Background: an optimization exercise with open tools, aiming at small area. Do not read the settings as production practice.
In this exercise RTL edits were held to simulation tests only and were not proved equivalent to the original.
Some runs may be left out. An edit can pass the tests and still lose a function that they never use.
No activity file was given, so power comes from the tool's default toggle rates.

==> design/flow/run.sh <==
#!/bin/bash
# synth_recipe.tcl (not shown) runs the flow's synth.tcl, then flattens the netlist and writes it again
# the make line also repeats each setting of config.mk as NAME=value (left out here)
make -C /OpenROAD-flow-scripts/flow DESIGN_CONFIG=/design/flow/config.mk WORK_HOME=/design/flow/orfs CLKGATE_MAP_FILE= SYNTH_SCRIPT=/design/flow/synth_recipe.tcl finish
==> design/flow/smiley_bitmap.hex <==
ff
ff
ff
ff
ff
ff
ff
ff
ff
ff
ff
ff
ff
ff
ff
ff
ff
ff
f0
ec
fc
f8
f8
f8
f8
f8
f8
f8
f0
f0
ff
ff
ff
ff
ff
ff
ff
ff
ff
ff
ff
ff
ff
ff
ff
ff
ff
ff
ff
ff
ff
ff
f0
f0
f0
f0
ff
ff
ff
ff
ff
ff
ff
ff
ff
ff
ff
ff
ff
ff
ff
ff
ff
ff
ff
ff
ff
ff
f0
f8
f8
f8
f8
fe
ff
ff
ff
ff
ff
ff
ff
ff
ff
f8
f8
f8
fc
f0
ff
ff
ff
ff
ff
ff
ff
ff
ff
ff
ff
ff
ff
ff
ff
ff
f0
fe
fe
fd
fd
fd
f8
f8
ff
ff
ff
ff
ff
ff
ff
ff
ff
ff
ff
ff
ff
ff
ff
ff
ff
f0
f8
f8
f8
ff
ff
ff
ff
ff
ff
ff
ff
ff
ff
ff
ff
f8
00
00
00
00
00
f8
f8
f8
f0
ff
ff
ff
ff
ff
ff
ff
ff
ff
ff
ff
ff
f0
fe
fe
fe
fd
fd
fc
f8
f8
f8
ff
ff
ff
ff
ff
ff
ff
ff
ff
ff
ff
ff
ff
ff
f0
f8
fc
ff
ff
ff
ff
ff
ff
ff
ff
ff
ff
ff
ff
ff
ff
f8
00
da
da
da
da
df
00
f8
ff
fc
fc
f0
ff
ff
ff
ff
ff
ff
ff
ff
ff
ff
f8
fe
fd
fd
fd
fd
fd
fc
f8
f8
ff
ff
ff
ff
ff
ff
ff
ff
ff
ff
ff
ff
fe
fc
f8
ff
ff
fe
f8
f8
fe
ff
ff
ff
ff
ff
ff
ff
ff
ff
f4
00
da
da
da
da
da
da
da
6d
f8
da
da
da
f8
f0
ff
ff
ff
ff
ff
ff
ff
f0
f8
fd
fd
fd
fd
fd
fd
fc
f8
f0
ff
ff
ff
ff
ff
ff
ff
ff
ff
ff
ff
d0
f8
fc
ff
ff
f8
00
00
00
00
f8
ff
ff
ff
ff
ff
ff
ff
ff
f8
da
da
da
da
da
da
da
da
da
20
da
da
da
fe
f8
f0
ff
ff
ff
ff
ff
ff
d0
f8
f8
fc
fd
fd
fd
fc
fc
f8
ff
ff
ff
ff
ff
ff
ff
ff
ff
ff
ff
f8
f8
ff
ff
ff
f9
00
da
da
da
da
00
f8
ff
ff
ff
ff
ff
ff
fe
da
da
da
da
da
da
da
da
da
da
da
f8
da
da
da
da
f8
f8
ff
ff
ff
ff
ff
f0
f8
f8
f8
fc
fc
fc
f8
f8
ec
ff
ff
ff
ff
ff
ff
ff
ff
ff
ff
f8
f8
ff
ff
ff
f8
da
da
da
da
da
da
da
da
f8
ff
ff
ff
ff
ff
f8
da
da
da
da
da
01
33
00
da
da
da
f8
da
da
fe
fe
fe
f8
fc
ff
ff
ff
ff
ff
f8
f8
f8
f8
f8
f8
f8
f8
ff
ff
ff
ff
ff
ff
ff
ff
ff
ff
f8
f8
ff
ff
ff
f8
da
da
da
da
da
da
da
da
da
da
f8
ff
ff
ff
ff
8c
da
da
da
da
da
da
da
bb
6f
da
da
da
fe
fe
fe
fe
fe
fe
f8
f8
ff
ff
d0
f8
f8
fd
fd
fd
f8
f8
f8
f8
fe
ff
ff
ff
ff
ff
ff
ff
ff
f0
f8
fe
ff
ff
fe
f9
da
da
da
da
da
da
da
da
da
da
f8
fe
fe
fe
fe
da
da
da
da
da
da
00
00
00
df
b6
da
da
fe
fe
fe
fe
fe
fe
fe
f8
f8
fe
fe
fd
fd
fd
fc
f8
f8
f8
f8
f8
fe
fe
f0
ff
ff
ff
ff
ff
ff
f8
f8
fe
fe
fe
fe
da
da
da
da
da
da
73
00
da
da
da
df
fe
fe
fe
fe
da
da
da
da
00
da
00
00
00
df
00
da
da
fe
fe
fe
fe
fe
fe
fe
f8
fe
fd
fd
fd
fc
fc
f8
f8
f8
f8
f8
f8
f8
f8
fd
f8
ff
ff
ff
ff
fc
f8
fe
fe
fe
fe
f8
da
da
da
da
da
da
da
bf
2f
da
da
da
fe
fe
fe
fe
00
da
da
da
00
da
00
00
00
da
00
da
df
fe
fe
fe
fe
fe
fe
f8
fd
fd
fd
fd
fc
fc
fc
fc
fc
fc
fc
f8
f8
f8
f8
f8
fd
fc
ff
ff
ff
f8
f8
fe
fe
fe
fe
f8
da
da
da
da
da
da
00
00
df
00
da
da
fe
fe
fe
fe
f9
da
da
da
91
bb
00
00
da
da
da
da
d4
fe
fe
fe
fe
fe
cc
f8
f8
f8
f8
fc
fc
fc
fc
fc
fc
fc
fc
fc
fc
fc
f8
f8
f8
f8
f8
ff
f0
f8
f8
fe
fe
fe
fe
f8
da
da
da
da
da
00
00
00
00
73
da
da
fe
fe
fe
fe
fe
da
da
da
da
2e
97
bb
97
00
da
da
fe
fe
fe
fe
fe
fe
fe
f8
f0
f0
fc
fc
fc
fd
fd
fd
f4
f0
fd
fd
fc
fc
fc
f8
f8
f8
f8
f5
f4
f8
fe
fe
fe
fe
fe
fd
da
da
da
da
df
00
00
00
00
73
da
da
fe
fe
fe
fe
fe
f9
da
da
da
da
91
00
da
da
da
b6
fd
fd
fd
fd
fd
fd
cc
f8
fe
fe
fd
fd
fd
fc
f8
f8
fd
fd
fd
fd
fd
fc
fc
fc
f8
f8
f8
f8
f8
f8
fe
fe
fe
fe
fe
fe
da
da
da
da
97
00
00
da
da
00
da
da
fd
fd
fd
fd
fd
fd
da
da
da
da
da
da
da
da
df
fd
fd
fd
fd
fd
fd
f0
fe
fe
fd
fd
fd
fc
fc
f8
fd
fd
fd
fd
fd
fd
fd
fc
fc
fc
f8
f8
f8
f8
f8
f8
fd
fd
fd
fd
fd
fd
da
da
da
da
00
97
df
df
2f
da
da
b0
fd
fd
fd
fd
fd
fd
fd
da
da
da
da
da
da
ff
fd
fd
fd
fd
fd
fd
fd
f8
fd
fd
fd
fd
fc
fd
fd
fd
fd
fd
fd
fd
fd
fd
fd
fd
fc
fc
f8
f8
f8
f8
fc
f8
fd
fd
fd
fd
fd
fd
fd
da
da
da
da
00
2f
00
da
da
da
fd
fd
fd
fd
fd
fd
fd
fd
fd
fd
f9
96
b0
fd
fd
fd
fd
fd
fd
fd
fd
fd
f8
f8
f8
f8
fc
fc
fc
fd
fd
fd
fd
fd
fd
fd
fd
fd
fc
fc
fc
f8
f8
f8
f8
ec
f8
f8
fd
fd
fd
fd
fd
fd
24
da
da
da
da
da
da
da
da
fd
fd
fd
fd
fd
fd
fd
fd
fd
fd
fd
fd
fd
fd
fd
f0
fd
fd
f9
f0
f0
fd
fd
fd
f8
f8
f8
f8
cc
f0
f0
f0
f0
cc
fd
fd
fd
fd
fd
fc
fc
fc
f8
f8
f8
f0
f5
f8
f8
fd
fd
fd
fd
fd
fd
fd
00
da
da
da
da
da
da
f8
fd
fd
fd
fd
fd
fd
fd
fd
fd
fd
fd
fd
fd
fd
fd
f0
fd
fd
fd
fd
fd
fd
fd
fd
fd
f0
f8
fe
fd
fd
fd
fc
f8
fd
fd
fd
fd
fd
fc
fc
fc
f8
f8
f8
f8
ff
ff
f8
f8
fd
fd
fd
fd
fd
fd
fd
fd
fd
00
df
df
f8
fd
fd
fd
fd
fd
fd
fd
fd
fd
fd
fd
fd
fd
fd
f8
df
ff
80
fd
fd
fd
fc
fc
fc
fc
fc
fc
f8
fd
fd
fd
fc
fc
fc
fc
fc
fc
fc
fc
fc
fc
f8
f8
f8
f8
f8
f0
ff
ff
f0
f8
f8
fd
fd
fd
fd
fd
fd
fd
fd
fd
fd
fd
fd
fd
fd
fd
fd
fd
fd
fc
fc
fc
fc
fc
fc
d0
ff
ff
ff
60
80
fc
fc
fc
fc
fc
fc
fc
fc
fc
f8
f8
f8
f8
f8
f8
f8
fc
fc
fc
fc
fc
f8
f8
f8
f8
f8
f8
f0
ff
ff
ff
ff
fc
f8
f8
fd
fc
fc
fc
fc
fc
fc
fc
fc
fc
fc
fc
fc
fc
fc
fc
fc
fc
fc
fc
f0
ff
ff
ff
ff
ff
20
60
ec
fc
fc
fc
fc
fc
fc
fc
fc
fc
f8
f8
f8
f8
f8
f8
f8
f8
f8
f8
f8
f8
f8
f8
f8
f8
f8
f0
ff
ff
ff
ff
ff
ff
f8
f8
fc
fc
fc
fc
fc
fc
fc
fc
fc
fc
fc
fc
fc
fc
fc
fc
f4
f5
ff
ff
ff
ff
ff
ff
20
80
80
80
fc
fc
fc
fc
f8
f8
f8
f8
fc
f8
f8
d0
f0
f8
f8
f8
f8
f8
f8
f8
f8
f8
f8
f8
f8
ec
ff
ff
ff
ff
ff
ff
ff
ff
f0
f8
f8
fc
fc
fc
fc
fc
fc
fc
fc
fc
f0
80
80
80
80
ff
ff
ff
ff
ff
ff
8d
20
80
f5
f5
f5
ec
f8
f8
f8
f8
f8
f8
f8
f8
f8
f8
f0
ff
ff
ff
fe
f0
f0
f8
f8
f8
f8
f0
f0
fe
ff
ff
ff
ff
ff
ff
ff
ff
ff
ff
ff
f0
f8
f8
f8
fc
f8
fc
f8
f8
f8
f8
f8
80
80
80
80
80
80
60
60
20
e4
f1
ed
f5
f1
f1
ed
f8
f8
f8
f8
f8
f8
f8
f8
f8
f8
f0
ff
ff
ff
ff
ff
ff
ff
ff
ff
ff
ff
ff
ff
ff
ff
ff
ff
ff
ff
ff
ff
ff
ff
ff
ff
ff
ff
f8
f8
f8
f8
f8
f8
f8
f8
f8
f8
f8
80
80
80
80
80
80
60
ed
f5
ed
e4
ed
ec
ec
f0
f8
f8
f8
f8
f8
f8
f8
f8
f8
ff
ff
ff
ff
ff
ff
ff
ff
ff
ff
ff
ff
ff
ff
ff
ff
ff
ff
ff
ff
ff
ff
ff
ff
ff
ff
ff
ff
ff
ff
f8
f8
f8
f8
f8
f8
f8
f8
f8
f8
f8
80
80
80
80
80
c4
f1
e4
ed
ed
ed
ed
ec
f8
f8
f8
f8
f8
f8
f8
f8
f0
ff
ff
ff
ff
ff
ff
ff
ff
ff
ff
ff
ff
ff
ff
ff
ff
ff
ff
ff
ff
ff
ff
ff
ff
ff
ff
ff
ff
ff
ff
ff
ff
ff
f8
f8
f8
f8
f8
f8
f8
f8
f8
f8
80
80
80
80
e4
e4
ed
ed
ed
ed
ec
f8
f8
f8
f8
f8
f8
f8
f8
ff
ff
ff
ff
ff
ff
ff
ff
ff
ff
ff
ff
ff
ff
ff
ff
ff
ff
ff
ff
ff
ff
ff
ff
ff
ff
ff
ff
ff
ff
ff
ff
ff
ff
ff
ff
ff
fc
f8
f8
f8
f8
f8
f8
f8
f8
f0
80
80
ed
ed
ed
ed
ed
fc
f8
f8
f8
f8
f8
f8
f0
ff
ff
ff
ff
ff
ff
ff
ff
ff
ff
ff
ff
ff
ff
ff
ff
ff
ff
ff
ff
ff
ff
ff
ff
ff
ff
ff
ff
ff
ff
ff
ff
ff
ff
ff
ff
ff
ff
ff
ff
ff
f0
f8
f8
f8
f8
f8
f8
f8
f8
f0
ec
ec
f0
f8
f8
f8
f8
f8
f8
f8
ff
ff
ff
ff
ff
ff
ff
ff
ff
ff
ff
ff
ff
ff
ff
ff
ff
ff
ff
ff
ff
ff
ff
ff
ff
ff
ff
ff
ff
ff
ff
ff
ff
ff
ff
ff
ff
ff
ff
ff
ff
ff
ff
ff
ff
ff
ff
ff
f9
f0
fc
f8
f8
f8
f8
f8
f8
f8
f4
f0
ff
ff
ff
ff
ff
ff
ff
ff
ff
ff
ff
ff
ff
ff
ff
ff
ff
ff
ff
ff
ff
ff
ff
ff
ff
ff
ff
ff
ff
ff
ff
ff
ff
ff
ff
==> design/flow/config.mk <==
export PLATFORM = sky130hd
export DESIGN_NAME = vga_game_top
export DESIGN_NICKNAME = vga_game_top
export VERILOG_FILES = /design/flow/design.v
export SDC_FILE = /design/flow/constraint.sdc
export NUM_CORES = 4
export LEC_CHECK = 0
export CAP_MARGIN = 20
export CORE_MARGIN = 2
export CORE_UTILIZATION = 40
export SLEW_MARGIN = 20
export SYNTH_MEMORY_MAX_BITS = 65536
==> design/flow/numbers_bitmap.hex <==
03e0
0ff8
0ff8
1ffc
3e7c
383e
781e
781e
f81f
f00f
f00f
f00f
f00f
f00f
f00f
f00f
f00f
f00f
f00f
f00f
f00f
f00f
f00f
f01e
f81e
7c3e
7c3c
3e7c
3ff8
1ff8
0ff0
07c0
00e0
01e0
07e0
0fe0
1fe0
3fe0
7ee0
78e0
70e0
20e0
00e0
00e0
00e0
00e0
00e0
00e0
00e0
00e0
00e0
00e0
00e0
00e0
00e0
00e0
00e0
00e0
00e0
00e0
7fff
7fff
7fff
7fff
0fe0
1ff0
7ff8
fff8
fcfc
f0fc
e07e
003e
003e
003e
003c
007c
007c
0078
00f8
00f8
00f8
00f0
00e0
01c0
03c0
0780
0f00
1f00
1f00
3e00
7c01
f803
ffff
ffff
ffff
ffff
0fe0
1ff8
7ff8
fff8
fcfc
f07c
e07c
003e
003c
003c
003c
007c
00f8
00f8
1ff0
1fc0
1ff8
1ff8
00fc
007e
003f
001f
001f
001f
001f
003f
e07e
f8fe
fffc
fff8
7ff8
1fc0
00f8
00f8
00f8
00f8
01f8
03f8
0378
0778
0778
0f78
1f78
1f78
1e78
3e78
3c78
7878
7878
f078
e078
e078
e078
ffff
ffff
ffff
0078
0078
0078
0078
0078
0078
0078
00fc
7fff
7fff
7ffe
7ffc
7800
7800
7800
7800
7800
7800
7800
7fe0
7ff8
7ff8
7ffc
20fe
007e
003f
001f
001f
000f
000f
000f
001f
001f
803e
c07e
f8fc
fff8
fff8
fff0
1fc0
01fc
07fe
0ffe
1fff
1f0f
3f01
3e00
7c00
7800
f800
f000
f000
f000
f3f8
fffc
fffe
ffff
ff7f
f81f
f00f
f007
f007
f007
f007
f80f
f80f
7c1f
7f7e
3ffe
1ffc
1ff8
07e0
ffff
ffff
ffff
ffff
c00f
801f
001f
001e
003e
003c
007c
0078
00f8
00f8
00f8
00f8
00f0
00f0
00e0
00e0
01e0
01e0
03c0
03c0
0780
0780
0f80
0f00
0f00
1f00
1f00
1f00
0ff0
1ff8
3ffc
7ffe
7efe
f83f
f81f
f00f
f00f
f00f
f81e
7c3e
7e7c
3ff8
1ff8
0fe0
0ff0
1ff8
3ffc
7e7e
f83f
f00f
e00f
e007
e007
f00f
f81f
fe7f
fffe
7ffe
3ff8
1ff0
0fe0
1ff8
3ff8
7ffc
fefc
f83e
f01e
f01f
e00f
e00f
e00f
e00f
f00f
f81f
feff
ffff
7fff
3fff
1fcf
000f
000f
000f
001e
001e
003e
007c
80fc
f0f8
fff8
fff0
ffe0
3f00
07e0
07e0
07e0
07e0
0ff0
0c38
0c38
0c38
1c3c
181c
381c
300c
700e
700e
700e
700e
700e
700e
700e
ffff
ffff
ffff
e007
e007
e007
e007
e007
e007
e007
e007
e007
f00f
fff0
fff8
fffc
fffe
70fe
703f
701f
700f
700f
700f
701e
703e
707c
7ff8
7ff8
7fe0
7ff0
7ff8
7ffc
707e
703f
700f
700f
7007
7007
700f
701f
707f
fffe
fffe
fff8
fff0
03f8
0ffc
0ffe
1fff
3e43
3801
7800
7800
f800
f000
f000
f000
f000
f000
f000
f000
f000
f000
f000
f000
f000
f000
f000
f000
f800
7c00
7c01
3e43
3fff
1ffe
0ffc
07f8
ffe0
fff8
fff8
fffc
707c
703e
701e
701e
701f
700f
700f
700f
700f
700f
700f
700f
700f
700f
700f
700f
700f
700f
700f
701e
701e
703e
703c
707c
fff8
fff8
fff0
ffc0
ffff
ffff
ffff
ffff
f003
f000
f000
f000
f000
f000
f000
f000
f000
f001
ffff
ffff
ffff
ffff
f001
f000
f000
f000
f000
f000
f000
f000
f000
f043
ffff
ffff
ffff
ffff
ffff
ffff
ffff
ffff
f003
f000
f000
f000
f000
f000
f000
f000
f000
f001
ffff
ffff
ffff
ffff
f001
f000
f000
f000
f000
f000
f000
f000
f000
f000
f000
f000
f000
f000
==> design/flow/hart_bitmap.hex <==
ff
ff
ff
ff
ff
ff
ff
ff
ff
ff
ff
ff
ff
ff
ff
ff
ff
ff
ff
ff
ff
ff
ff
ff
ff
ff
ff
ff
ff
ff
ff
ff
ff
ff
ff
ff
ff
ff
ff
ff
ff
ff
ff
ff
ff
ff
ff
ff
ff
ff
ff
ff
ff
ff
ff
ff
ff
ff
ff
ff
ff
ff
ff
ff
ff
ff
ff
ff
ff
ff
ff
ff
ff
ff
ff
ff
ff
ff
ff
ff
ff
ff
ff
ff
ff
ff
ff
ff
ff
ff
ff
ff
ff
ff
ff
ff
ff
ff
ff
ff
ff
ff
ff
ff
ff
ff
ff
ff
ff
ff
ff
ff
ff
ff
ff
ff
ff
ff
ff
ff
ff
ff
ff
ff
ff
ff
ff
ff
ff
ff
ff
ff
ff
ff
ff
ff
ff
d6
6d
b2
b6
b6
ff
ff
ff
ff
ff
ff
ff
ff
ff
ff
ff
ff
ff
ff
ff
ff
ff
ff
ff
ff
ff
ff
ff
ff
ff
ff
b6
20
6d
b2
92
92
6d
db
ff
ff
ff
fb
ff
ff
ff
ff
ff
ff
ff
ff
ff
ff
ff
ff
ff
ff
ff
ff
ff
ff
ff
fb
84
60
85
8d
6d
92
69
89
ff
d2
d2
d2
b2
b2
ff
ff
ff
ff
ff
ff
ff
ff
ff
ff
ff
ff
ff
ff
ff
ff
ff
d2
c0
e0
e0
c0
ad
69
49
85
a5
cd
d2
f2
f2
cd
ad
fb
ff
ff
ff
ff
ff
ff
ff
ff
ff
ff
ff
ff
ff
ff
ff
cd
c0
e0
e0
e0
e0
a0
69
cd
a0
a9
ad
cd
cd
f2
cd
ad
ff
ff
ff
ff
ff
ff
ff
ff
ff
ff
ff
ff
ff
ff
ff
a9
c0
e0
e0
e0
e0
e0
cd
c4
c0
a0
a0
a5
a9
84
a4
80
d2
ff
ff
ff
ff
ff
ff
ff
ff
ff
ff
ff
ff
ff
ff
a9
e0
e0
e0
e0
e0
e0
e5
e0
e0
c0
c0
a0
a0
a0
80
a0
a5
ff
ff
ff
ff
ff
ff
ff
ff
ff
ff
ff
ff
ff
ff
cd
e0
e0
e0
e0
e0
c0
c0
e0
e0
e0
e0
e0
c0
c0
c0
a0
a0
fa
ff
ff
ff
ff
ff
ff
ff
ff
ff
ff
ff
ff
ff
d2
e0
e0
e0
e0
e0
e0
e0
e0
e0
e0
e0
e0
e0
c0
e0
e0
c0
b6
ff
ff
ff
ff
ff
ff
ff
ff
ff
ff
ff
ff
ff
fb
a4
e0
e0
e0
e0
e0
e0
e0
e0
e0
e0
e0
e0
c0
e0
e0
80
b6
ff
ff
ff
ff
ff
ff
ff
ff
ff
ff
ff
ff
ff
ff
8d
a0
e0
e0
e0
e0
e0
e0
e0
e0
e0
e0
e0
e0
e0
c0
64
da
ff
ff
ff
ff
ff
ff
ff
ff
ff
ff
ff
ff
ff
ff
d6
64
a0
e0
e0
e0
e0
e0
e0
e0
e0
e0
e0
e0
c0
80
89
ff
ff
ff
ff
ff
ff
ff
ff
ff
ff
ff
ff
ff
ff
ff
ff
cd
60
c0
e0
e0
e0
e0
e0
e0
e0
e0
e0
e0
c0
80
b2
ff
ff
ff
ff
ff
ff
ff
ff
ff
ff
ff
ff
ff
ff
ff
ff
fb
a4
60
c0
e0
e0
e0
e0
e0
e0
e0
e0
e0
c0
a5
db
ff
ff
ff
ff
ff
ff
ff
ff
ff
ff
ff
ff
ff
ff
ff
ff
ff
d6
80
80
e0
e0
e0
e0
e0
e0
e0
e0
e0
c0
d6
ff
ff
ff
ff
ff
ff
ff
ff
ff
ff
ff
ff
ff
ff
ff
ff
ff
ff
ff
ed
80
a0
e0
e0
e0
e0
e0
e0
e0
60
92
ff
ff
ff
ff
ff
ff
ff
ff
ff
ff
ff
ff
ff
ff
ff
ff
ff
ff
fb
fb
f6
a9
60
c0
e0
e0
e0
c0
80
64
92
ff
ff
ff
ff
ff
ff
ff
ff
ff
ff
ff
ff
ff
ff
ff
ff
ff
ff
fb
fb
fa
f6
d2
84
60
a0
c0
80
64
8d
db
ff
ff
ff
ff
ff
ff
ff
ff
ff
ff
ff
ff
ff
ff
ff
ff
ff
ff
ff
fb
fb
f6
f6
d6
8d
40
60
85
ad
f6
fa
fb
fb
fb
ff
ff
ff
ff
ff
ff
ff
ff
ff
ff
ff
ff
ff
ff
ff
ff
ff
fb
fa
f6
d6
d2
b2
89
cd
d2
d2
f2
f6
f6
fa
fb
fb
ff
ff
ff
ff
ff
ff
ff
ff
ff
ff
ff
ff
ff
ff
ff
ff
fb
fb
fa
d6
d6
d2
d2
d2
cd
d2
d2
d2
d6
f6
f6
fb
fb
ff
ff
ff
ff
ff
ff
ff
ff
ff
ff
ff
ff
ff
ff
ff
fb
fb
fa
f6
f6
f6
f2
d2
d2
d2
d2
d2
d2
d6
f6
fa
fb
ff
ff
ff
ff
ff
ff
ff
ff
ff
ff
ff
ff
ff
ff
ff
fb
fb
fb
fa
f6
f6
f6
f6
d2
d2
d2
d2
d6
d6
f6
fa
fb
fb
ff
ff
ff
ff
ff
ff
ff
ff
ff
ff
ff
ff
ff
ff
fb
fb
fb
fa
fa
f6
f6
f6
f6
d6
d6
d6
d6
d6
f6
fa
fb
fb
ff
ff
ff
ff
ff
ff
ff
ff
ff
ff
ff
ff
ff
ff
ff
fb
fb
fb
fa
fa
f6
f6
f6
f6
d6
d6
d6
f6
fa
fb
fb
fb
ff
ff
ff
ff
ff
ff
ff
ff
ff
ff
ff
ff
ff
ff
ff
ff
fb
fb
fb
fb
fa
fa
fa
f6
f6
d6
fa
fa
fb
fb
fb
fb
ff
ff
ff
ff
ff
ff
ff
ff
ff
ff
ff
ff
ff
ff
ff
ff
fb
fb
fb
fb
fb
fb
fb
fa
fa
fa
fb
fb
fb
fb
fb
ff
ff
ff
ff
ff
ff
ff
ff
ff
ff
ff
ff
ff
ff
ff
ff
ff
ff
fb
fb
fb
fb
fb
fb
fb
fb
fb
fb
fb
fb
fb
ff
ff
ff
ff
ff
ff
ff
ff
ff
ff
ff
ff
ff
ff
ff
ff
cd
ac
cd
ff
ff
ff
ff
ff
ff
ff
ff
ff
c5
c1
c1
c5
ff
ff
ff
ff
ff
ff
ff
ff
ff
ff
ff
ff
ff
ff
ff
b0
78
3c
1c
55
cd
ff
ff
ff
ff
ff
a9
62
87
c7
e7
e3
c2
ff
ff
ff
ff
ff
ff
ff
ff
ff
ff
ff
ff
ff
d1
9c
7c
3c
3c
1d
39
ad
ff
ff
ff
a9
26
47
87
c3
e7
e7
e7
c6
ff
ff
ff
ff
ff
ff
ff
ff
ff
ff
ff
ff
d4
bc
7c
3c
1c
3d
1e
3a
ad
ff
ce
26
27
67
83
c7
e7
e7
e3
e2
ff
ff
ff
ff
ff
ff
ff
ff
ff
ff
ff
ff
d8
bc
7c
5c
3c
1d
3e
1e
3a
cd
4e
0b
27
47
87
a3
e7
e7
e7
e6
ee
ff
ff
ff
ff
ff
ff
ff
ff
ff
ff
f1
dc
bc
7c
5c
3c
3d
1d
1e
1f
52
2f
0b
27
47
87
a7
e7
e7
e7
e7
ea
ff
ff
ff
ff
ff
ff
ff
ff
ff
ff
f1
fc
bc
9c
5c
3c
1d
3d
1e
1f
1b
13
0b
27
47
86
a6
e7
e7
e7
e3
e6
ff
ff
ff
ff
ff
ff
ff
ff
ff
ff
f0
fc
bc
9c
5c
3c
3d
1d
1e
1f
1b
13
0f
27
47
a0
a0
c6
e7
e7
e7
e6
ff
ff
ff
ff
ff
ff
ff
ff
ff
ff
f0
fc
bc
9c
5c
3c
1d
3d
3a
3e
3b
13
0f
07
47
a0
c0
c6
e7
e7
e3
e6
ff
ff
ff
ff
ff
ff
ff
ff
ff
ff
f0
fc
dc
9c
5c
3c
1c
68
6d
56
85
4e
0f
07
27
81
a1
c7
e7
e7
e7
e6
ff
ff
ff
ff
ff
ff
ff
ff
ff
ff
f0
fc
dc
9c
7c
3c
6c
c0
84
51
c0
85
0f
0b
27
66
86
a1
c2
e7
e7
ea
ff
ff
ff
ff
ff
ff
ff
ff
ff
ff
d1
f8
dc
9c
7c
3c
50
c0
a4
56
c0
69
2e
26
46
81
82
a0
c1
e7
e3
ea
ff
ff
ff
ff
ff
ff
ff
ff
ff
ff
f1
f8
dc
bc
7c
74
54
84
89
3e
6d
4e
a0
65
61
a0
a0
c0
c1
c7
e7
f2
ff
ff
ff
ff
ff
ff
ff
ff
ff
ff
ff
f4
dc
bc
94
a0
a0
51
39
1e
1f
69
c0
81
80
c0
c0
c0
c1
c7
e2
ff
ff
ff
ff
ff
ff
ff
ff
ff
ff
ff
ff
f4
fc
bc
98
a0
a0
88
1d
3a
4d
69
c0
85
80
c0
c0
c0
c1
c6
e6
ff
ff
ff
ff
ff
ff
ff
ff
ff
ff
ff
ff
d1
fc
ac
88
c0
c0
84
3d
55
c0
69
89
66
80
c0
c0
c0
c1
c3
ea
ff
ff
ff
ff
ff
ff
ff
ff
ff
ff
ff
ff
f1
d8
a0
c0
c0
c0
84
51
69
c0
69
17
2f
65
a0
c0
c0
a1
c2
ff
ff
ff
ff
ff
ff
ff
ff
ff
ff
ff
ff
ff
ff
d0
c4
c0
c0
c0
84
84
c0
c0
89
17
0f
26
80
c0
c0
c6
e6
ff
ff
ff
ff
ff
ff
ff
ff
ff
ff
ff
ff
ff
ff
d1
c8
c0
c0
c0
88
88
c0
c0
89
33
2e
45
61
a0
c0
c2
ee
ff
ff
ff
ff
ff
ff
ff
ff
ff
ff
ff
ff
ff
ff
ff
ac
c4
c0
c0
8c
70
c0
c0
89
69
65
a0
81
66
a1
c6
ff
ff
ff
ff
ff
ff
ff
ff
ff
ff
ff
ff
ff
ff
ff
ff
ad
90
c0
c0
6c
1d
6d
a4
6d
a4
c0
c0
80
47
83
ca
ff
ff
ff
ff
ff
ff
ff
ff
ff
ff
ff
ff
ff
ff
ff
ff
ff
94
74
88
54
1d
1e
3e
3a
85
c0
c0
81
47
82
ff
ff
ff
ff
ff
ff
ff
ff
ff
ff
ff
ff
ff
ff
ff
ff
ff
ff
d1
7c
5c
1c
1d
3d
69
6d
4e
a0
c0
61
43
aa
ff
ff
ff
ff
ff
ff
ff
ff
ff
ff
ff
ff
ff
ff
ff
ff
ff
ff
ff
94
5c
3c
1d
39
c0
89
37
84
c0
46
66
ff
ff
ff
ff
ff
ff
ff
ff
ff
ff
ff
ff
ff
ff
ff
ff
ff
ff
ff
ff
d1
58
3c
1d
3d
a4
6d
1b
52
85
27
aa
ff
ff
ff
ff
ff
ff
ff
ff
ff
ff
ff
ff
ff
ff
ff
ff
ff
ff
ff
ff
ff
90
3c
1d
1d
3a
3a
1b
13
0f
66
ff
ff
ff
ff
ff
ff
ff
ff
ff
ff
ff
ff
ff
ff
ff
ff
ff
ff
ff
ff
ff
ff
ff
54
1c
3d
1e
1e
3b
17
2a
ff
ff
ff
ff
ff
ff
ff
ff
ff
ff
ff
ff
ff
ff
ff
ff
ff
ff
ff
ff
ff
ff
ff
ff
b1
3c
1d
1e
1e
1b
17
8d
ff
ff
ff
ff
ff
ff
ff
ff
ff
ff
ff
ff
ff
ff
ff
ff
ff
ff
ff
ff
ff
ff
ff
ff
ff
70
1d
3e
3e
1f
6e
ff
ff
ff
ff
ff
ff
ff
ff
ff
ff
ff
ff
ff
ff
ff
ff
ff
ff
ff
ff
ff
ff
ff
ff
ff
ff
ff
55
1e
1e
56
ff
ff
ff
ff
ff
ff
ff
ff
ff
ff
ff
ff
ff
ff
ff
ff
ff
ff
ff
ff
ff
ff
ff
ff
ff
ff
ff
ff
d1
39
3a
b1
ff
ff
ff
ff
ff
ff
ff
ff
ff
ff
ff
ff
ff
ff
ff
ff
ff
ff
ff
ff
ff
ff
ff
ff
ff
ff
ff
ff
ff
ad
ad
ff
ff
ff
ff
ff
ff
ff
ff
ff
ff
ff
ff
ff
ff
ff
==> design/flow/constraint.sdc <==
create_clock -name core_clock -period 10.0 [get_ports {clk}]
set_input_delay 2.0000 -clock core_clock [delete_from_list [all_inputs] [get_ports {clk}]]
set_output_delay 2.0000 -clock core_clock [all_outputs]
set_load 0.01 [all_outputs]
==> design/flow/design.v <==
module SEG7	
 ( input	   logic[3:0]  iDIG, 
    output  logic [6:0]	oSEG	
  ) ;
always_comb
begin
		case(iDIG)
		4'h1: oSEG = 7'b1111001;	 
		4'h2: oSEG = 7'b0100100; 	 
		4'h3: oSEG = 7'b0110000; 	 
		4'h4: oSEG = 7'b0011001; 	 
		4'h5: oSEG = 7'b0010010; 	 
		4'h6: oSEG = 7'b0000010; 	 
		4'h7: oSEG = 7'b1111000; 	 
		4'h8: oSEG = 7'b0000000; 	 
		4'h9: oSEG = 7'b0011000; 	 
		4'ha: oSEG = 7'b0001000;
		4'hb: oSEG = 7'b0000011;
		4'hc: oSEG = 7'b1000110;
		4'hd: oSEG = 7'b0100001;
		4'he: oSEG = 7'b0000110;
		4'hf: oSEG = 7'b0001110;
		4'h0: oSEG = 7'b1000000;
		endcase
end
endmodule
module	VGA_Controller	(	 
					input		logic	[7:0]		RGBIn,
					output	logic	[10:0]	PixelX,
					output	logic	[10:0]	PixelY,
					output	logic			startOfFrame,
						output logic [28:0] oVGA,
						output logic [18:0] address ,
					input		logic	clk,
					input		logic	resetN	);
logic			[10:0]	H_Cont;
logic			[10:0]	V_Cont;
logic      oVGA_HS;
logic      oVGA_HS_d;
logic      oVGA_VS;
const int	H_FRONT	=	24;
const int	H_SYNC	=	40;
const int	H_BACK	=	128;
const int	H_ACT	=	640;
const int	H_BLANK	=	H_FRONT+H_SYNC+H_BACK;
const int	H_TOTAL	=	H_FRONT+H_SYNC+H_BACK+H_ACT;
const int	V_FRONT	=	9;
const int	V_SYNC	=	3;
const int	V_BACK	=	28;
const int	V_ACT	=	480;
const int	V_BLANK	=	V_FRONT+V_SYNC+V_BACK;
const int	V_TOTAL	=	V_FRONT+V_SYNC+V_BACK+V_ACT;
logic VGA_VS_pulse;
logic VGA_VS_d;
int VGA_VS_pulse_cnt;
logic			timer_done;
assign	oVGA		=   	{{~clk},{~((H_Cont<H_BLANK)||(V_Cont<V_BLANK))},{1'b1},{oVGA_VS},{oVGA_HS},
							 {RGBIn[1:0], {6{RGBIn[1]}}},     {RGBIn[4:2], {5{RGBIn[4]}}},      {RGBIn[7:5], {5{RGBIn[7]}}}};  
assign	PixelX	=	(H_Cont>=H_BLANK)	?	H_Cont-H_BLANK	:	11'h0	;
assign	PixelY	=	(V_Cont>=V_BLANK)	?	V_Cont-V_BLANK	:	11'h0	;
assign   address =PixelY*640+PixelX;
always_ff@(posedge clk or negedge resetN)
begin
	if(!resetN)
	begin
		H_Cont		<=	11'b0;
		 oVGA_HS		<=	1'b1;
		oVGA_HS_d		<=	11'b1;
	end
	else
	begin
		if(H_Cont<H_TOTAL) 			
					H_Cont	<=	H_Cont+1'b1;
		else
		H_Cont	<=	11'b0;
		if(H_Cont==H_FRONT-1'b1)			 
			oVGA_HS	<=	1'b0;
		if(H_Cont==H_FRONT+H_SYNC-1'b1)	 
			oVGA_HS	<=	1'b1;
		oVGA_HS_d <= oVGA_HS;
	end
end
always_ff@(posedge clk or negedge resetN)
begin
	if(!resetN)
	begin
		  V_Cont		<=	11'b0;
		  oVGA_VS	<=	1'b1;
		   VGA_VS_d	<= 1'b0;
	end
	else begin
		if (!oVGA_HS_d && oVGA_HS)     
	   begin
			if(V_Cont<V_TOTAL)
				V_Cont	<=	V_Cont+1'b1;
			else
				V_Cont	<=	11'b0;
			if(V_Cont==V_FRONT-1'b1)			 
				oVGA_VS	<=	1'b0;
			if(V_Cont==V_FRONT+V_SYNC-1'b1)	 
				oVGA_VS	<=	1'b1;
	   end
		VGA_VS_d	<= oVGA_VS;
	end
end
assign startOfFrame	= !oVGA_VS && VGA_VS_d; 
endmodule
module keyPad_decoder 	
 ( 
   input	   logic  clk,
	input	   logic  resetN, 
   input  logic [8:0]	keyCode,	
   input  logic 	make,	
   input  logic 	brakee,   
   output  logic [9:0] 	NumberKey,	
   output  logic plus,Back,slash,del,enter,minus , star, num ,
	output  logic [3:0]	key,
   output  logic 	keyIsValid	 
  ) ;
  localparam NUM_OF_KEYS  = 18 ;
 logic[0:(NUM_OF_KEYS-1)][8:0] KEYS_ENCODEING =   
  {9'h070, 9'h069, 9'h072, 9'h07A, 9'h06B, 9'h073, 9'h074, 9'h06C, 9'h075, 9'h07D,  9'h079 , 9'h066, 9'h14A,  9'h071, 9'h15A,  9'h07B , 9'h07C,   9'h077 } ; 
	 logic [NUM_OF_KEYS:0] 	keyIsPressed ;  
always_ff @(posedge clk or negedge resetN) begin
 	if (resetN == 1'b0) begin 
			key <= 4'b0000 ; 	
			keyIsValid	<= 0 ; 
			keyIsPressed <= '0 ; 
		end 
		else begin 
				for(int i = 0 ;i < 10 ; i++) begin  
					if (keyCode  == KEYS_ENCODEING[i] ) begin 
							if (make == 1'b1) begin ;   
							      keyIsPressed[i] <=1'b1;
									keyIsValid <= 1'b1 ;
									key <= i	; 
							end ; 
							if (brakee == 1'b1) begin  
								keyIsPressed[i] <=1'b0;
								keyIsValid <= 1'b0 ;  
							end 
					end 
				for(int i = 10 ;i < NUM_OF_KEYS ; i++) begin  
					if (keyCode  == KEYS_ENCODEING[i] ) begin 
							if (make == 1'b1) begin ;   
							   keyIsPressed[i] <=1'b1;
							end ; 
							if (brakee == 1'b1) begin  
								keyIsPressed[i] <=1'b0;
							end 
					end 
				end
		end 
    end 
end 
assign   plus = keyIsPressed [10] ; 
assign   Back = keyIsPressed [11] ; 
assign   slash = keyIsPressed [12] ; 
assign   del = keyIsPressed [13] ; 
assign   enter = keyIsPressed [14] ; 
assign   minus = keyIsPressed [15] ; 
assign   star = keyIsPressed [16] ; 
assign   num = keyIsPressed [17] ; 
assign   NumberKey [9:0]= keyIsPressed [9:0] ; 
endmodule
module	back_ground_draw	(	
					input	logic	clk,
					input	logic	resetN,
					input 	logic	[10:0]	pixelX,
					input 	logic	[10:0]	pixelY,
					output	logic	[7:0]	BG_RGB,
					output	logic		boardersDrawReq 
);
const int	xFrameSize	=	635;
const int	yFrameSize	=	475;
const int	bracketOffset =	32;
const int   COLOR_MARTIX_SIZE  = 16*8 ;  
logic [2:0] redBits;
logic [2:0] greenBits;
logic [1:0] blueBits;
logic [10:0] shift_pixelX;
localparam logic [2:0] DARK_COLOR = 3'b111 ; 
localparam logic [2:0] LIGHT_COLOR = 3'b000 ; 
localparam  int RED_TOP_Y  = 156 ;
localparam  int RED_LEFT_X  = 256 ;
localparam  int GREEN_RIGHT_X  = 32 ;
localparam  int BLUE_BOTTOM_Y  = 300 ;
localparam  int BLUE_RIGHT_X  = 200 ;
parameter  logic [10:0] COLOR_MATRIX_TOP_Y  = 100 ; 
parameter  logic [10:0] COLOR_MATRIX_LEFT_X = 100 ;
always_ff@(posedge clk or negedge resetN)
begin
	if(!resetN) begin
				redBits <= DARK_COLOR ;	
				greenBits <= DARK_COLOR  ;	
				blueBits <= DARK_COLOR ;	 
				boardersDrawReq <= 1'b0 ;
				shift_pixelX <= 11'b0 ;
	end 
	else begin
		greenBits <= 3'b111 ; 
		redBits <= 3'b000 ;
		blueBits <= 2'b11; 
		boardersDrawReq <= 	1'b0 ; 
		if (        ((pixelX <= bracketOffset) && (pixelX >=(bracketOffset- bracketOffset/4))) ||
						((pixelY <= bracketOffset) && (pixelY >= (bracketOffset- bracketOffset/4))) ||
						((pixelX >= (xFrameSize-bracketOffset))&&(pixelX <= (xFrameSize-(bracketOffset- bracketOffset/4)))) || 
						((pixelY >= (yFrameSize-bracketOffset))&&(pixelY <= (yFrameSize-(bracketOffset- bracketOffset/4))))) 
			begin 
					redBits <= LIGHT_COLOR ;	
					greenBits <= DARK_COLOR  ;	
					blueBits <= DARK_COLOR ;
					 boardersDrawReq <= 	1'b1;
			end
		if (( pixelY > 4 ) && (pixelY < 20 ) && (pixelX >30 )&& (pixelX <542 ))
		 begin
		        shift_pixelX<= pixelX-29;
             blueBits <= shift_pixelX[8:7] ; 
				 greenBits <= shift_pixelX[3:1] ; 
				 redBits <= shift_pixelX[6:4];       
				 boardersDrawReq <= 	1'b1;
		 end 
	BG_RGB <=  { blueBits, redBits, greenBits } ;  
	end; 	
end 
endmodule
module	smiley_move	(	
					input	 logic clk,
					input	 logic resetN,
					input	 logic startOfFrame,       
					input	 logic Y_direction_key,    
					input	 logic toggle_x_key,       
					input  logic collision,          
					input  logic [3:0] HitEdgeCode,  
					output logic signed 	[10:0] topLeftX,  
					output logic signed	[10:0] topLeftY   
);
parameter int INITIAL_X = 280;
parameter int INITIAL_Y = 185;
parameter int INITIAL_X_SPEED = 40;
parameter int INITIAL_Y_SPEED = 20;
parameter int Y_ACCEL = -10;
const int MAX_Y_SPEED = 500;
const int	FIXED_POINT_MULTIPLIER = 64;  
const int   OBJECT_WIDTH_X = 64;
const int   OBJECT_HIGHT_Y = 64;
const int	SafetyMargin   =	2;
const int	x_FRAME_LEFT	=	(SafetyMargin)* FIXED_POINT_MULTIPLIER; 
const int	x_FRAME_RIGHT	=	(639 - SafetyMargin - OBJECT_WIDTH_X)* FIXED_POINT_MULTIPLIER; 
const int	y_FRAME_TOP		=	(SafetyMargin) * FIXED_POINT_MULTIPLIER;
const int	y_FRAME_BOTTOM	=	(479 -SafetyMargin - OBJECT_HIGHT_Y ) * FIXED_POINT_MULTIPLIER;  
enum  logic [2:0] {IDLE_ST,         	 
						 MOVE_ST, 				 
						 START_OF_FRAME_ST, 	           
						 POSITION_CHANGE_ST,  
						 POSITION_LIMITS_ST   
						}  SM_Motion ;
int Xspeed  ;  
int Yspeed  ; 
int Xposition ;  
int Yposition ;  
logic toggle_x_key_D ;
logic [15:0] hit_reg;   
always_ff @(posedge clk or negedge resetN)
begin : fsm_sync_proc
	if (resetN == 1'b0) begin 
		SM_Motion <= IDLE_ST ; 
		Xspeed <= 0   ; 
		Yspeed <= 0  ; 
		Xposition <= 0  ; 
		Yposition <= 0   ; 
		toggle_x_key_D <= 0 ;
		hit_reg <= 16'b0 ;	
	end 	
	else begin
		toggle_x_key_D <= toggle_x_key ;   
		case(SM_Motion)
			IDLE_ST: begin
				Xspeed  <= INITIAL_X_SPEED ; 
				Yspeed  <= INITIAL_Y_SPEED  ; 
				Xposition <= INITIAL_X*FIXED_POINT_MULTIPLIER; 
				Yposition <= INITIAL_Y*FIXED_POINT_MULTIPLIER; 
				if (startOfFrame) 
					SM_Motion <= MOVE_ST ;
			end
			MOVE_ST:  begin      
				if (Y_direction_key && (Yspeed > 0 ) ) 
					Yspeed <= -Yspeed; 
				if (toggle_x_key & !toggle_x_key_D)  
					Xspeed <= -Xspeed ;  
				if (collision) begin
					hit_reg[HitEdgeCode]<=1'b1;
				end
				if (startOfFrame )
					SM_Motion <= START_OF_FRAME_ST ; 
		end 
			START_OF_FRAME_ST:  begin       
			case (hit_reg)
				16'h0000:   
					begin
							Yspeed <= Yspeed ;
							Xspeed <= Xspeed ;
					end
				16'h1000,16'h0040,16'h0008,16'h0200:	 
				  begin
							Yspeed <= -Yspeed ;
							Xspeed <= -Xspeed ;
					end
				16'h0100,16'h1100,16'h0300,16'h1200,16'h1300:   
				  begin
							if (Xspeed < 0)
							  Xspeed <= -Xspeed ;
				  end
				16'h0010,16'h1010,16'h0050, 16'h1040 , 16'h1050 :  
				  begin 
							if (Yspeed < 0)
							  Yspeed <= -Yspeed-1 ;
				  end
				16'h0004,16'h0044,16'h000C, 16'h0048 , 16'h004C:  
				 begin
								if (Xspeed > 0)
									Xspeed <= -Xspeed ;
			  end
				16'h0002,16'h0202,16'h000A,16'h0028 ,16'h002A:  
				  begin
							if (Yspeed > 0)
							  Yspeed <= -Yspeed+1 ;
				  end
				 default:   
				  begin
							Yspeed <= -Yspeed ;
							Xspeed <= -Xspeed ;
					end
				 endcase
				hit_reg <= 16'h0000;   
				SM_Motion <= POSITION_CHANGE_ST ; 
			end 
			POSITION_CHANGE_ST : begin   
				Xposition <= Xposition + Xspeed ; 
				Yposition <= Yposition + Yspeed ;
				if (Yspeed < MAX_Y_SPEED )  
   				Yspeed <= Yspeed - Y_ACCEL ;  
				SM_Motion <= POSITION_LIMITS_ST ; 
			end
			POSITION_LIMITS_ST : begin   
		if (Xposition < x_FRAME_LEFT) 
						Xposition <= x_FRAME_LEFT ; 
		if (Xposition > x_FRAME_RIGHT)
						Xposition <= x_FRAME_RIGHT ; 
		if (Yposition < y_FRAME_TOP) 
						Yposition <= y_FRAME_TOP ; 
		if (Yposition > y_FRAME_BOTTOM) 
						Yposition <= y_FRAME_BOTTOM ; 
				SM_Motion <= MOVE_ST ; 
			end
		endcase   
	end 
end  
assign 	topLeftX = Xposition / FIXED_POINT_MULTIPLIER ;    
assign 	topLeftY = Yposition / FIXED_POINT_MULTIPLIER ;    
endmodule	
module	square_object	(	
					input		logic	clk,
					input		logic	resetN,
					input 	logic signed	[10:0] pixelX, 
					input 	logic signed	[10:0] pixelY,
					input 	logic signed	[10:0] topLeftX,  
					input 	logic	signed [10:0] topLeftY,    
					output 	logic	[10:0] offsetX, 
					output 	logic	[10:0] offsetY,
					output	logic	drawingRequest,  
					output	logic	[7:0]	 RGBout  
);
parameter  int OBJECT_WIDTH_X = 100;
parameter  int OBJECT_HEIGHT_Y = 100;
parameter  logic [7:0] OBJECT_COLOR = 8'h5b ; 
localparam logic [7:0] TRANSPARENT_ENCODING = 8'hFF ; 
int rightX ;  
int bottomY ;
logic insideBracket ; 
assign rightX	= (topLeftX + OBJECT_WIDTH_X);
assign bottomY	= (topLeftY + OBJECT_HEIGHT_Y);
assign	insideBracket  = 	 ( (pixelX  >= topLeftX) &&  (pixelX < rightX)  
						   && (pixelY  >= topLeftY) &&  (pixelY < bottomY) )  ;  
always_ff@(posedge clk or negedge resetN)
begin
	if(!resetN) begin
		RGBout			<=	8'b0;
		drawingRequest	<=	1'b0;
	end
	else begin 
	      RGBout <= TRANSPARENT_ENCODING ;  
			drawingRequest <= 1'b0 ; 
			offsetX	<= 0;  
			offsetY	<= 0;  
		if (insideBracket)  
		begin 
			RGBout  <= OBJECT_COLOR ;	 
			drawingRequest <= 1'b1 ;
			offsetX	<= (pixelX - topLeftX);  
			offsetY	<= (pixelY - topLeftY);
		end 
	end
end 
endmodule 
module	smileyBitMap	(	
					input	logic	clk,
					input	logic	resetN,
					input logic	[10:0] offsetX, 
					input logic	[10:0] offsetY,
					input	logic	InsideRectangle,  
					output	logic	drawingRequest,  
					output	logic	[7:0] RGBout,   
					output   logic	[3:0] HitEdgeCode  
 ) ;
localparam  int OBJECT_NUMBER_OF_Y_BITS = 5;   
localparam  int OBJECT_NUMBER_OF_X_BITS = 6;   
localparam  int OBJECT_HEIGHT_Y = 1 <<  OBJECT_NUMBER_OF_Y_BITS ;
localparam  int OBJECT_WIDTH_X = 1 <<  OBJECT_NUMBER_OF_X_BITS;
localparam  int OBJECT_HEIGHT_Y_DIVIDER = OBJECT_NUMBER_OF_Y_BITS - 3;  
localparam  int OBJECT_WIDTH_X_DIVIDER =  OBJECT_NUMBER_OF_X_BITS - 3;  
localparam logic [7:0] TRANSPARENT_ENCODING = 8'hFF ; 
logic [7:0] object_colors [0:OBJECT_HEIGHT_Y*OBJECT_WIDTH_X-1] ;
initial $readmemh("smiley_bitmap.hex", object_colors) ;
logic [0:7] [0:7] [3:0] hit_colors = 
		  {32'hC4444446,     
			32'h8C444462,    
			32'h88C44622,    
			32'h888C6222,    
			32'h88893222,    
			32'h88911322,    
			32'h89111132,    
			32'h91111113};
logic [OBJECT_NUMBER_OF_Y_BITS-1:0] bm_y ;
logic [0:7] [3:0] hit_row ;
assign bm_y    = OBJECT_NUMBER_OF_Y_BITS'(OBJECT_HEIGHT_Y - 1) - offsetY[OBJECT_NUMBER_OF_Y_BITS-1:0] ;
assign hit_row = hit_colors[offsetY[OBJECT_NUMBER_OF_Y_BITS-1:OBJECT_HEIGHT_Y_DIVIDER]] ;
always_ff@(posedge clk or negedge resetN)
begin
	if(!resetN) begin
		RGBout <=	8'h00;
		HitEdgeCode <= 4'h0;
	end
	else begin
		RGBout <= TRANSPARENT_ENCODING ;  
		HitEdgeCode <= 4'h0;
		if (InsideRectangle == 1'b1 ) 
		begin  
			RGBout <= object_colors[{bm_y, offsetX[OBJECT_NUMBER_OF_X_BITS-1:0]}];
			HitEdgeCode <= hit_row[offsetX[OBJECT_NUMBER_OF_X_BITS-1:OBJECT_WIDTH_X_DIVIDER]];	 
		end  	
	end
end
assign drawingRequest = (RGBout != TRANSPARENT_ENCODING ) ? 1'b1 : 1'b0 ;  
endmodule
module NumbersBitMap	(	
					input		logic	clk,
					input		logic	resetN,
					input 	logic	[10:0] offsetX, 
					input 	logic	[10:0] offsetY,
						input		logic	InsideRectangle,  
					input 	logic	[3:0] digit,  
					output	logic				drawingRequest,  
					output	logic	[7:0]		RGBout
);
parameter  logic	[7:0] digit_color = 8'hff ;  
logic [15:0] number_bitmap [0:511] ;
initial $readmemh("numbers_bitmap.hex", number_bitmap) ; 
logic [15:0] digit_row ;
assign digit_row = number_bitmap[{digit, offsetY[4:0]}] ;
always_ff@(posedge clk or negedge resetN)
begin
	if(!resetN) begin
		drawingRequest <=	1'b0;
	end
	else begin
		drawingRequest <=	1'b0;
		if (InsideRectangle == 1'b1 )
			drawingRequest <= (digit_row[4'd15 - offsetX[3:0]]);	 
	end 
end
assign RGBout = digit_color ;  
endmodule
module random 	
 ( 
	input	logic  clk,
	input	logic  resetN, 
	input	logic	 rise,
	output logic unsigned [SIZE_BITS-1:0] dout	
  ) ;
parameter SIZE_BITS = 8;
parameter unsigned MIN_VAL = 0;   
parameter unsigned MAX_VAL = 255;
	logic unsigned  [SIZE_BITS-1:0] counter ;
	logic rise_d  ;
always_ff @(posedge clk or negedge resetN) begin
		if (!resetN) begin
			dout <= (MAX_VAL+MIN_VAL)/2;
			counter <= MIN_VAL;
			rise_d <= 1'b0;
		end
		else begin
			counter <= counter+1;
			if ( counter >= MAX_VAL )  
				counter <=  MIN_VAL ;  
			rise_d <= rise;
			if (rise && !rise_d)  
				dout <= counter;
		end
	end
endmodule
module	HartsMatrixBitMap	(	
					input	logic	clk,
					input	logic	resetN,
					input logic	[10:0] offsetX, 
					input logic	[10:0] offsetY,
					input	logic	InsideRectangle,  
					input logic random_hart,
					input smiley_hart_collision,
					output	logic	drawingRequest,  
					output	logic	[7:0] RGBout   
 ) ;
localparam logic [7:0] TRANSPARENT_ENCODING = 8'hFF ; 
logic [0:15] [0:15] [3:0]  MazeBitMapMask ;  
logic [0:15] [0:15] [3:0]  MazeDefaultBitMapMask=  
{{64'h0001110000011100},
 {64'h0010002102100010},
 {64'h0010000010000010},
 {64'h0001000000000100},
 {64'h0001000000000100},
 {64'h0000100000001000},
 {64'h0000010000010000},
 {64'h0000001000100000},
 {64'h0000000101000000},
 {64'h0000000010000000},
 {64'h0000000000000000},
 {64'h0002000000002000},
 {64'h0000000000000000},
 {64'h0000000000000000},
 {64'h0000000000000000},
 {64'h0000000000000000}};
 logic [7:0] object_colors [0:2047] ;
 initial $readmemh("hart_bitmap.hex", object_colors) ;
logic [0:15] [3:0] maze_row ;
logic [3:0] maze_cell ;
assign maze_row  = MazeBitMapMask[offsetY[8:5]] ;
assign maze_cell = maze_row[offsetX[8:5]] ;
always_ff@(posedge clk or negedge resetN)
begin
	if(!resetN) begin
		RGBout <=	8'h00;
		MazeBitMapMask  <=  MazeDefaultBitMapMask ;   
	end
	else begin
		RGBout <= TRANSPARENT_ENCODING ;  
             if (smiley_hart_collision == 1'b1)
						for (int i = 0; i < 16; i++)
							for (int j = 0; j < 16; j++)
								if ((offsetY[8:5] == i) && (offsetX[8:5] == j))
									MazeBitMapMask[i][j] <= 4'h0;
		if (InsideRectangle == 1'b1 )	
			begin 
		   	case (maze_cell)
					 4'h0 : RGBout <= TRANSPARENT_ENCODING ;
					 4'h1 : RGBout <= object_colors[{random_hart, offsetY[4:0], offsetX[4:0]}]; 
					 4'h2 : RGBout <= object_colors[{1'b1, offsetY[4:0], offsetX[4:0]}] ; 
					 default:  RGBout <= TRANSPARENT_ENCODING ; 
				endcase
			end 
	end 
end
assign drawingRequest = (RGBout != TRANSPARENT_ENCODING ) ? 1'b1 : 1'b0 ;  
endmodule
module	objects_mux	(	
					input		logic	clk,
					input		logic	resetN,
					input		logic	smileyDrawingRequest,  
					input		logic	[7:0] smileyRGB, 
					input		logic box_drawingRequest,
					input		logic [7:0] boxRGB,
					input    logic HartDrawingRequest,  
					input		logic	[7:0] hartRGB,
					input		logic	[7:0] backGroundRGB, 
					input		logic	BGDrawingRequest, 
					input		logic	[7:0] RGB_MIF, 
				   output	logic	[7:0] RGBOut
);
always_ff@(posedge clk or negedge resetN)
begin
	if(!resetN) begin
			RGBOut	<= 8'b0;
	end
	else begin
		if (smileyDrawingRequest == 1'b1 )   begin
			RGBOut <= smileyRGB;   
		 end
	else if (box_drawingRequest == 1'b1) begin
			RGBOut <= boxRGB;  
		end
 		else if (HartDrawingRequest == 1'b1) begin
				RGBOut <= hartRGB;
		end
		else if (BGDrawingRequest == 1'b1) begin
				RGBOut <= backGroundRGB ;
		end
		else RGBOut <= RGB_MIF ; 
		end ; 
	end
endmodule
module	game_controller	(	
			input	logic	clk,
			input	logic	resetN,
			input	logic	startOfFrame,   
			input	logic	drawing_request_smiley,
			input	logic	drawing_request_boarders,
			input logic numberDrawingRequest,
			input	logic	drawing_request_hart,
			output logic collision,  
			output logic SingleHitPulse,  
			output logic collision_Smiley_Hart  
);
assign collision = (drawing_request_smiley && drawing_request_boarders) || (drawing_request_smiley && numberDrawingRequest) || ( drawing_request_smiley && drawing_request_hart ); 
logic flag ;  
logic collision_smiley_number;
always_ff@(posedge clk or negedge resetN)
begin
	if(!resetN)
	begin 
		flag	<= 1'b0;
		SingleHitPulse <= 1'b0 ; 
		collision_smiley_number <= 1'b0 ;
		collision_Smiley_Hart <= 1'b0 ;
	end 
	else begin 
	collision_smiley_number <= drawing_request_smiley && numberDrawingRequest;
	collision_Smiley_Hart <= drawing_request_smiley && drawing_request_hart;
			SingleHitPulse <= 1'b0 ;  
			if(startOfFrame) 
				flag <= 1'b0 ;  
if ( (collision_smiley_number || collision_Smiley_Hart) && (flag == 1'b0)) begin 
			flag	<= 1'b1;  
			SingleHitPulse <= 1'b1 ; 
		end ; 
	end 
end
endmodule
module vga_game_top (
	input  logic        clk,
	input  logic        resetN,
	input  logic [8:0]  keyCode,
	input  logic        make,
	input  logic        brakee,
	output logic [18:0] bg_address,
	input  logic [7:0]  bg_data,
	output logic [27:0] oVGA,
	output logic [6:0]  HEX0,
	output logic [7:0]  BG_RGB,
	output logic        boardersDrawReq
);
	logic [10:0] pixelX, pixelY;
	logic        startOfFrame;
	logic [28:0] oVGA_full;
	logic [7:0]  RGB;
	logic [3:0]  keyPad;
	logic        keypadValid;
	logic [9:0]  keyIsPressed;
	logic        kp_plus, kp_back, kp_slash, kp_del, kp_enter, kp_minus, kp_star, kp_num;
	logic        collision, singleHit, collision_Smiley_Hart;
	logic        smileyDR, numberDrawingRequest, HartDrawingRequest;
	logic [7:0]  smileyRGB, RGBNum, hartRGB;
	logic [10:0] box_topLeftY;
	VGA_Controller inst (
		.RGBIn(RGB), .PixelX(pixelX), .PixelY(pixelY), .startOfFrame(startOfFrame),
		.oVGA(oVGA_full), .address(bg_address), .clk(clk), .resetN(resetN));
	assign oVGA = oVGA_full[27:0];
	keyPad_decoder kbd (
		.clk(clk), .resetN(resetN), .keyCode(keyCode), .make(make), .brakee(brakee),
		.NumberKey(keyIsPressed), .plus(kp_plus), .Back(kp_back), .slash(kp_slash),
		.del(kp_del), .enter(kp_enter), .minus(kp_minus), .star(kp_star), .num(kp_num),
		.key(keyPad), .keyIsValid(keypadValid));
	SEG7 inst10 (.iDIG(keyPad), .oSEG(HEX0));
	back_ground_draw #(.COLOR_MATRIX_TOP_Y(30), .COLOR_MATRIX_LEFT_X(30)) inst4 (
		.clk(clk), .resetN(resetN), .pixelX(pixelX), .pixelY(pixelY),
		.BG_RGB(BG_RGB), .boardersDrawReq(boardersDrawReq));
	logic [10:0] SmileyTLX, SmileyTLY, smileyOffsetX, smileyOffsetY;
	logic        smileyRecDR;
	logic [7:0]  smiley_sq_rgb;
	logic [3:0]  HitEdgeCode;
	smiley_move #(.INITIAL_X(280), .INITIAL_Y(32), .INITIAL_X_SPEED(60),
	              .INITIAL_Y_SPEED(50), .Y_ACCEL(-2)) smiley_mv (
		.clk(clk), .resetN(resetN), .startOfFrame(startOfFrame),
		.Y_direction_key(keyIsPressed[8]), .toggle_x_key(kp_enter),
		.collision(collision), .HitEdgeCode(HitEdgeCode),
		.topLeftX(SmileyTLX), .topLeftY(SmileyTLY));
	square_object #(.OBJECT_WIDTH_X(64), .OBJECT_HEIGHT_Y(32), .OBJECT_COLOR(8'h00)) smiley_sq (
		.clk(clk), .resetN(resetN), .pixelX(pixelX), .pixelY(pixelY),
		.topLeftX(SmileyTLX), .topLeftY(SmileyTLY),
		.offsetX(smileyOffsetX), .offsetY(smileyOffsetY),
		.drawingRequest(smileyRecDR), .RGBout(smiley_sq_rgb));
	smileyBitMap smiley_bm (
		.clk(clk), .resetN(resetN), .offsetX(smileyOffsetX), .offsetY(smileyOffsetY),
		.InsideRectangle(smileyRecDR), .drawingRequest(smileyDR), .RGBout(smileyRGB),
		.HitEdgeCode(HitEdgeCode));
	logic [10:0] box_offsetX, box_offsetY;
	logic        box_drawingRequest;
	logic [7:0]  box_RGBout;
	square_object #(.OBJECT_WIDTH_X(16), .OBJECT_HEIGHT_Y(32), .OBJECT_COLOR(8'h75)) inst13 (
		.clk(clk), .resetN(resetN), .pixelX(pixelX), .pixelY(pixelY),
		.topLeftX(11'd300), .topLeftY(box_topLeftY),
		.offsetX(box_offsetX), .offsetY(box_offsetY),
		.drawingRequest(box_drawingRequest), .RGBout(box_RGBout));
	NumbersBitMap #(.digit_color(8'he0)) inst15 (
		.clk(clk), .resetN(resetN), .offsetX(box_offsetX), .offsetY(box_offsetY),
		.InsideRectangle(box_drawingRequest), .digit(keyPad),
		.drawingRequest(numberDrawingRequest), .RGBout(RGBNum));
	random #(.SIZE_BITS(11), .MIN_VAL(0), .MAX_VAL(236)) inst17 (
		.clk(clk), .resetN(resetN), .rise(singleHit), .dout(box_topLeftY));
	logic [10:0] hart_offsetX, hart_offsetY;
	logic        boxHartDrawingRequest;
	logic [7:0]  hart_sq_rgb;
	square_object #(.OBJECT_WIDTH_X(512), .OBJECT_HEIGHT_Y(416), .OBJECT_COLOR(8'h5b)) hart_sq (
		.clk(clk), .resetN(resetN), .pixelX(pixelX), .pixelY(pixelY),
		.topLeftX(11'd32), .topLeftY(11'd32),
		.offsetX(hart_offsetX), .offsetY(hart_offsetY),
		.drawingRequest(boxHartDrawingRequest), .RGBout(hart_sq_rgb));
	HartsMatrixBitMap hart_bm (
		.clk(clk), .resetN(resetN), .offsetX(hart_offsetX), .offsetY(hart_offsetY),
		.InsideRectangle(boxHartDrawingRequest), .random_hart(keypadValid),
		.smiley_hart_collision(1'b0),
		.drawingRequest(HartDrawingRequest), .RGBout(hartRGB));
	objects_mux inst19 (
		.clk(clk), .resetN(resetN),
		.smileyDrawingRequest(smileyDR), .smileyRGB(smileyRGB),
		.box_drawingRequest(numberDrawingRequest), .boxRGB(RGBNum),
		.HartDrawingRequest(HartDrawingRequest), .hartRGB(hartRGB),
		.backGroundRGB(BG_RGB), .BGDrawingRequest(boardersDrawReq),
		.RGB_MIF(bg_data), .RGBOut(RGB));
	game_controller inst20 (
		.clk(clk), .resetN(resetN), .startOfFrame(startOfFrame),
		.drawing_request_smiley(smileyDR), .drawing_request_boarders(boardersDrawReq),
		.numberDrawingRequest(numberDrawingRequest), .drawing_request_hart(HartDrawingRequest),
		.collision(collision), .SingleHitPulse(singleHit),
		.collision_Smiley_Hart(collision_Smiley_Hart));
endmodule
Fig. 1: run 1, full-chip view from the flow's report step
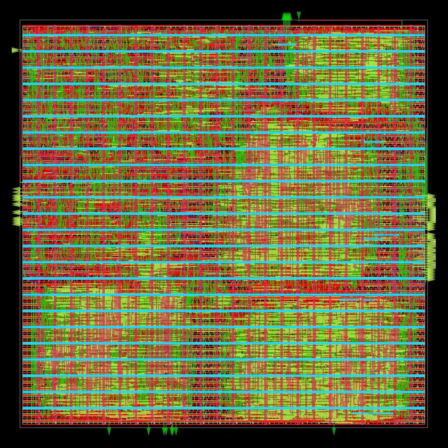
Post-Layout Cell Count: 8,039
die height: 342 um

Fig. 2: run 1, logic cells by family
Drawn at 1.5 px/um.
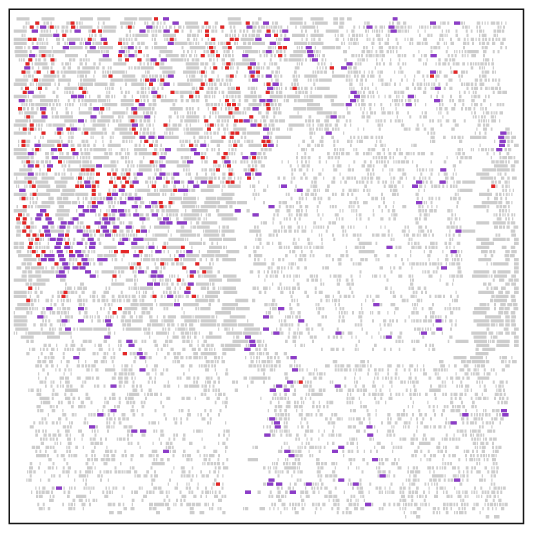
- XOR/XNOR gates: red (cells 237; most used xnor2_1)
- adder and majority cells: purple (cells 317; most used ha_1; where spread over the die)

Fig. 3: run 1, the metal 1 layer
Drawn at 1.5 px/um. Supply wires on this layer in gray.
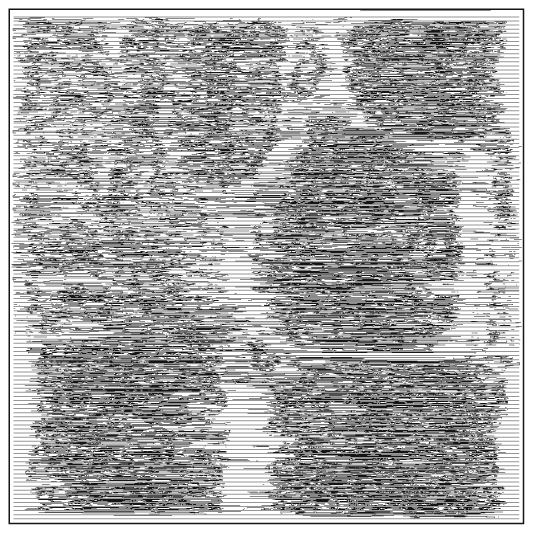
- nets with wire on the layer: 6,374
- share of all routed wire: 40%
- main direction: horizontal

## run 1: metrics by stage
step | power, uW | std cells
after CTS | 3870 | 8026
after global placement | 2270 | 7949
final | 3910 | 8039
after floorplan | 1860 | 6761
after detailed placement | 2250 | 7950
after global routing | 4010 | 8027
## run 1: cell type report
type	instances	area, sq um
repair buffers	273	2330
diodes	13	32.5
clock inverters	21	282
multi-input cells	5674	34800
clock buffers	55	1160
well taps	1500	1880
fillers	12000	63700
flip-flops and latches	310	7970
inverters	193	724
## run 1: layout by cell type (no fill, tap or decap), types with 80 or more instances in the layout
cell	instances
nand2_1	782
o22ai_1	96
nor2b_1	80
nor2_1	694
o21ai_0	710
ha_1	310
dfrtp_1	237
a31oi_1	158
clkdlybuf4s50_1	81
xnor2_1	133
o211ai_1	101
a21oi_1	752
a211oi_1	95
xor2_1	103
nand3_1	227
nor3_1	163
buf_4	185
inv_1	171
## run 1: worst max-delay path by stage
stage                      to  slack [ns]
6_report       bg_address[17]        2.23
5_1_grt        bg_address[17]        1.84
4_1_cts        bg_address[17]        2.27
3_5_place_dp         register        2.72
3_3_place_gp         register        2.79
2_1_floorplan  bg_address[18]        4.01
## run 1: critical path: stages (launching register included)
cell             delay (ns)
dfrtp_1                0.48
inv_1                  0.09
ha_1                   0.16
nor4bb_1               0.33
o21ai_1                0.24
and2_1                 0.27
nor2_1                 0.65
ha_1                   0.38
inv_1                  0.06
ha_1                   0.18
inv_1                  0.06
fa_1                   0.39
inv_1                  0.07
a21oi_1                0.05
o21ai_0                0.25
a21oi_1                0.12
o21bai_1               0.21
xor2_1                 0.28
nand3b_1               0.15
xnor2_1                0.16
clkdlybuf4s50_1        0.55
## run 1: metal layers
layer	routed length, um	track usage, %
met1	104000	56.7
met2	98800	57.3
met3	39200	17.7
met4	15000	19.4
met5	113	0
## run 1: logic make-up (layout without fill, tap and decap cells)
| family | Yosys count | after routing | synth area share (%) |
|---|---|---|---|
| adder cells (fa/ha/maj) | 317 | 317 | 8.78 |
| AO/OA/AOI/OAI | 2696 | 2696 | 37.3 |
| buffers and inverters | 777 | 542 | 6.80 |
| other | 2 | 17 | 0.0164 |
| AND/OR/NAND/NOR | 2353 | 2353 | 23.4 |
| flip-flops | 310 | 310 | 17.4 |
| XOR/XNOR | 237 | 237 | 4.56 |
| multiplexers | 67 | 67 | 1.77 |
## run 1: report_power, final
group | internal (uW) | switching, uW | leakage [uW]
logic | 267 | 713 | 0.0146
clock network | 933 | 677 | 0.000697
registers | 1290 | 23.4 | 0.00387
==> results.yml, run 1 <==
outcome:
  status: "timing/DRC/antenna clean"
power_and_ir_drop:
  p_per_area_nw_per_um2: 79.5
  p_leak_uw: 0.0191
  peakVddDrop_mv: 0.123
placed_design:
  dpl_cell_area_sq_um: 47600
  dp_hpwl_um: 180000
  place_congestion: 1.09
  port_buffers: 82
  dp_slack_ns: 2.72
floorplan:
  die-area_sq_um: 117000
  start_util_pct: 40.5
  die_w_um: 342
  io-pin-count: 84
  rows: 123
  core_sq_um: 113000
global_routing:
  grt_max_degree: 135
  grt.total_usage_pct: 42.0
  gr-total-overflow: 0
  antenna_found_initial: 19
  grt_pass1_wl_um: 371000
  first_global_vias: 53200
detailed_routing:
  drtPass1Iterations: 10
  vias: 57800
  wirelength_um: 257000
  drc_errors: 0
  viasPerCell: 7.19
  wl_per_cell_um: 32.0
  drt.antenna.violating_nets: 0
  drt_iter0_markers: 10600
sta:
  tns_ns: 0
  holdWs_ns: 0.394
  finalCritPeriodShare_pct: 77.7
  layout_setup_ws_ns: 2.23
  drv_slew: 0
  tightest_slew_ns: 1.31
  layout_min_cycle_time_ns: 7.77
  slew_headroom_pct: 12.9
  rsz0062_at_grt: "false"
  fin_skew_ns: 0.0453
  fmax_mhz: 129
  hold_viol: 0
  setup_viol: 0
clock_tree:
  cts_tree: "done"
  cts_resized: 0
  cts_hold_buf: 0
  htreeDepth: 2
  cts_buffers: 41
  post_cts.repair.setup_buffers: 0
  cts_root_buf: "clkbuf_16"
  cts.sinks: 310
  cts.clk_slew.worst_paths_ns: 0.07
  clock_path_buffers: 3
  insertion_delay_ns: 0.64
worst_hold_path:
  worstHoldPathCells: 0
  hp-class: "register to register"
  hold_start: "inst20.SingleHitPulse$_DFF_PN0_"
  hold_end: "inst17.rise_d$_DFF_PN0_"
synth:
  ys_ff_latch: 310
  synth_edf_count: 46
  synth_area_leaders: "dfrtp_1 (13%), ha_1 (8.5%), a21oi_1 (8.3%), o21ai_0 (7.8%), nand2_1 (6.4%)"
  synth_top_area_share_pct: 13.1
  syn_area_sq_um: 45700
  yosysUniqueCellTypes: 109
  ys.flop_type: "dfrtp_1"
  synthCells: 6759
  yosys-top-cells-count: "nand2_1 (784), a21oi_1 (753), o21ai_0 (714), nor2_1 (705), clkbuf_1 (415)"
  async_flop_share_pct: 82.6
  yosysWarnings: 14
  yosys.area.top_type: "dfrtp_1"
  yosysMostFrequentCell: "nand2_1"
  syn_area_per_cell_sq_um: 6.76
  ys_seq_area_share_pct: 17.4
worst_setup_path:
  required_ns: 8.00
  cp-end-kind: "output pin"
  cp_max_fo: 10
  cp.arrival_ns: 5.77
  startpoint_type: "register"
  r2r_slack_ns: 2.40
  worstSetupPathType: "register to output pin"
  cp-startpoint: "inst.V_Cont[0]$_DFFE_PN0P_"
  r2r.worst_path.cells: 22
  r2r_start: "inst.H_Cont[2]$_DFF_PN0_"
finish:
  utilization_pct: 43.6
  drive_gt1_share_pct: 6.41
  reg_top3: "smiley_mv.Xposition x32, smiley_mv.Yposition x32, smiley_mv.Yspeed x32"
  nets: 6830
  syn_to_final_growth_pct: 7.60
  final_area_sq_um: 49100
flow_run:
  drv_cap: 0
--- run 2: outline of the changes from run 1 ---
design/flow/design.v: 744 -> 5636 lines; modules unchanged: 0
  SEG7: edited, 26 -> 25 lines
  VGA_Controller: edited, 81 -> 33 lines
  keyPad_decoder: edited, 58 -> 56 lines
  back_ground_draw: edited, 61 -> 17 lines
  smiley_move: edited, 135 -> 114 lines
  smileyBitMap: edited, 50 -> 2138 lines
  NumbersBitMap: edited, 28 -> 851 lines
  random: edited, 28 -> 18 lines
  HartsMatrixBitMap: edited, 62 -> 2258 lines
  objects_mux: edited, 36 -> 21 lines
  game_controller: edited, 37 -> 35 lines
  vga_game_top: edited, 98 -> 70 lines
  removed: square_object
==> module game_controller as of run 2 <==
module game_controller (
	input  logic clk,
	input  logic resetN,
	input  logic startOfFrame,
	input  logic drawing_request_smiley,
	input  logic drawing_request_boarders,
	input  logic numberDrawingRequest,
	input  logic drawing_request_hart,
	output logic collision,
	output logic SingleHitPulse      
);
	assign collision = drawing_request_smiley &&
		(drawing_request_boarders || numberDrawingRequest || drawing_request_hart);
	logic hit_d, flag, pulse, pulse_d;
	always_ff @(posedge clk)
		hit_d <= drawing_request_smiley && (numberDrawingRequest || drawing_request_hart);
	always_ff @(posedge clk or negedge resetN) begin
		if (!resetN) begin
			flag <= 1'b1;
			pulse <= 1'b0;
			pulse_d <= 1'b0;
			SingleHitPulse <= 1'b0;
		end else begin
			pulse <= 1'b0;
			if (startOfFrame)
				flag <= 1'b0;
			if (hit_d && !flag) begin
				flag <= 1'b1;
				pulse <= 1'b1;
			end
			pulse_d <= pulse;
			SingleHitPulse <= pulse_d;
		end
	end
endmodule
==> module vga_game_top as of run 2 <==
module vga_game_top (
	input  logic        clk,
	input  logic        resetN,
	input  logic [8:0]  keyCode,
	input  logic        make,
	input  logic        brakee,
	output logic [18:0] bg_address,
	input  logic [7:0]  bg_data,
	output logic [27:0] oVGA,
	output logic [6:0]  HEX0,
	output logic [7:0]  BG_RGB,
	output logic        boardersDrawReq
);
	logic [9:0] hx, vy;
	logic       startOfFrame, hblank, vblank, HS, VS;
	VGA_Controller vga (.clk(clk), .resetN(resetN), .hx(hx), .vy(vy),
		.startOfFrame(startOfFrame), .hblank(hblank), .vblank(vblank),
		.HS(HS), .VS(VS), .address(bg_address));
	logic [7:0] RGB;
	assign oVGA = {!(hblank || vblank), 1'b1, VS, HS,
	               RGB[1:0], {6{RGB[1]}}, RGB[4:2], {5{RGB[4]}}, RGB[7:5], {5{RGB[7]}}};
	logic [3:0] key, key_d;
	logic       keyValid, keyValid_d, key8, enter;
	keyPad_decoder kbd (.clk(clk), .resetN(resetN), .keyCode(keyCode), .make(make),
		.brakee(brakee), .key8(key8), .enter(enter), .key(key), .keyIsValid(keyValid));
	always_ff @(posedge clk) begin
		key_d <= key;
		keyValid_d <= keyValid;
	end
	SEG7 seg (.iDIG(key), .oSEG(HEX0));
	back_ground_draw bg (.hx(hx), .vy(vy), .BG_RGB(BG_RGB), .boardersDrawReq(boardersDrawReq));
	logic [9:0]  smTLX, smTLY;
	logic        collision, singleHit;
	logic [3:0]  HitEdgeCode;
	smiley_move smv (.clk(clk), .resetN(resetN), .startOfFrame(startOfFrame),
		.Y_direction_key(key8), .toggle_x_key(enter), .collision(collision),
		.HitEdgeCode(HitEdgeCode), .topLeftX(smTLX), .topLeftY(smTLY));
	logic [10:0] sdx, sdy;
	logic        smInside, smileyDR;
	logic [7:0]  smileyRGB;
	assign sdx = {1'b0, hx} - {1'b0, smTLX};
	assign sdy = {1'b0, vy} - {1'b0, smTLY};
	assign smInside = (sdx[10:6] == 5'd0) && (sdy[10:5] == 6'd0);
	logic        smT;
	smileyBitMap smb (.offsetX(sdx[5:0]), .offsetY(sdy[4:0]), .RGB(smileyRGB),
		.transparent(smT), .HitEdgeCode(HitEdgeCode));
	assign smileyDR = smInside && !smT;
	logic [7:0]  boxY;
	logic [9:0]  bdy;
	logic        boxInside, numPixel, numberDR;
	random rnd (.clk(clk), .resetN(resetN), .rise(singleHit), .dout(boxY));
	assign bdy = vy - {2'b0, boxY};
	assign boxInside = (hx >= 10'd302) && (hx <= 10'd317) && (bdy[9:5] == 5'd0);
	NumbersBitMap nbm (.offsetX(hx[3:0] + 4'd2), .offsetY(bdy[4:0]), .digit(key_d), .pixel(numPixel));
	assign numberDR = boxInside && numPixel;
	logic        hartDR, hartT;
	logic [7:0]  hartRGB;
	HartsMatrixBitMap hbm (.hx(hx), .vy(vy), .random_hart(keyValid_d), .RGB(hartRGB), .transparent(hartT));
	assign hartDR = !hartT;
	objects_mux mux (.clk(clk),
		.smileyDrawingRequest(smileyDR), .smileyRGB(smileyRGB),
		.box_drawingRequest(numberDR), .boxRGB(8'hE0),
		.HartDrawingRequest(hartDR), .hartRGB(hartRGB),
		.backGroundRGB(BG_RGB), .BGDrawingRequest(boardersDrawReq),
		.RGB_MIF(bg_data), .RGBOut(RGB));
	game_controller gc (.clk(clk), .resetN(resetN), .startOfFrame(startOfFrame),
		.drawing_request_smiley(smileyDR), .drawing_request_boarders(boardersDrawReq),
		.numberDrawingRequest(numberDR), .drawing_request_hart(hartDR),
		.collision(collision), .SingleHitPulse(singleHit));
endmodule
==> module smiley_move as of run 2 <==
module smiley_move (
	input  logic        clk,
	input  logic        resetN,
	input  logic        startOfFrame,
	input  logic        Y_direction_key,
	input  logic        toggle_x_key,
	input  logic        collision,
	input  logic [3:0]  HitEdgeCode,
	output logic [9:0]  topLeftX,      
	output logic [9:0]  topLeftY       
);
	localparam logic [2:0] IDLE_ST = 3'd0, MOVE_ST = 3'd1, START_OF_FRAME_ST = 3'd2,
	                       POSITION_CHANGE_ST = 3'd3, POSITION_LIMITS_ST = 3'd4;
	localparam int XOFS = 128;
	localparam int XLEFT = (2*64 + XOFS) / 4, XRIGHT = (573*64 + XOFS) / 4;
	logic [2:0]  state;
	logic        xneg;             
	logic signed [10:0] yspeed;
	logic [13:0] xq;
	logic signed [15:0] ypos;
	logic        toggle_d;
	logic h1, h2, h3, h4, h6, h8, h9, hC;
	always_ff @(posedge clk or negedge resetN) begin
		if (!resetN) state <= IDLE_ST;
		else case (state)
			IDLE_ST:            if (startOfFrame) state <= MOVE_ST;
			MOVE_ST:            if (startOfFrame) state <= START_OF_FRAME_ST;
			START_OF_FRAME_ST:  state <= POSITION_CHANGE_ST;
			POSITION_CHANGE_ST: state <= POSITION_LIMITS_ST;
			default:            state <= MOVE_ST;
		endcase
	end
	always_ff @(posedge clk)
		toggle_d <= toggle_x_key;
	always_ff @(posedge clk) begin
		if (state == IDLE_ST || state == START_OF_FRAME_ST)
			{h1, h2, h3, h4, h6, h8, h9, hC} <= 8'b0;
		else if (state == MOVE_ST && collision) begin
			if (HitEdgeCode == 4'h1) h1 <= 1'b1;
			if (HitEdgeCode == 4'h2) h2 <= 1'b1;
			if (HitEdgeCode == 4'h3) h3 <= 1'b1;
			if (HitEdgeCode == 4'h4) h4 <= 1'b1;
			if (HitEdgeCode == 4'h6) h6 <= 1'b1;
			if (HitEdgeCode == 4'h8) h8 <= 1'b1;
			if (HitEdgeCode == 4'h9) h9 <= 1'b1;
			if (HitEdgeCode == 4'hC) hC <= 1'b1;
		end
	end
	logic [7:0] hits;
	assign hits = {hC, h9, h8, h6, h4, h3, h2, h1};
	logic b_none, b_left, b_top, b_right, b_bottom, b_both;
	always_comb begin
		b_none = 1'b0; b_left = 1'b0; b_top = 1'b0; b_right = 1'b0; b_bottom = 1'b0; b_both = 1'b0;
		case (hits)
			8'b00000000: b_none = 1'b1;
			8'b10000000, 8'b00010000, 8'b00000100, 8'b01000000: b_both = 1'b1;
			8'b00100000, 8'b10100000, 8'b01100000, 8'b11000000, 8'b11100000: b_left = 1'b1;
			8'b00001000, 8'b10001000, 8'b00011000, 8'b10010000, 8'b10011000: b_top = 1'b1;
			8'b00000010, 8'b00010010, 8'b00000110, 8'b00010100, 8'b00010110: b_right = 1'b1;
			8'b00000001, 8'b01000001, 8'b00000101: b_bottom = 1'b1;
			default: b_both = 1'b1;
		endcase
	end
	logic        yneg, yload;
	logic [1:0]  yk;
	always_comb begin
		yneg = 1'b0; yk = 2'd0; yload = 1'b0;
		case (state)
			MOVE_ST:
				if (Y_direction_key && yspeed > 0) begin yneg = 1'b1; yk = 2'd1; yload = 1'b1; end
			START_OF_FRAME_ST: begin
				if (b_both) begin yneg = 1'b1; yk = 2'd1; yload = 1'b1; end
				if (b_top && yspeed < 0) begin yneg = 1'b1; yk = 2'd0; yload = 1'b1; end
				if (b_bottom && yspeed > 0) begin yneg = 1'b1; yk = 2'd2; yload = 1'b1; end
			end
			POSITION_CHANGE_ST:
				if (yspeed < 11'sd500) begin yk = 2'd2; yload = 1'b1; end
			default: ;
		endcase
	end
	logic signed [15:0] ysum16;
	assign ysum16 = ypos + {{5{yspeed[10]}}, yspeed};
	logic signed [10:0] ysum;
	assign ysum = (yneg ? ~yspeed : yspeed) + {9'b0, yk};
	always_ff @(posedge clk) begin
		case (state)
			IDLE_ST: begin
				xneg <= 1'b0;
				yspeed <= 11'sd50;
				xq <= 14'((280*64 + XOFS) / 4);
				ypos <= 16'sd2048;
			end
			MOVE_ST: begin
				if (yload) yspeed <= ysum;
				if (toggle_x_key && !toggle_d) xneg <= !xneg;
			end
			START_OF_FRAME_ST: begin
				if (yload) yspeed <= ysum;
				if (b_both || (b_left && xneg) || (b_right && !xneg)) xneg <= !xneg;
			end
			POSITION_CHANGE_ST: begin
				if (yload) yspeed <= ysum;
				if (xneg) xq <= (xq < 14'(XLEFT + 15))  ? 14'(XLEFT)  : xq - 14'd15;
				else      xq <= (xq > 14'(XRIGHT - 15)) ? 14'(XRIGHT) : xq + 14'd15;
				if (ysum16 < 16'sd128)        ypos <= 16'sd128;
				else if (ysum16 > 16'sd26432) ypos <= 16'sd26432;
				else                          ypos <= ysum16;
			end
			default: ;
		endcase
	end
	assign topLeftX = xq[13:4];
	assign topLeftY = ypos[15:6];
endmodule
==> module SEG7 as of run 2 <==
module SEG7 (
	input  logic [3:0] iDIG,
	output logic [6:0] oSEG
);
	always_comb begin
		case (iDIG)
			4'h1: oSEG = 7'b1111001;
			4'h2: oSEG = 7'b0100100;
			4'h3: oSEG = 7'b0110000;
			4'h4: oSEG = 7'b0011001;
			4'h5: oSEG = 7'b0010010;
			4'h6: oSEG = 7'b0000010;
			4'h7: oSEG = 7'b1111000;
			4'h8: oSEG = 7'b0000000;
			4'h9: oSEG = 7'b0011000;
			4'ha: oSEG = 7'b0001000;
			4'hb: oSEG = 7'b0000011;
			4'hc: oSEG = 7'b1000110;
			4'hd: oSEG = 7'b0100001;
			4'he: oSEG = 7'b0000110;
			4'hf: oSEG = 7'b0001110;
			default: oSEG = 7'b1000000;
		endcase
	end
endmodule
==> module back_ground_draw as of run 2 <==
module back_ground_draw (
	input  logic [9:0] hx,
	input  logic [9:0] vy,
	output logic [7:0] BG_RGB,
	output logic       boardersDrawReq
);
	logic xb, yb, yb_prev, band1, band2;
	assign xb = (hx >= 10'd25 && hx <= 10'd33) || (hx >= 10'd604 && hx <= 10'd612);
	assign yb      = (vy >= 10'd24 && vy <= 10'd32) || (vy >= 10'd443 && vy <= 10'd451);
	assign yb_prev = (vy >= 10'd25 && vy <= 10'd33) || (vy >= 10'd444 && vy <= 10'd452);
	assign band1 = (vy >= 10'd5 && vy <= 10'd19) && (hx >= 10'd32 && hx <= 10'd542);
	assign boardersDrawReq = xb || ((hx == 10'd897) ? yb_prev : yb) || band1;
	assign band2 = (vy >= 10'd5 && vy <= 10'd19) && (hx >= 10'd33 && hx <= 10'd543);
	logic [8:0] sx;
	assign sx = hx[8:0] - 9'd32;    
	assign BG_RGB = band2 ? sx[8:1] : 8'hC7;
endmodule
==> module objects_mux as of run 2 <==
module objects_mux (
	input  logic       clk,
	input  logic       smileyDrawingRequest,
	input  logic [7:0] smileyRGB,
	input  logic       box_drawingRequest,
	input  logic [7:0] boxRGB,
	input  logic       HartDrawingRequest,
	input  logic [7:0] hartRGB,
	input  logic [7:0] backGroundRGB,
	input  logic       BGDrawingRequest,
	input  logic [7:0] RGB_MIF,
	output logic [7:0] RGBOut
);
	always_ff @(posedge clk) begin
		if (smileyDrawingRequest)    RGBOut <= smileyRGB;
		else if (box_drawingRequest) RGBOut <= boxRGB;
		else if (HartDrawingRequest) RGBOut <= hartRGB;
		else if (BGDrawingRequest)   RGBOut <= backGroundRGB;
		else                         RGBOut <= RGB_MIF;
	end
endmodule
==> module VGA_Controller as of run 2 <==
module VGA_Controller (
	input  logic        clk,
	input  logic        resetN,
	output logic [9:0]  hx,
	output logic [9:0]  vy,
	output logic        startOfFrame,
	output logic        hblank,
	output logic        vblank,
	output logic        HS,
	output logic        VS,
	output logic [18:0] address
);
	assign hblank = hx[9] & hx[8];        
	assign vblank = vy[9];                
	always_ff @(posedge clk or negedge resetN) begin
		if (!resetN) begin
			hx <= 10'd832;
			vy <= 10'd984;
		end else begin
			hx <= (hx == 10'd640) ? 10'd832 : hx + 10'd1;
			if (hx == 10'd896)
				vy <= (vy == 10'd480) ? 10'd984 : vy + 10'd1;
		end
	end
	assign HS = !(hx >= 10'd856 && hx <= 10'd895);         
	assign VS = !(vy >= 10'd993 && vy <= 10'd995);         
	assign startOfFrame = (hx == 10'd897) && (vy == 10'd993);    
	logic [9:0] px;
	logic [8:0] py;
	assign px = hblank ? 10'd0 : hx;
	assign py = vblank ? 9'd0 : vy[8:0];
	assign address = {({3'b0, py} + {1'b0, py, 2'b0} + {9'b0, px[9:7]}), px[6:0]};
endmodule
==> module random as of run 2 <==
module random (
	input  logic       clk,
	input  logic       resetN,
	input  logic       rise,
	output logic [7:0] dout
);
	logic [7:0] counter;
	always_ff @(posedge clk or negedge resetN) begin
		if (!resetN) begin
			dout <= 8'd2;
			counter <= 8'd235;
		end else begin
			counter <= (counter >= 8'd236) ? 8'd0 : counter + 8'd1;
			if (rise)
				dout <= counter;
		end
	end
endmodule
--- a/design/flow/config.mk
+++ b/design/flow/config.mk
@@ -6,4 +6,5 @@
 export NUM_CORES = 4
 export LEC_CHECK = 0
+export ABC_AREA = 1
 export CAP_MARGIN = 20
 export CORE_MARGIN = 2
removed: design/flow/hart_bitmap.hex
removed: design/flow/numbers_bitmap.hex
removed: design/flow/smiley_bitmap.hex
==> run 2 against run 1 <==
Via count fell by 42%; clock skew fell by 0.036 ns; clock-buffer cell count decreased by 38; still clean; largest power group unchanged; first-iteration DRC count is 42% lower; wire length shrank 43%; combinational power down 78%; global-route usage is 5.3 points higher; highest routed layer unchanged; largest cell class unchanged; hold slack worse by 0.045 ns; utilization grew 0.12 points; register-to-register slack improved by 1.5 ns.
==> results.yml, run 2 <==
worst_setup_path:
  startpoint_type: "register"
  r2r.worst_path.cells: 18
  cp.arrival_ns: 4.75
  r2r_start: "vga.vy[0]$_DFFE_PN0N_"
  worstSetupPathType: "register to output pin"
  r2r_end: "mux.RGBOut[1]$_DFF_P_"
  cpPeakStageDelay_ns: 0.66
  r2r_slack_ns: 3.92
  cp_max_fo: 47
  cp-end-kind: "output pin"
  crit_chain: "inv_1 > buf_4 > nor2_1 > fa_1 > ha_1 > a21oi_1 > nand2_1 > a21oi_1 > inv_1 > a21oi_1 > inv_1 > a21oi_1 > nor2_1 > nor2_1 > nor2_1 > o21ai_0 > nand2_1 > xor2_1 > clkdlybuf4s50_1"
  required_ns: 8.00
  slowest_stage: "dfrtp_2"
floorplan:
  rows: 88
  die_w_um: 247
  core_sq_um: 57900
  start_util_pct: 40.7
  io-pin-count: 84
synth:
  synth_edf_count: 42
  synth_mux_area_share_pct: 0.0425
  synth_area_leaders: "nand2_1 (16%), nor2_1 (7.9%), o21ai_0 (7.8%), nand3_1 (7.3%), inv_1 (7.2%)"
  synthCells: 4210
  yosys.area.top_type: "nand2_1"
  synth_top_area_share_pct: 16.4
  syn_area_sq_um: 23600
  ys_seq_area_share_pct: 12.7
  ys_ff_latch: 115
  yosysUniqueCellTypes: 75
  synth_fa_ha_area_share_pct: 7.34
  yosysWarnings: 4591
  synth-xor-area-share_pct: 2.31
  yosysMostFrequentCell: "nand2_1"
  async_flop_share_pct: 43.5
  syn_area_per_cell_sq_um: 5.60
  yosys.area_share.simple_pct: 37.3
  synth_top_family_by_area: "simple AND/OR/NAND/NOR gates"
  ys.flop_type: "edfxtp_1"
  synth_compound_area_share_pct: 27.6
  yosys-top-cells-count: "nand2_1 (1,027), nor2_1 (497), inv_1 (451), o21ai_0 (365), nand3_1 (343)"
sta:
  tightest_slew_ns: 1.17
  hold_viol: 0
  tns_ns: 0
  setup_viol: 0
  fin_skew_ns: 0.00956
  rsz0062_at_grt: "false"
  layout_min_cycle_time_ns: 6.75
  slew_headroom_pct: 20.8
  finalCritPeriodShare_pct: 67.5
  drv_slew: 0
  fmax_mhz: 148
clock_tree:
  htreeDepth: 4
  cts.sinks: 115
  post_cts.repair.setup_buffers: 0
  clock_path_buffers: 2
  cts_tree: "done"
  cts_root_buf: "clkbuf_16"
  cts_hold_buf: 0
  cts_buffers: 17
  cts_resized: 0
  cts.clk_slew.worst_paths_ns: 0.06
  insertion_delay_ns: 0.46
global_routing:
  grt.total_usage_pct: 47.4
  grt_pass1_wl_um: 211000
  gr-total-overflow: 0
  grt_max_degree: 66
  first_global_vias: 30400
  antenna_found_initial: 13
finish:
  reg_top3: "smv.ypos x16, smv.xq x14, smv.yspeed x11"
  multi_input_area_sq_um: 17600
  layout_common_cells: "nand2_1 (1,026), nor2_1 (496), inv_1 (450)"
  utilization_pct: 43.7
  nets: 4300
  top_register: "smv.ypos"
  drive_gt1_share_pct: 4.98
  seq_area_sq_um: 3000
  final.fill_count: 6525
  largest_reg_flops: 16
  syn_to_final_growth_pct: 7.39
detailed_routing:
  wirelength_um: 147000
  drt_iter0_markers: 6123
  viasPerCell: 6.77
  vias: 33400
  wl_per_cell_um: 29.9
  drc_errors: 0
  drt.antenna.violating_nets: 0
  drtPass1Iterations: 8
worst_hold_path:
  hold_end: "gc.SingleHitPulse$_DFF_PN0_"
  worstHoldPathCells: 0
  hold_start: "gc.pulse_d$_DFF_PN0_"
  hp-class: "register to register"
placed_design:
  place_congestion: 1.17
  port_buffers: 82
  dp_hpwl_um: 108000
  dp_cells: 4890
power_and_ir_drop:
  p_per_area_nw_per_um2: 54.8
  p_leak_uw: 0.0117
  peakVddDrop_mv: 0.122
outcome:
  status: "timing/DRC/antenna clean"
flow_run:
  drv_cap: 0
-- run 2: area by class of cell --
| type | count | area share [%] |
|---|---|---|
| Sequential cell | 115 | 11.9 |
| Inverter | 490 | 7.30 |
| Clock inverter | 15 | 0.668 |
| Antenna cell | 6 | 0.0594 |
| Multi-Input combinational cell | 3376 | 69.6 |
| Tap cell | 765 | 3.78 |
| Timing Repair Buffer | 145 | 5.09 |
| Clock buffer | 17 | 1.68 |
-- run 2: worst max-delay path, delay by kind of cell, from the launching register on --
| kind | cells | cell delay [ns] |
|---|---|---|
| buffers and inverters | 5 | 1.34 |
| and+or+nand+nor | 6 | 0.57 |
| DFF | 1 | 0.66 |
| adders and majority gates | 2 | 0.78 |
| xor gates and xnor gates | 1 | 0.14 |
| AOI/OAI and AO/OA | 5 | 0.78 |
-- run 2: through the flow --
| step | power, uW | area [sq um] | hold WS (ns) | worst slack, ns |
|---|---|---|---|---|
| after floorplan | 636 | 23600 | 0.331 | 4.50 |
| after global placement | 732 | 24700 | 0.334 | 3.77 |
| after detailed placement | 730 | 24700 | 0.344 | 3.83 |
| after CTS | 1370 | 25300 | 0.352 | 3.31 |
| after global routing | 1420 | 25300 | 0.355 | 2.94 |
| final | 1390 | 25300 | 0.349 | 3.25 |
-- run 2: cell families (layout without fill, tap and decap cells) --
group	count (synthesis)	after routing
compound gates	1097	1097
buf+inv	719	667
xor+xnor	59	59
other cells	2	8
mux	1	1
flops	115	115
simple gates	2083	2083
fa+ha+maj	134	134
-- run 2: per-layer routing --
metal	wire, um	vias to the layer above	global-route usage [%]
met5	86	-	0
met4	12500	14	30.2
met3	22700	834	19.4
met2	58000	3132	67.3
met1	53800	15200	58.8
li1	-	14200	-
-- run 2: where the power goes --
part | leakage [uW] | internal (uW) | total [uW] | switching (uW)
sequential | 0.00128 | 495 | 517 | 22.2
combinational | 0.0101 | 77.6 | 214 | 136
clock | 0.000285 | 373 | 654 | 281
-- run 2: worst max-delay path by stage --
stage                           from             end  depth (start not counted)
5_1_grt        vga.vy[2]$_DFFE_PN0N_  bg_address[17]                         19
3_5_place_dp   vga.vy[2]$_DFFE_PN0N_  bg_address[17]                         19
3_3_place_gp   vga.vy[2]$_DFFE_PN0N_  bg_address[17]                         19
4_1_cts        vga.vy[2]$_DFFE_PN0N_  bg_address[17]                         19
6_report       vga.vy[2]$_DFFE_PN0N_  bg_address[17]                         19
2_1_floorplan  vga.vy[2]$_DFFE_PN0N_  bg_address[17]                         20
Fig. 4: run 2, logic cells by family
Drawn at 2 px/um.
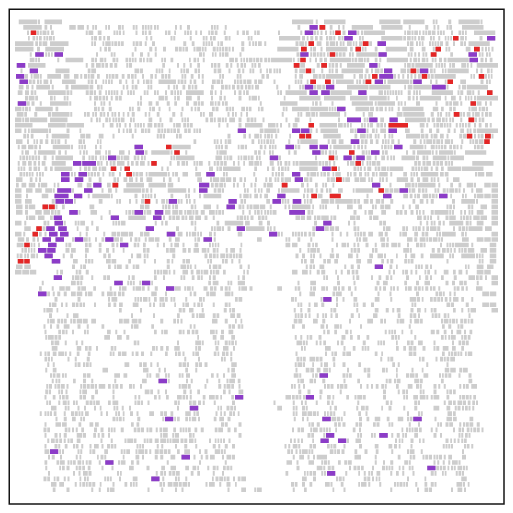
Post-Layout Cell Count: 4,929
multi-input combinational area share: 69.6%
most common cell after layout, fill and taps aside: nand2_1

Fig. 5: run 2, cell density map
Drawn at 1.5 px/um. The die is cut into 25 by 25 equal tiles; white is low, dark blue is high, 0 to 100% covered.
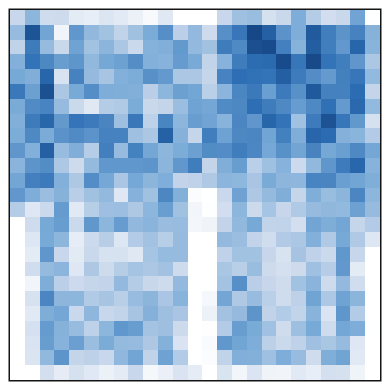
- nearly empty tiles: 7.0%
- mean over tiles: 40%
- fullest tile: 91%
- densest ninth of the die: upper right

Fig. 6: run 2, full-chip view from the flow's report step
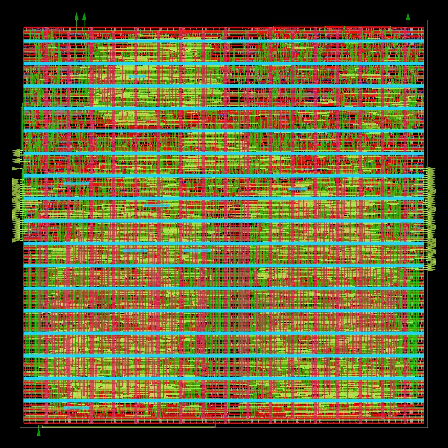
die height: 247 um
die area: 60,800 sq um

Fig. 7: run 2, wires at chosen ports, followed through buffers
Drawn at 1.5 px/um.
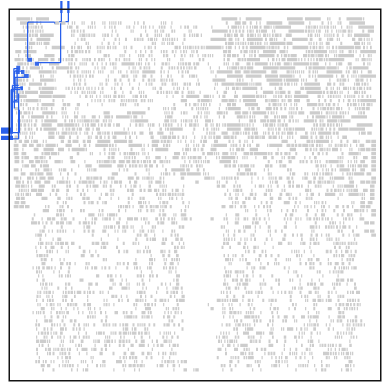
- `HEX0`: blue (direction output; end cells 7; buffers 7; wire 343 um)

==> run 2 -> run 3 <==
--- a/design/flow/design.v
+++ b/design/flow/design.v
@@ -13,12 +13,12 @@
 			4'h7: oSEG = 7'b1111000;
 			4'h8: oSEG = 7'b0000000;
 			4'h9: oSEG = 7'b0011000;
-			4'ha: oSEG = 7'b0001000;
-			4'hb: oSEG = 7'b0000011;
-			4'hc: oSEG = 7'b1000110;
-			4'hd: oSEG = 7'b0100001;
-			4'he: oSEG = 7'b0000110;
-			4'hf: oSEG = 7'b0001110;
+			4'ha: oSEG = 7'b0000100;
+			4'hb: oSEG = 7'b0010000;
+			4'hc: oSEG = 7'b0011000;
+			4'hd: oSEG = 7'b0010010;
+			4'he: oSEG = 7'b0000010;
+			4'hf: oSEG = 7'b0011000;
 			default: oSEG = 7'b1000000;
 		endcase
 	end
@@ -138,10 +138,16 @@
 	input  logic        collision,
 	input  logic [3:0]  HitEdgeCode,
 	output logic [9:0]  topLeftX,      
-	output logic [9:0]  topLeftY       
+	output logic [9:0]  topLeftY,      
+	output logic        hide,          
+	input  logic [9:0]  hx             
 );
 	localparam logic [2:0] IDLE_ST = 3'd0, MOVE_ST = 3'd1, START_OF_FRAME_ST = 3'd2,
-	                       POSITION_CHANGE_ST = 3'd3, POSITION_LIMITS_ST = 3'd4;
+	                       PRE_ST = 3'd3,      
+	                       WAIT_ST = 3'd4,     
+	                       SER_ST = 3'd5,      
+	                       FIN1_ST = 3'd6,     
+	                       FIN2_ST = 3'd7;     
 	localparam int XOFS = 128;
 	localparam int XLEFT = (2*64 + XOFS) / 4, XRIGHT = (573*64 + XOFS) / 4;
 	logic [2:0]  state;
@@ -156,13 +162,23 @@
 		else case (state)
 			IDLE_ST:            if (startOfFrame) state <= MOVE_ST;
 			MOVE_ST:            if (startOfFrame) state <= START_OF_FRAME_ST;
-			START_OF_FRAME_ST:  state <= POSITION_CHANGE_ST;
-			POSITION_CHANGE_ST: state <= POSITION_LIMITS_ST;
+			START_OF_FRAME_ST:  state <= PRE_ST;
+			PRE_ST:             if (hx == 10'd900) state <= WAIT_ST;
+			WAIT_ST:            if (hx == 10'd927) state <= SER_ST;
+			SER_ST:             if (hx == 10'd943) state <= FIN1_ST;
+			FIN1_ST:            state <= FIN2_ST;
 			default:            state <= MOVE_ST;
 		endcase
 	end
 	always_ff @(posedge clk)
 		toggle_d <= toggle_x_key;
+	logic seen8, tpar, recording;
+	assign recording = (state == WAIT_ST) || (state == SER_ST) || (state == FIN1_ST);
+	always_ff @(posedge clk) begin
+		seen8 <= recording && (seen8 || Y_direction_key);
+		tpar  <= recording && (tpar ^ (toggle_x_key && !toggle_d));
+	end
+	assign hide = (state == SER_ST) || (state == FIN1_ST);
 	always_ff @(posedge clk) begin
 		if (state == IDLE_ST || state == START_OF_FRAME_ST)
 			{h1, h2, h3, h4, h6, h8, h9, hC} <= 8'b0;
@@ -204,13 +220,26 @@
 				if (b_top && yspeed < 0) begin yneg = 1'b1; yk = 2'd0; yload = 1'b1; end
 				if (b_bottom && yspeed > 0) begin yneg = 1'b1; yk = 2'd2; yload = 1'b1; end
 			end
-			POSITION_CHANGE_ST:
+			FIN1_ST:
 				if (yspeed < 11'sd500) begin yk = 2'd2; yload = 1'b1; end
+			FIN2_ST:
+				if ((seen8 || Y_direction_key) && yspeed > 0) begin yneg = 1'b1; yk = 2'd1; yload = 1'b1; end
 			default: ;
 		endcase
 	end
-	logic signed [15:0] ysum16;
-	assign ysum16 = ypos + {{5{yspeed[10]}}, yspeed};
+	logic [3:0] k;
+	logic       cy, cx, yb, xb, ys_bit, xs_bit, cy_in, cx_in;
+	assign k = hx[3:0];
+	assign cy_in = (k != 4'd0) && cy;
+	assign cx_in = (k != 4'd0) && cx;
+	assign yb = (k < 4'd11) ? yspeed[0] : yspeed[10];      
+	assign xb = (k < 4'd4) ? (!xneg || k == 4'd0) : xneg;   
+	assign ys_bit = ypos[0] ^ yb ^ cy_in;
+	assign xs_bit = xq[0] ^ xb ^ cx_in;
+	always_ff @(posedge clk) begin
+		cy <= (ypos[0] & yb) | (cy_in & (ypos[0] ^ yb));
+		cx <= (xq[0] & xb) | (cx_in & (xq[0] ^ xb));
+	end
 	logic signed [10:0] ysum;
 	assign ysum = (yneg ? ~yspeed : yspeed) + {9'b0, yk};
 	always_ff @(posedge clk) begin
@@ -229,13 +258,21 @@
 				if (yload) yspeed <= ysum;
 				if (b_both || (b_left && xneg) || (b_right && !xneg)) xneg <= !xneg;
 			end
-			POSITION_CHANGE_ST: begin
+			SER_ST: begin
+				ypos <= {ys_bit, ypos[15:1]};
+				if (k < 4'd14) xq <= {xs_bit, xq[13:1]};
+				if (k < 4'd11) yspeed <= {yspeed[0], yspeed[10:1]};
+			end
+			FIN1_ST: begin
+				if (yload) yspeed <= ysum;
+				if (xq < 14'(XLEFT))  xq <= 14'(XLEFT);
+				if (xq > 14'(XRIGHT)) xq <= 14'(XRIGHT);
+				if (ypos < 16'sd128)   ypos <= 16'sd128;
+				if (ypos > 16'sd26432) ypos <= 16'sd26432;
+			end
+			FIN2_ST: begin
 				if (yload) yspeed <= ysum;
-				if (xneg) xq <= (xq < 14'(XLEFT + 15))  ? 14'(XLEFT)  : xq - 14'd15;
-				else      xq <= (xq > 14'(XRIGHT - 15)) ? 14'(XRIGHT) : xq + 14'd15;
-				if (ysum16 < 16'sd128)        ypos <= 16'sd128;
-				else if (ysum16 > 16'sd26432) ypos <= 16'sd26432;
-				else                          ypos <= ysum16;
+				if (tpar ^ (toggle_x_key && !toggle_d)) xneg <= !xneg;
 			end
 			default: ;
 		endcase
@@ -5596,17 +5633,18 @@
 	SEG7 seg (.iDIG(key), .oSEG(HEX0));
 	back_ground_draw bg (.hx(hx), .vy(vy), .BG_RGB(BG_RGB), .boardersDrawReq(boardersDrawReq));
 	logic [9:0]  smTLX, smTLY;
-	logic        collision, singleHit;
+	logic        collision, singleHit, smHide;
 	logic [3:0]  HitEdgeCode;
 	smiley_move smv (.clk(clk), .resetN(resetN), .startOfFrame(startOfFrame),
 		.Y_direction_key(key8), .toggle_x_key(enter), .collision(collision),
-		.HitEdgeCode(HitEdgeCode), .topLeftX(smTLX), .topLeftY(smTLY));
+		.HitEdgeCode(HitEdgeCode), .topLeftX(smTLX), .topLeftY(smTLY),
+		.hide(smHide), .hx(hx));
 	logic [10:0] sdx, sdy;
 	logic        smInside, smileyDR;
 	logic [7:0]  smileyRGB;
 	assign sdx = {1'b0, hx} - {1'b0, smTLX};
 	assign sdy = {1'b0, vy} - {1'b0, smTLY};
-	assign smInside = (sdx[10:6] == 5'd0) && (sdy[10:5] == 6'd0);
+	assign smInside = (sdx[10:6] == 5'd0) && (sdy[10:5] == 6'd0) && !smHide;
 	logic        smT;
 	smileyBitMap smb (.offsetX(sdx[5:0]), .offsetY(sdy[4:0]), .RGB(smileyRGB),
 		.transparent(smT), .HitEdgeCode(HitEdgeCode));
==> design/flow/flow/run.sh (new file) <==
#!/bin/bash
# The standard layout with two changes:
#  - synthesis: synth_recipe.tcl unchanged, except that its ABC technology
#    mapping runs flow/strong_area.abc (deep AIG resynthesis, then iterated area-recovering mapping)
#    instead of ORFS's abc_area.script; registers are mapped before ABC runs,
#    so they are the standard synthesis's;
#  - the port buffers use the smallest buffer cell (buf_1) instead of the
#    default clkdlybuf4s50_1; every port still gets a buffer.
# Each tool's full output goes to the ORFS logs under orfs/logs and to
# standard_flow.log here.
set -euo pipefail
WORK=$(pwd)
cat > "$WORK/strong_synth.tcl" <<EOT
proc abc {args} {
  set i [lsearch \$args -script]
  if {\$i >= 0} { lset args [expr {\$i + 1}] $WORK/flow/strong_area.abc }
  yosys abc {*}\$args
}
source $WORK/synth_recipe.tcl
EOT
grep -q "SYNTH_SCRIPT=$WORK/synth_recipe.tcl" standard.sh
sed "s#SYNTH_SCRIPT=$WORK/synth_recipe.tcl#SYNTH_SCRIPT=$WORK/strong_synth.tcl#" standard.sh > strong_standard.sh
export BUFFER_PORTS_ARGS="-buffer_cell sky130_fd_sc_hd__buf_1"
bash strong_standard.sh > standard_flow.log 2>&1
==> design/flow/flow/strong_area.abc (new file) <==
strash
&get -n
&deepsyn -T 300
&dch
&nf -R 1000
&st
&dch
&nf -R 1000
&put
topo
==> design/flow/standard.sh (new file) <==
#!/bin/bash
# synth_recipe.tcl (not shown) runs the flow's synth.tcl, then flattens the netlist and writes it again
# the make line also repeats each setting of config.mk as NAME=value (left out here)
make -C /OpenROAD-flow-scripts/flow DESIGN_CONFIG=/design/flow/config.mk WORK_HOME=/design/flow/orfs CLKGATE_MAP_FILE= SYNTH_SCRIPT=/design/flow/synth_recipe.tcl "${@:-finish}"
removed: design/flow/run.sh
==> run 3 against run 2 <==
Design area down 15%; hold slack better by 0.013 ns; clock-buffer cell count unchanged; non-clock buffer count up 49; largest cell class unchanged; utilization up 2.2 points; combinational power down about 30%; still clean on timing, DRC and antenna; clock power down 3.8%; clock skew up 0.0029 ns; worst setup slack worse by 0.54 ns; area after synthesis down 20%; sequential share of layout area up 2.5 points; maximum frequency down 7.4%.
==> results.yml, run 3 <==
worst_setup_path:
  r2r_slack_ns: 2.71
  required_ns: 10.30
  cp-startpoint: "vga.hx[2]$_DFF_PN0_"
  cp-end-kind: "register"
  cp_top_family: "compound AO/OA/AOI/OAI gates"
  r2r.worst_path.cells: 22
  cp.arrival_ns: 7.60
  path_buf_inv: 2
  worstSetupPathType: "register to register"
  r2r_end: "mux.RGBOut[6]$_DFF_P_"
  r2r_start: "vga.hx[2]$_DFF_PN0_"
  cp_max_fo: 27
  crit_chain: "clkinv_1 > ha_2 > buf_4 > nand2_1 > nand2_1 > nor2_1 > or3_1 > a21oi_1 > nand4_1 > a31oi_1 > a21oi_1 > o221ai_1 > a21oi_1 > a32oi_1 > nor2_1 > a2111oi_1 > nand2_1 > nand2_1 > nor3_1 > o311ai_0 > o21ai_0 > a2111oi_0"
  cp.depth: 22
  cpMostUsedCell: "nand2_1"
  startpoint_type: "register"
  slowest_stage: "ha_2"
  cpPeakStageDelay_ns: 0.86
  setup.worst_path.end: "mux.RGBOut[6]$_DFF_P_"
synth:
  ys.flop_type: "edfxtp_1"
  synth_area_leaders: "a21oi_1 (9.5%), nand2_1 (8.1%), o21ai_0 (8.0%), ha_1 (7.6%), nor2_1 (7.2%)"
  yosys.area.top_type: "a21oi_1"
  async_flop_share_pct: 42.0
  syn_area_sq_um: 18900
  yosysMostFrequentCell: "nand2_1"
  synthCells: 2863
  syn_area_per_cell_sq_um: 6.59
  ys_ff_latch: 119
  synth_edf_count: 42
  yosysWarnings: 4591
  ys_seq_area_share_pct: 16.3
  synth_top_area_share_pct: 9.49
  yosys-top-cells-count: "nand2_1 (409), nor2_1 (364), a21oi_1 (358), o21ai_0 (302), ha_1 (115)"
  yosysUniqueCellTypes: 67
detailed_routing:
  viasPerCell: 8.11
  drc_errors: 0
  drt.antenna.violating_nets: 0
  vias: 29900
  wirelength_um: 133000
  drtPass1Iterations: 23
  drt_iter0_markers: 7722
  wl_per_cell_um: 36.1
finish:
  top_register: "smv.ypos"
  reg_top3: "smv.ypos x16, smv.xq x14, smv.yspeed x11"
  drive_gt1_share_pct: 5.99
  layout_common_cells: "nand2_1 (409), a21oi_1 (358), nor2_1 (357)"
  syn_to_final_growth_pct: 13.3
  nets: 3201
  final_common_cell: "nand2_1"
  largest_reg_flops: 16
global_routing:
  grt_max_degree: 55
  gr-total-overflow: 0
  grt_pass1_wl_um: 191000
  first_global_vias: 27600
  grt.total_usage_pct: 51.7
  antenna_found_initial: 9
clock_tree:
  cts_tree: "done"
  cts_resized: 0
  cts_root_buf: "clkbuf_16"
  cts.clk_slew.worst_paths_ns: 0.06
  cts_hold_buf: 0
  cts.sinks: 119
  htreeDepth: 4
  post_cts.repair.setup_buffers: 0
  cts_buffers: 17
  insertion_delay_ns: 0.44
  clock_path_buffers: 2
floorplan:
  io-pin-count: 84
  die_h_um: 221
  start_util_pct: 40.5
  rows: 79
  die_w_um: 221
  die-area_sq_um: 48900
  core_sq_um: 46600
sta:
  fmax_mhz: 137
  holdWs_ns: 0.362
  slew_headroom_pct: 16.6
  hold_viol: 0
  rsz0062_at_grt: "false"
  tightest_slew_ns: 1.25
  drv_slew: 0
  fin_skew_ns: 0.0125
  setup_viol: 0
  tns_ns: 0
  layout_min_cycle_time_ns: 7.29
  finalCritPeriodShare_pct: 72.9
  layout_setup_ws_ns: 2.71
outcome:
  status: "timing/DRC/antenna clean"
worst_hold_path:
  hp-class: "register to register"
placed_design:
  dp_cells: 3642
  dp_hpwl_um: 91600
  dpl_cell_area_sq_um: 20700
  dp_slack_ns: 2.98
  port_buffers: 82
  place_congestion: 1.24
power_and_ir_drop:
  p_per_area_nw_per_um2: 61.3
  p_leak_uw: 0.00780
  peakVddDrop_mv: 0.154
flow_run:
  drv_cap: 0
run 3: metrics by stage:
step,util (%),power (uW)
finish,45.9,1310
global route,45.9,1340
CTS,45.8,1300
detailed placement,44.5,681
global placement,44.5,683
floorplan,-,622
run 3: how the worst min path moves through the flow:
stage               cells after the start  slack, ns                          end                  from
global placement                        0       0.33  gc.SingleHitPulse$_DFF_PN0_  gc.pulse_d$_DFF_PN0_
finish                                  0       0.36         gc.pulse_d$_DFF_PN0_    gc.pulse$_DFF_PN0_
global route                            0       0.36         gc.pulse_d$_DFF_PN0_    gc.pulse$_DFF_PN0_
CTS                                     0       0.36         gc.pulse_d$_DFF_PN0_    gc.pulse$_DFF_PN0_
detailed placement                      0       0.34  gc.SingleHitPulse$_DFF_PN0_  gc.pulse_d$_DFF_PN0_
floorplan                               0       0.33  gc.SingleHitPulse$_DFF_PN0_  gc.pulse_d$_DFF_PN0_
run 3: cell families after synthesis:
family | synth area share, %
AND/OR/NAND/NOR | 30.3
XOR/XNOR | 2.74
adder cells (fa/ha/maj) | 8.47
multiplexers | 0.219
AO/OA/AOI/OAI | 39.6
buffers and inverters | 2.39
flip-flops | 16.3
other | 0.0199
run 3: where the power goes:
| group | total (uW) | internal, uW | switching (uW) |
|---|---|---|---|
| sequential | 531 | 512 | 19.3 |
| clock | 629 | 372 | 257 |
| combinational | 149 | 49.7 | 99.8 |
run 3: layout make-up:
| class | count | area, sq um |
|---|---|---|
| clock buffer | 17 | 425 |
| timing repair buffer | 194 | 1150 |
| multi-input combinational | 2643 | 15500 |
| inverter | 82 | 308 |
| clock inverter | 15 | 166 |
| sequential | 119 | 3080 |
| fill | 4841 | 25200 |
| tap | 607 | 759 |
| antenna | 13 | 32.5 |
run 3: layer usage:
metal	wire (um)	share of wire, %	up-vias	track usage (%)
met5	204	0.15	-	4.59
met4	12500	9.4	12	31.5
met3	25600	19	1170	31.8
met2	48700	37	3619	68.8
met1	46100	35	13700	61.7
li1	-	-	11500	-
Fig. 8: run 3, logic cells by family
Drawn at 2 px/um.
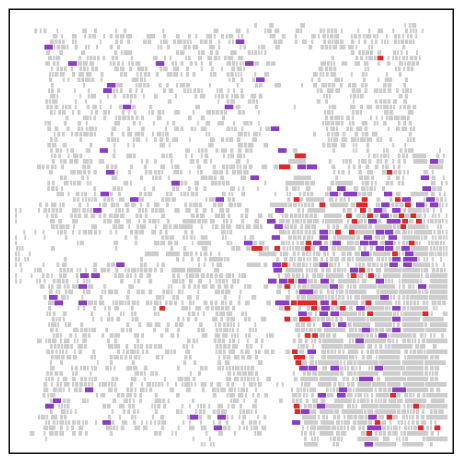
- adder and majority cells: purple (cells 123; most used ha_1)
- XOR/XNOR gates: red (cells 59; most used xnor2_1)

Fig. 9: run 3, the metal 1 layer
Drawn at 2 px/um. Supply wires on this layer in gray.
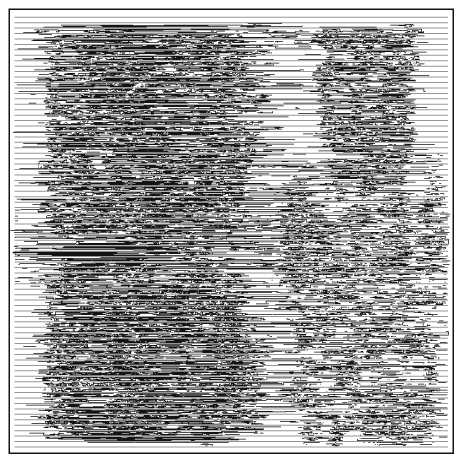
- share of all routed wire: 35%
- wire length on this layer: 46.1 mm
- main direction: horizontal
- longest straight run: 76.8 um

Fig. 10: run 3, full-chip view from the flow's report step
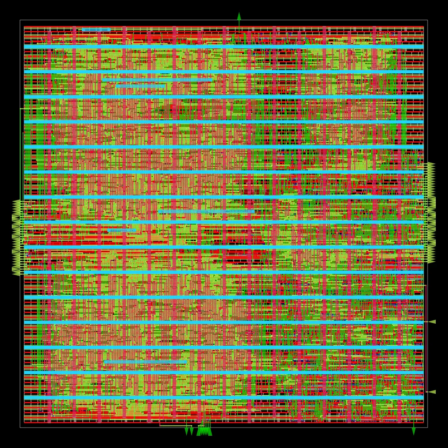
final core occ: 45.9%
fin area: 21,400 sq um
Post-Layout Cell Count: 3,690

Fig. 11: run 3, cell density map
Drawn at 1.5 px/um. The die is cut into 22 by 22 equal tiles; white is low, dark blue is high, 0 to 100% covered.
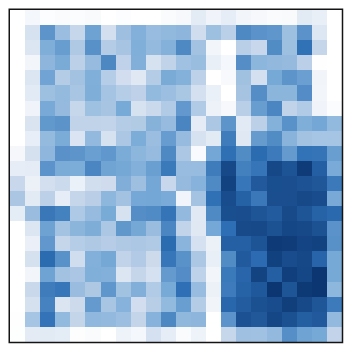
- nearly empty tiles: 7.6%
- fullest tile: 98%
- mean over tiles: 42%
- tiles over 75% full: 15%

==> run 3 -> run 4 <==
--- a/design/flow/flow/run.sh
+++ b/design/flow/flow/run.sh
@@ -5,7 +5,9 @@
 #    instead of ORFS's abc_area.script; registers are mapped before ABC runs,
 #    so they are the standard synthesis's;
 #  - the port buffers use the smallest buffer cell (buf_1) instead of the
-#    default clkdlybuf4s50_1; every port still gets a buffer.
+#    default clkdlybuf4s50_1; every port still gets a buffer;
+#  - clock tree synthesis runs with ORFS's default arguments plus
+#    -dont_use_dummy_load (no dummy load cells for balancing).
 # Each tool's full output goes to the ORFS logs under orfs/logs and to
 # standard_flow.log here.
 set -euo pipefail
@@ -21,4 +23,5 @@
 grep -q "SYNTH_SCRIPT=$WORK/synth_recipe.tcl" standard.sh
 sed "s#SYNTH_SCRIPT=$WORK/synth_recipe.tcl#SYNTH_SCRIPT=$WORK/strong_synth.tcl#" standard.sh > strong_standard.sh
 export BUFFER_PORTS_ARGS="-buffer_cell sky130_fd_sc_hd__buf_1"
+export CTS_ARGS="-sink_clustering_enable -repair_clock_nets -dont_use_dummy_load"
 bash strong_standard.sh > standard_flow.log 2>&1
--- a/design/flow/config.mk
+++ b/design/flow/config.mk
@@ -8,6 +8,6 @@
 export ABC_AREA = 1
 export CAP_MARGIN = 20
 export CORE_MARGIN = 2
-export CORE_UTILIZATION = 40
+export CORE_UTILIZATION = 30
 export SLEW_MARGIN = 20
 export SYNTH_MEMORY_MAX_BITS = 65536
==> run 4 against run 3 <==
Still clean; first-iteration DRC count down 16%; hold slack lost 0.014 ns; combinational power is 5% higher; maximum frequency increased by 2.7%; wire length grew 2.0%; clock-buffer cell count stayed put; global-route usage is 11 points lower; area after synthesis unchanged; sequential power up 0.9%; die area is 33% higher; critical path depth is 1 higher; synthesized cell count unchanged.
==> results.yml, run 4 <==
detailed_routing:
  wl_per_cell_um: 34.7
  drc_errors: 0
  vias: 28400
  drt.antenna.violating_nets: 0
  viasPerCell: 7.26
  drtPass1Iterations: 11
  drt_iter0_markers: 6464
sta:
  drv_slew: 0
  finalCritPeriodShare_pct: 71.0
  tightest_slew_ns: 1.36
  tns_ns: 0
  layout_min_cycle_time_ns: 7.10
  rsz0062_at_grt: "false"
  fmax_mhz: 141
  setup_viol: 0
  slew_headroom_pct: 8.95
synth:
  ys.flop_type: "edfxtp_1"
  syn_area_per_cell_sq_um: 6.59
  ys_seq_area_share_pct: 16.3
  ys_ff_latch: 119
  yosysMostFrequentCell: "nand2_1"
  synth_edf_count: 42
  yosysUniqueCellTypes: 67
  synth_area_leaders: "a21oi_1 (9.5%), nand2_1 (8.1%), o21ai_0 (8.0%), ha_1 (7.6%), nor2_1 (7.2%)"
  synth_top_area_share_pct: 9.49
  syn_area_sq_um: 18900
  yosys-top-cells-count: "nand2_1 (409), nor2_1 (364), a21oi_1 (358), o21ai_0 (302), ha_1 (115)"
  synthCells: 2863
  async_flop_share_pct: 42.0
  yosysWarnings: 4591
finish:
  largest_reg_flops: 16
  top_register: "smv.ypos"
  syn_to_final_growth_pct: 14.2
  layout_common_cells: "nand2_1 (409), nor2_1 (360), a21oi_1 (358)"
  utilization_pct: 34.8
  reg_top3: "smv.ypos x16, smv.xq x14, smv.yspeed x11"
  final_common_cell: "nand2_1"
  drive_gt1_share_pct: 5.74
placed_design:
  dp_hpwl_um: 96400
  place_congestion: 1.17
worst_setup_path:
  slowest_stage: "a2111oi_1"
  cpMostUsedCell: "nand2_1"
  startpoint_type: "register"
  worstSetupPathType: "register to register"
  crit_chain: "clkinv_1 > buf_4 > ha_2 > buf_4 > nand2_1 > nand2_1 > nor2_1 > or3_1 > a21oi_1 > nand4_1 > a31oi_1 > a21oi_1 > o221ai_1 > a21oi_1 > a32oi_1 > nor2_1 > a2111oi_1 > nand2_1 > nand2_1 > nor3_1 > o311ai_0 > o21ai_0 > a2111oi_0"
  cpPeakStageDelay_ns: 0.77
  path_buf_inv: 3
  cp.arrival_ns: 7.39
  cp-end-kind: "register"
  cp_top_family: "compound AO/OA/AOI/OAI gates"
  required_ns: 10.28
  r2r.worst_path.cells: 23
worst_hold_path:
  hp-class: "register to register"
floorplan:
  rows: 91
  die-area_sq_um: 64900
  start_util_pct: 30.5
  die_h_um: 255
  die_w_um: 255
clock_tree:
  clock_path_buffers: 2
  cts.sinks: 119
  htreeDepth: 4
  cts_buffers: 17
  post_cts.repair.setup_buffers: 0
  insertion_delay_ns: 0.42
  cts_tree: "done"
  cts_hold_buf: 0
  cts_resized: 0
power_and_ir_drop:
  p_leak_uw: 0.00777
  p_per_area_nw_per_um2: 54.7
global_routing:
  gr-total-overflow: 0
  first_global_vias: 26500
  grt_pass1_wl_um: 191000
  grt.total_usage_pct: 40.5
  grt_max_degree: 51
  antenna_found_initial: 15
outcome:
  status: "timing/DRC/antenna clean"
flow_run:
  drv_cap: 0
run 4: layer usage:
metal	vias up	share of wire (%)	GRT usage (%)
li1	11500	-	-
met1	13100	38	51.4
met2	2846	38	55.7
met3	889	16	19.4
met4	18	8.1	22.2
met5	-	0.11	0
run 4: logic make-up (layout without fill, tap and decap cells):
logic type      count (synthesis)  count (layout)  share of synthesized area [%]
compound gates               1201            1201                           39.6
xor+xnor                       59              59                           2.74
fa+ha+maj                     123             123                           8.47
buf+inv                       101             304                           2.39
flops                         119             119                           16.3
mux                             4               4                          0.219
other cells                     1               5                         0.0199
simple gates                 1255            1255                           30.3
run 4: path summary, 6_finish.rpt:
path                                          start                        to  slack (ns)
worst min register to register   gc.pulse$_DFF_PN0_      gc.pulse_d$_DFF_PN0_        0.35
worst max-delay path            vga.hx[1]$_DFF_PN0_     mux.RGBOut[6]$_DFF_P_        2.90
worst max register to register  vga.hx[1]$_DFF_PN0_     mux.RGBOut[6]$_DFF_P_        2.90
max in group asynchronous                    resetN       vga.hx[0]$_DFF_PN0_        7.79
min in group asynchronous                    resetN  rnd.counter[2]$_DFF_PN0_        1.70
worst min-delay path             gc.pulse$_DFF_PN0_      gc.pulse_d$_DFF_PN0_        0.35
run 4: cell type report:
class	count	area (sq um)
Antenna cell	4	10.0
Clock buffer	17	425
Fill cell	6920	40400
Inverter	82	308
Multi-Input combinational cell	2643	15500
Sequential cell	119	3080
Tap cell	837	1050
Timing Repair Buffer	205	1230
run 4: power by group:
part           switching [uW]  total [uW]  internal, uW
registers                23.3         536           513
logic                     106         156          49.7
clock network             194         486           293
total                     323        1180           855
run 4: metrics by stage:
stage / hold slack (ns) / area (sq um) / total power [uW] / setup WS, ns
global route: 0.355 / 21500 / 1220 / 2.49
finish: 0.348 / 21600 / 1180 / 2.90
CTS: 0.347 / 21500 / 1180 / 3.19
detailed placement: 0.338 / 21100 / 695 / 3.23
global placement: 0.333 / 21100 / 701 / 2.98
floorplan: 0.331 / 18900 / 622 / 1.48
Fig. 12: run 4, cell density map
Drawn at 1.5 px/um. The die is cut into 25 by 25 equal tiles; white is low, dark blue is high, 0 to 100% covered.
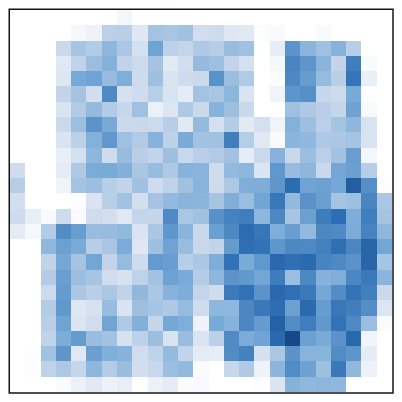
- emptiest ninth of the die: upper left
- fullest tile: 90%
- nearly empty tiles: 19%

Fig. 13: run 4, full-chip view from the flow's report step
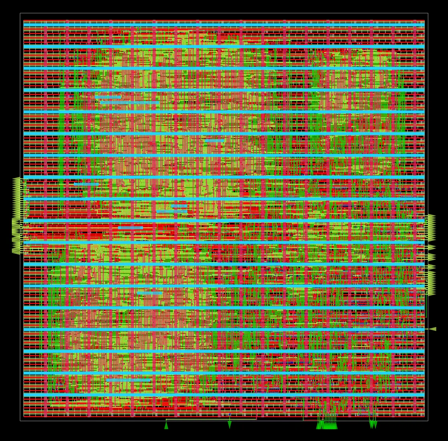
WL final: 136,000 um
Post-Layout Cell Count: 3,907
I/O Pins: 84

Fig. 14: run 4, wires at chosen ports, followed through buffers
Drawn at 1.5 px/um.
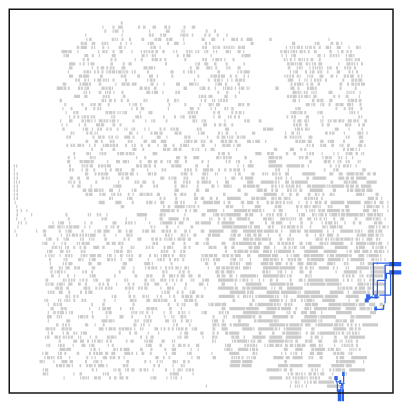
IO Port Bufs: 82

Fig. 15: run 4, logic cells by family
Drawn at 2 px/um.
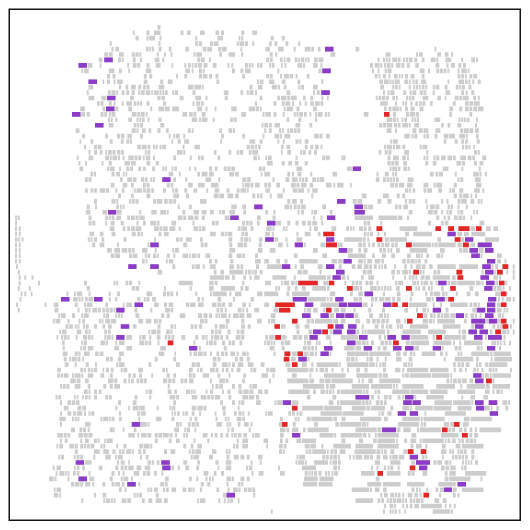
multi-input combinational area share: 71.7%

-- what the ideal ports hide --
In the flow no input, the clock included, has a driving cell. The finished layouts below were timed again as built, in two steps.
Step 1 assumes that a clkbuf_16 drives the clock port and a buf_2 every other input.
Step 2 also shifts input and output timing later by t, the mid clock arrival at the registers, as if the neighbouring blocks saw the same clock.
a / b / c = ideal / step 1 / step 2; a / b = the first two.
run | shift t [ns] | slack for setup (ns) | hold slack, ns | worst data-port slew with drivers (ns)
run 1 | 0.689 | 2.231 / 2.161 / 2.403 | 0.394 / 0.394 / 0.394 | 0.06
run 2 | 0.524 | 3.248 / 3.180 / 3.704 | 0.349 / 0.349 / 0.349 | 0.06
run 3 | 0.473 | 2.707 / 2.707 / 2.707 | 0.362 / 0.362 / 0.362 | 0.12
run 4 | 0.464 | 2.896 / 2.896 / 2.896 | 0.348 / 0.348 / 0.348 | 0.10
After both steps every run listed still meets setup and hold.
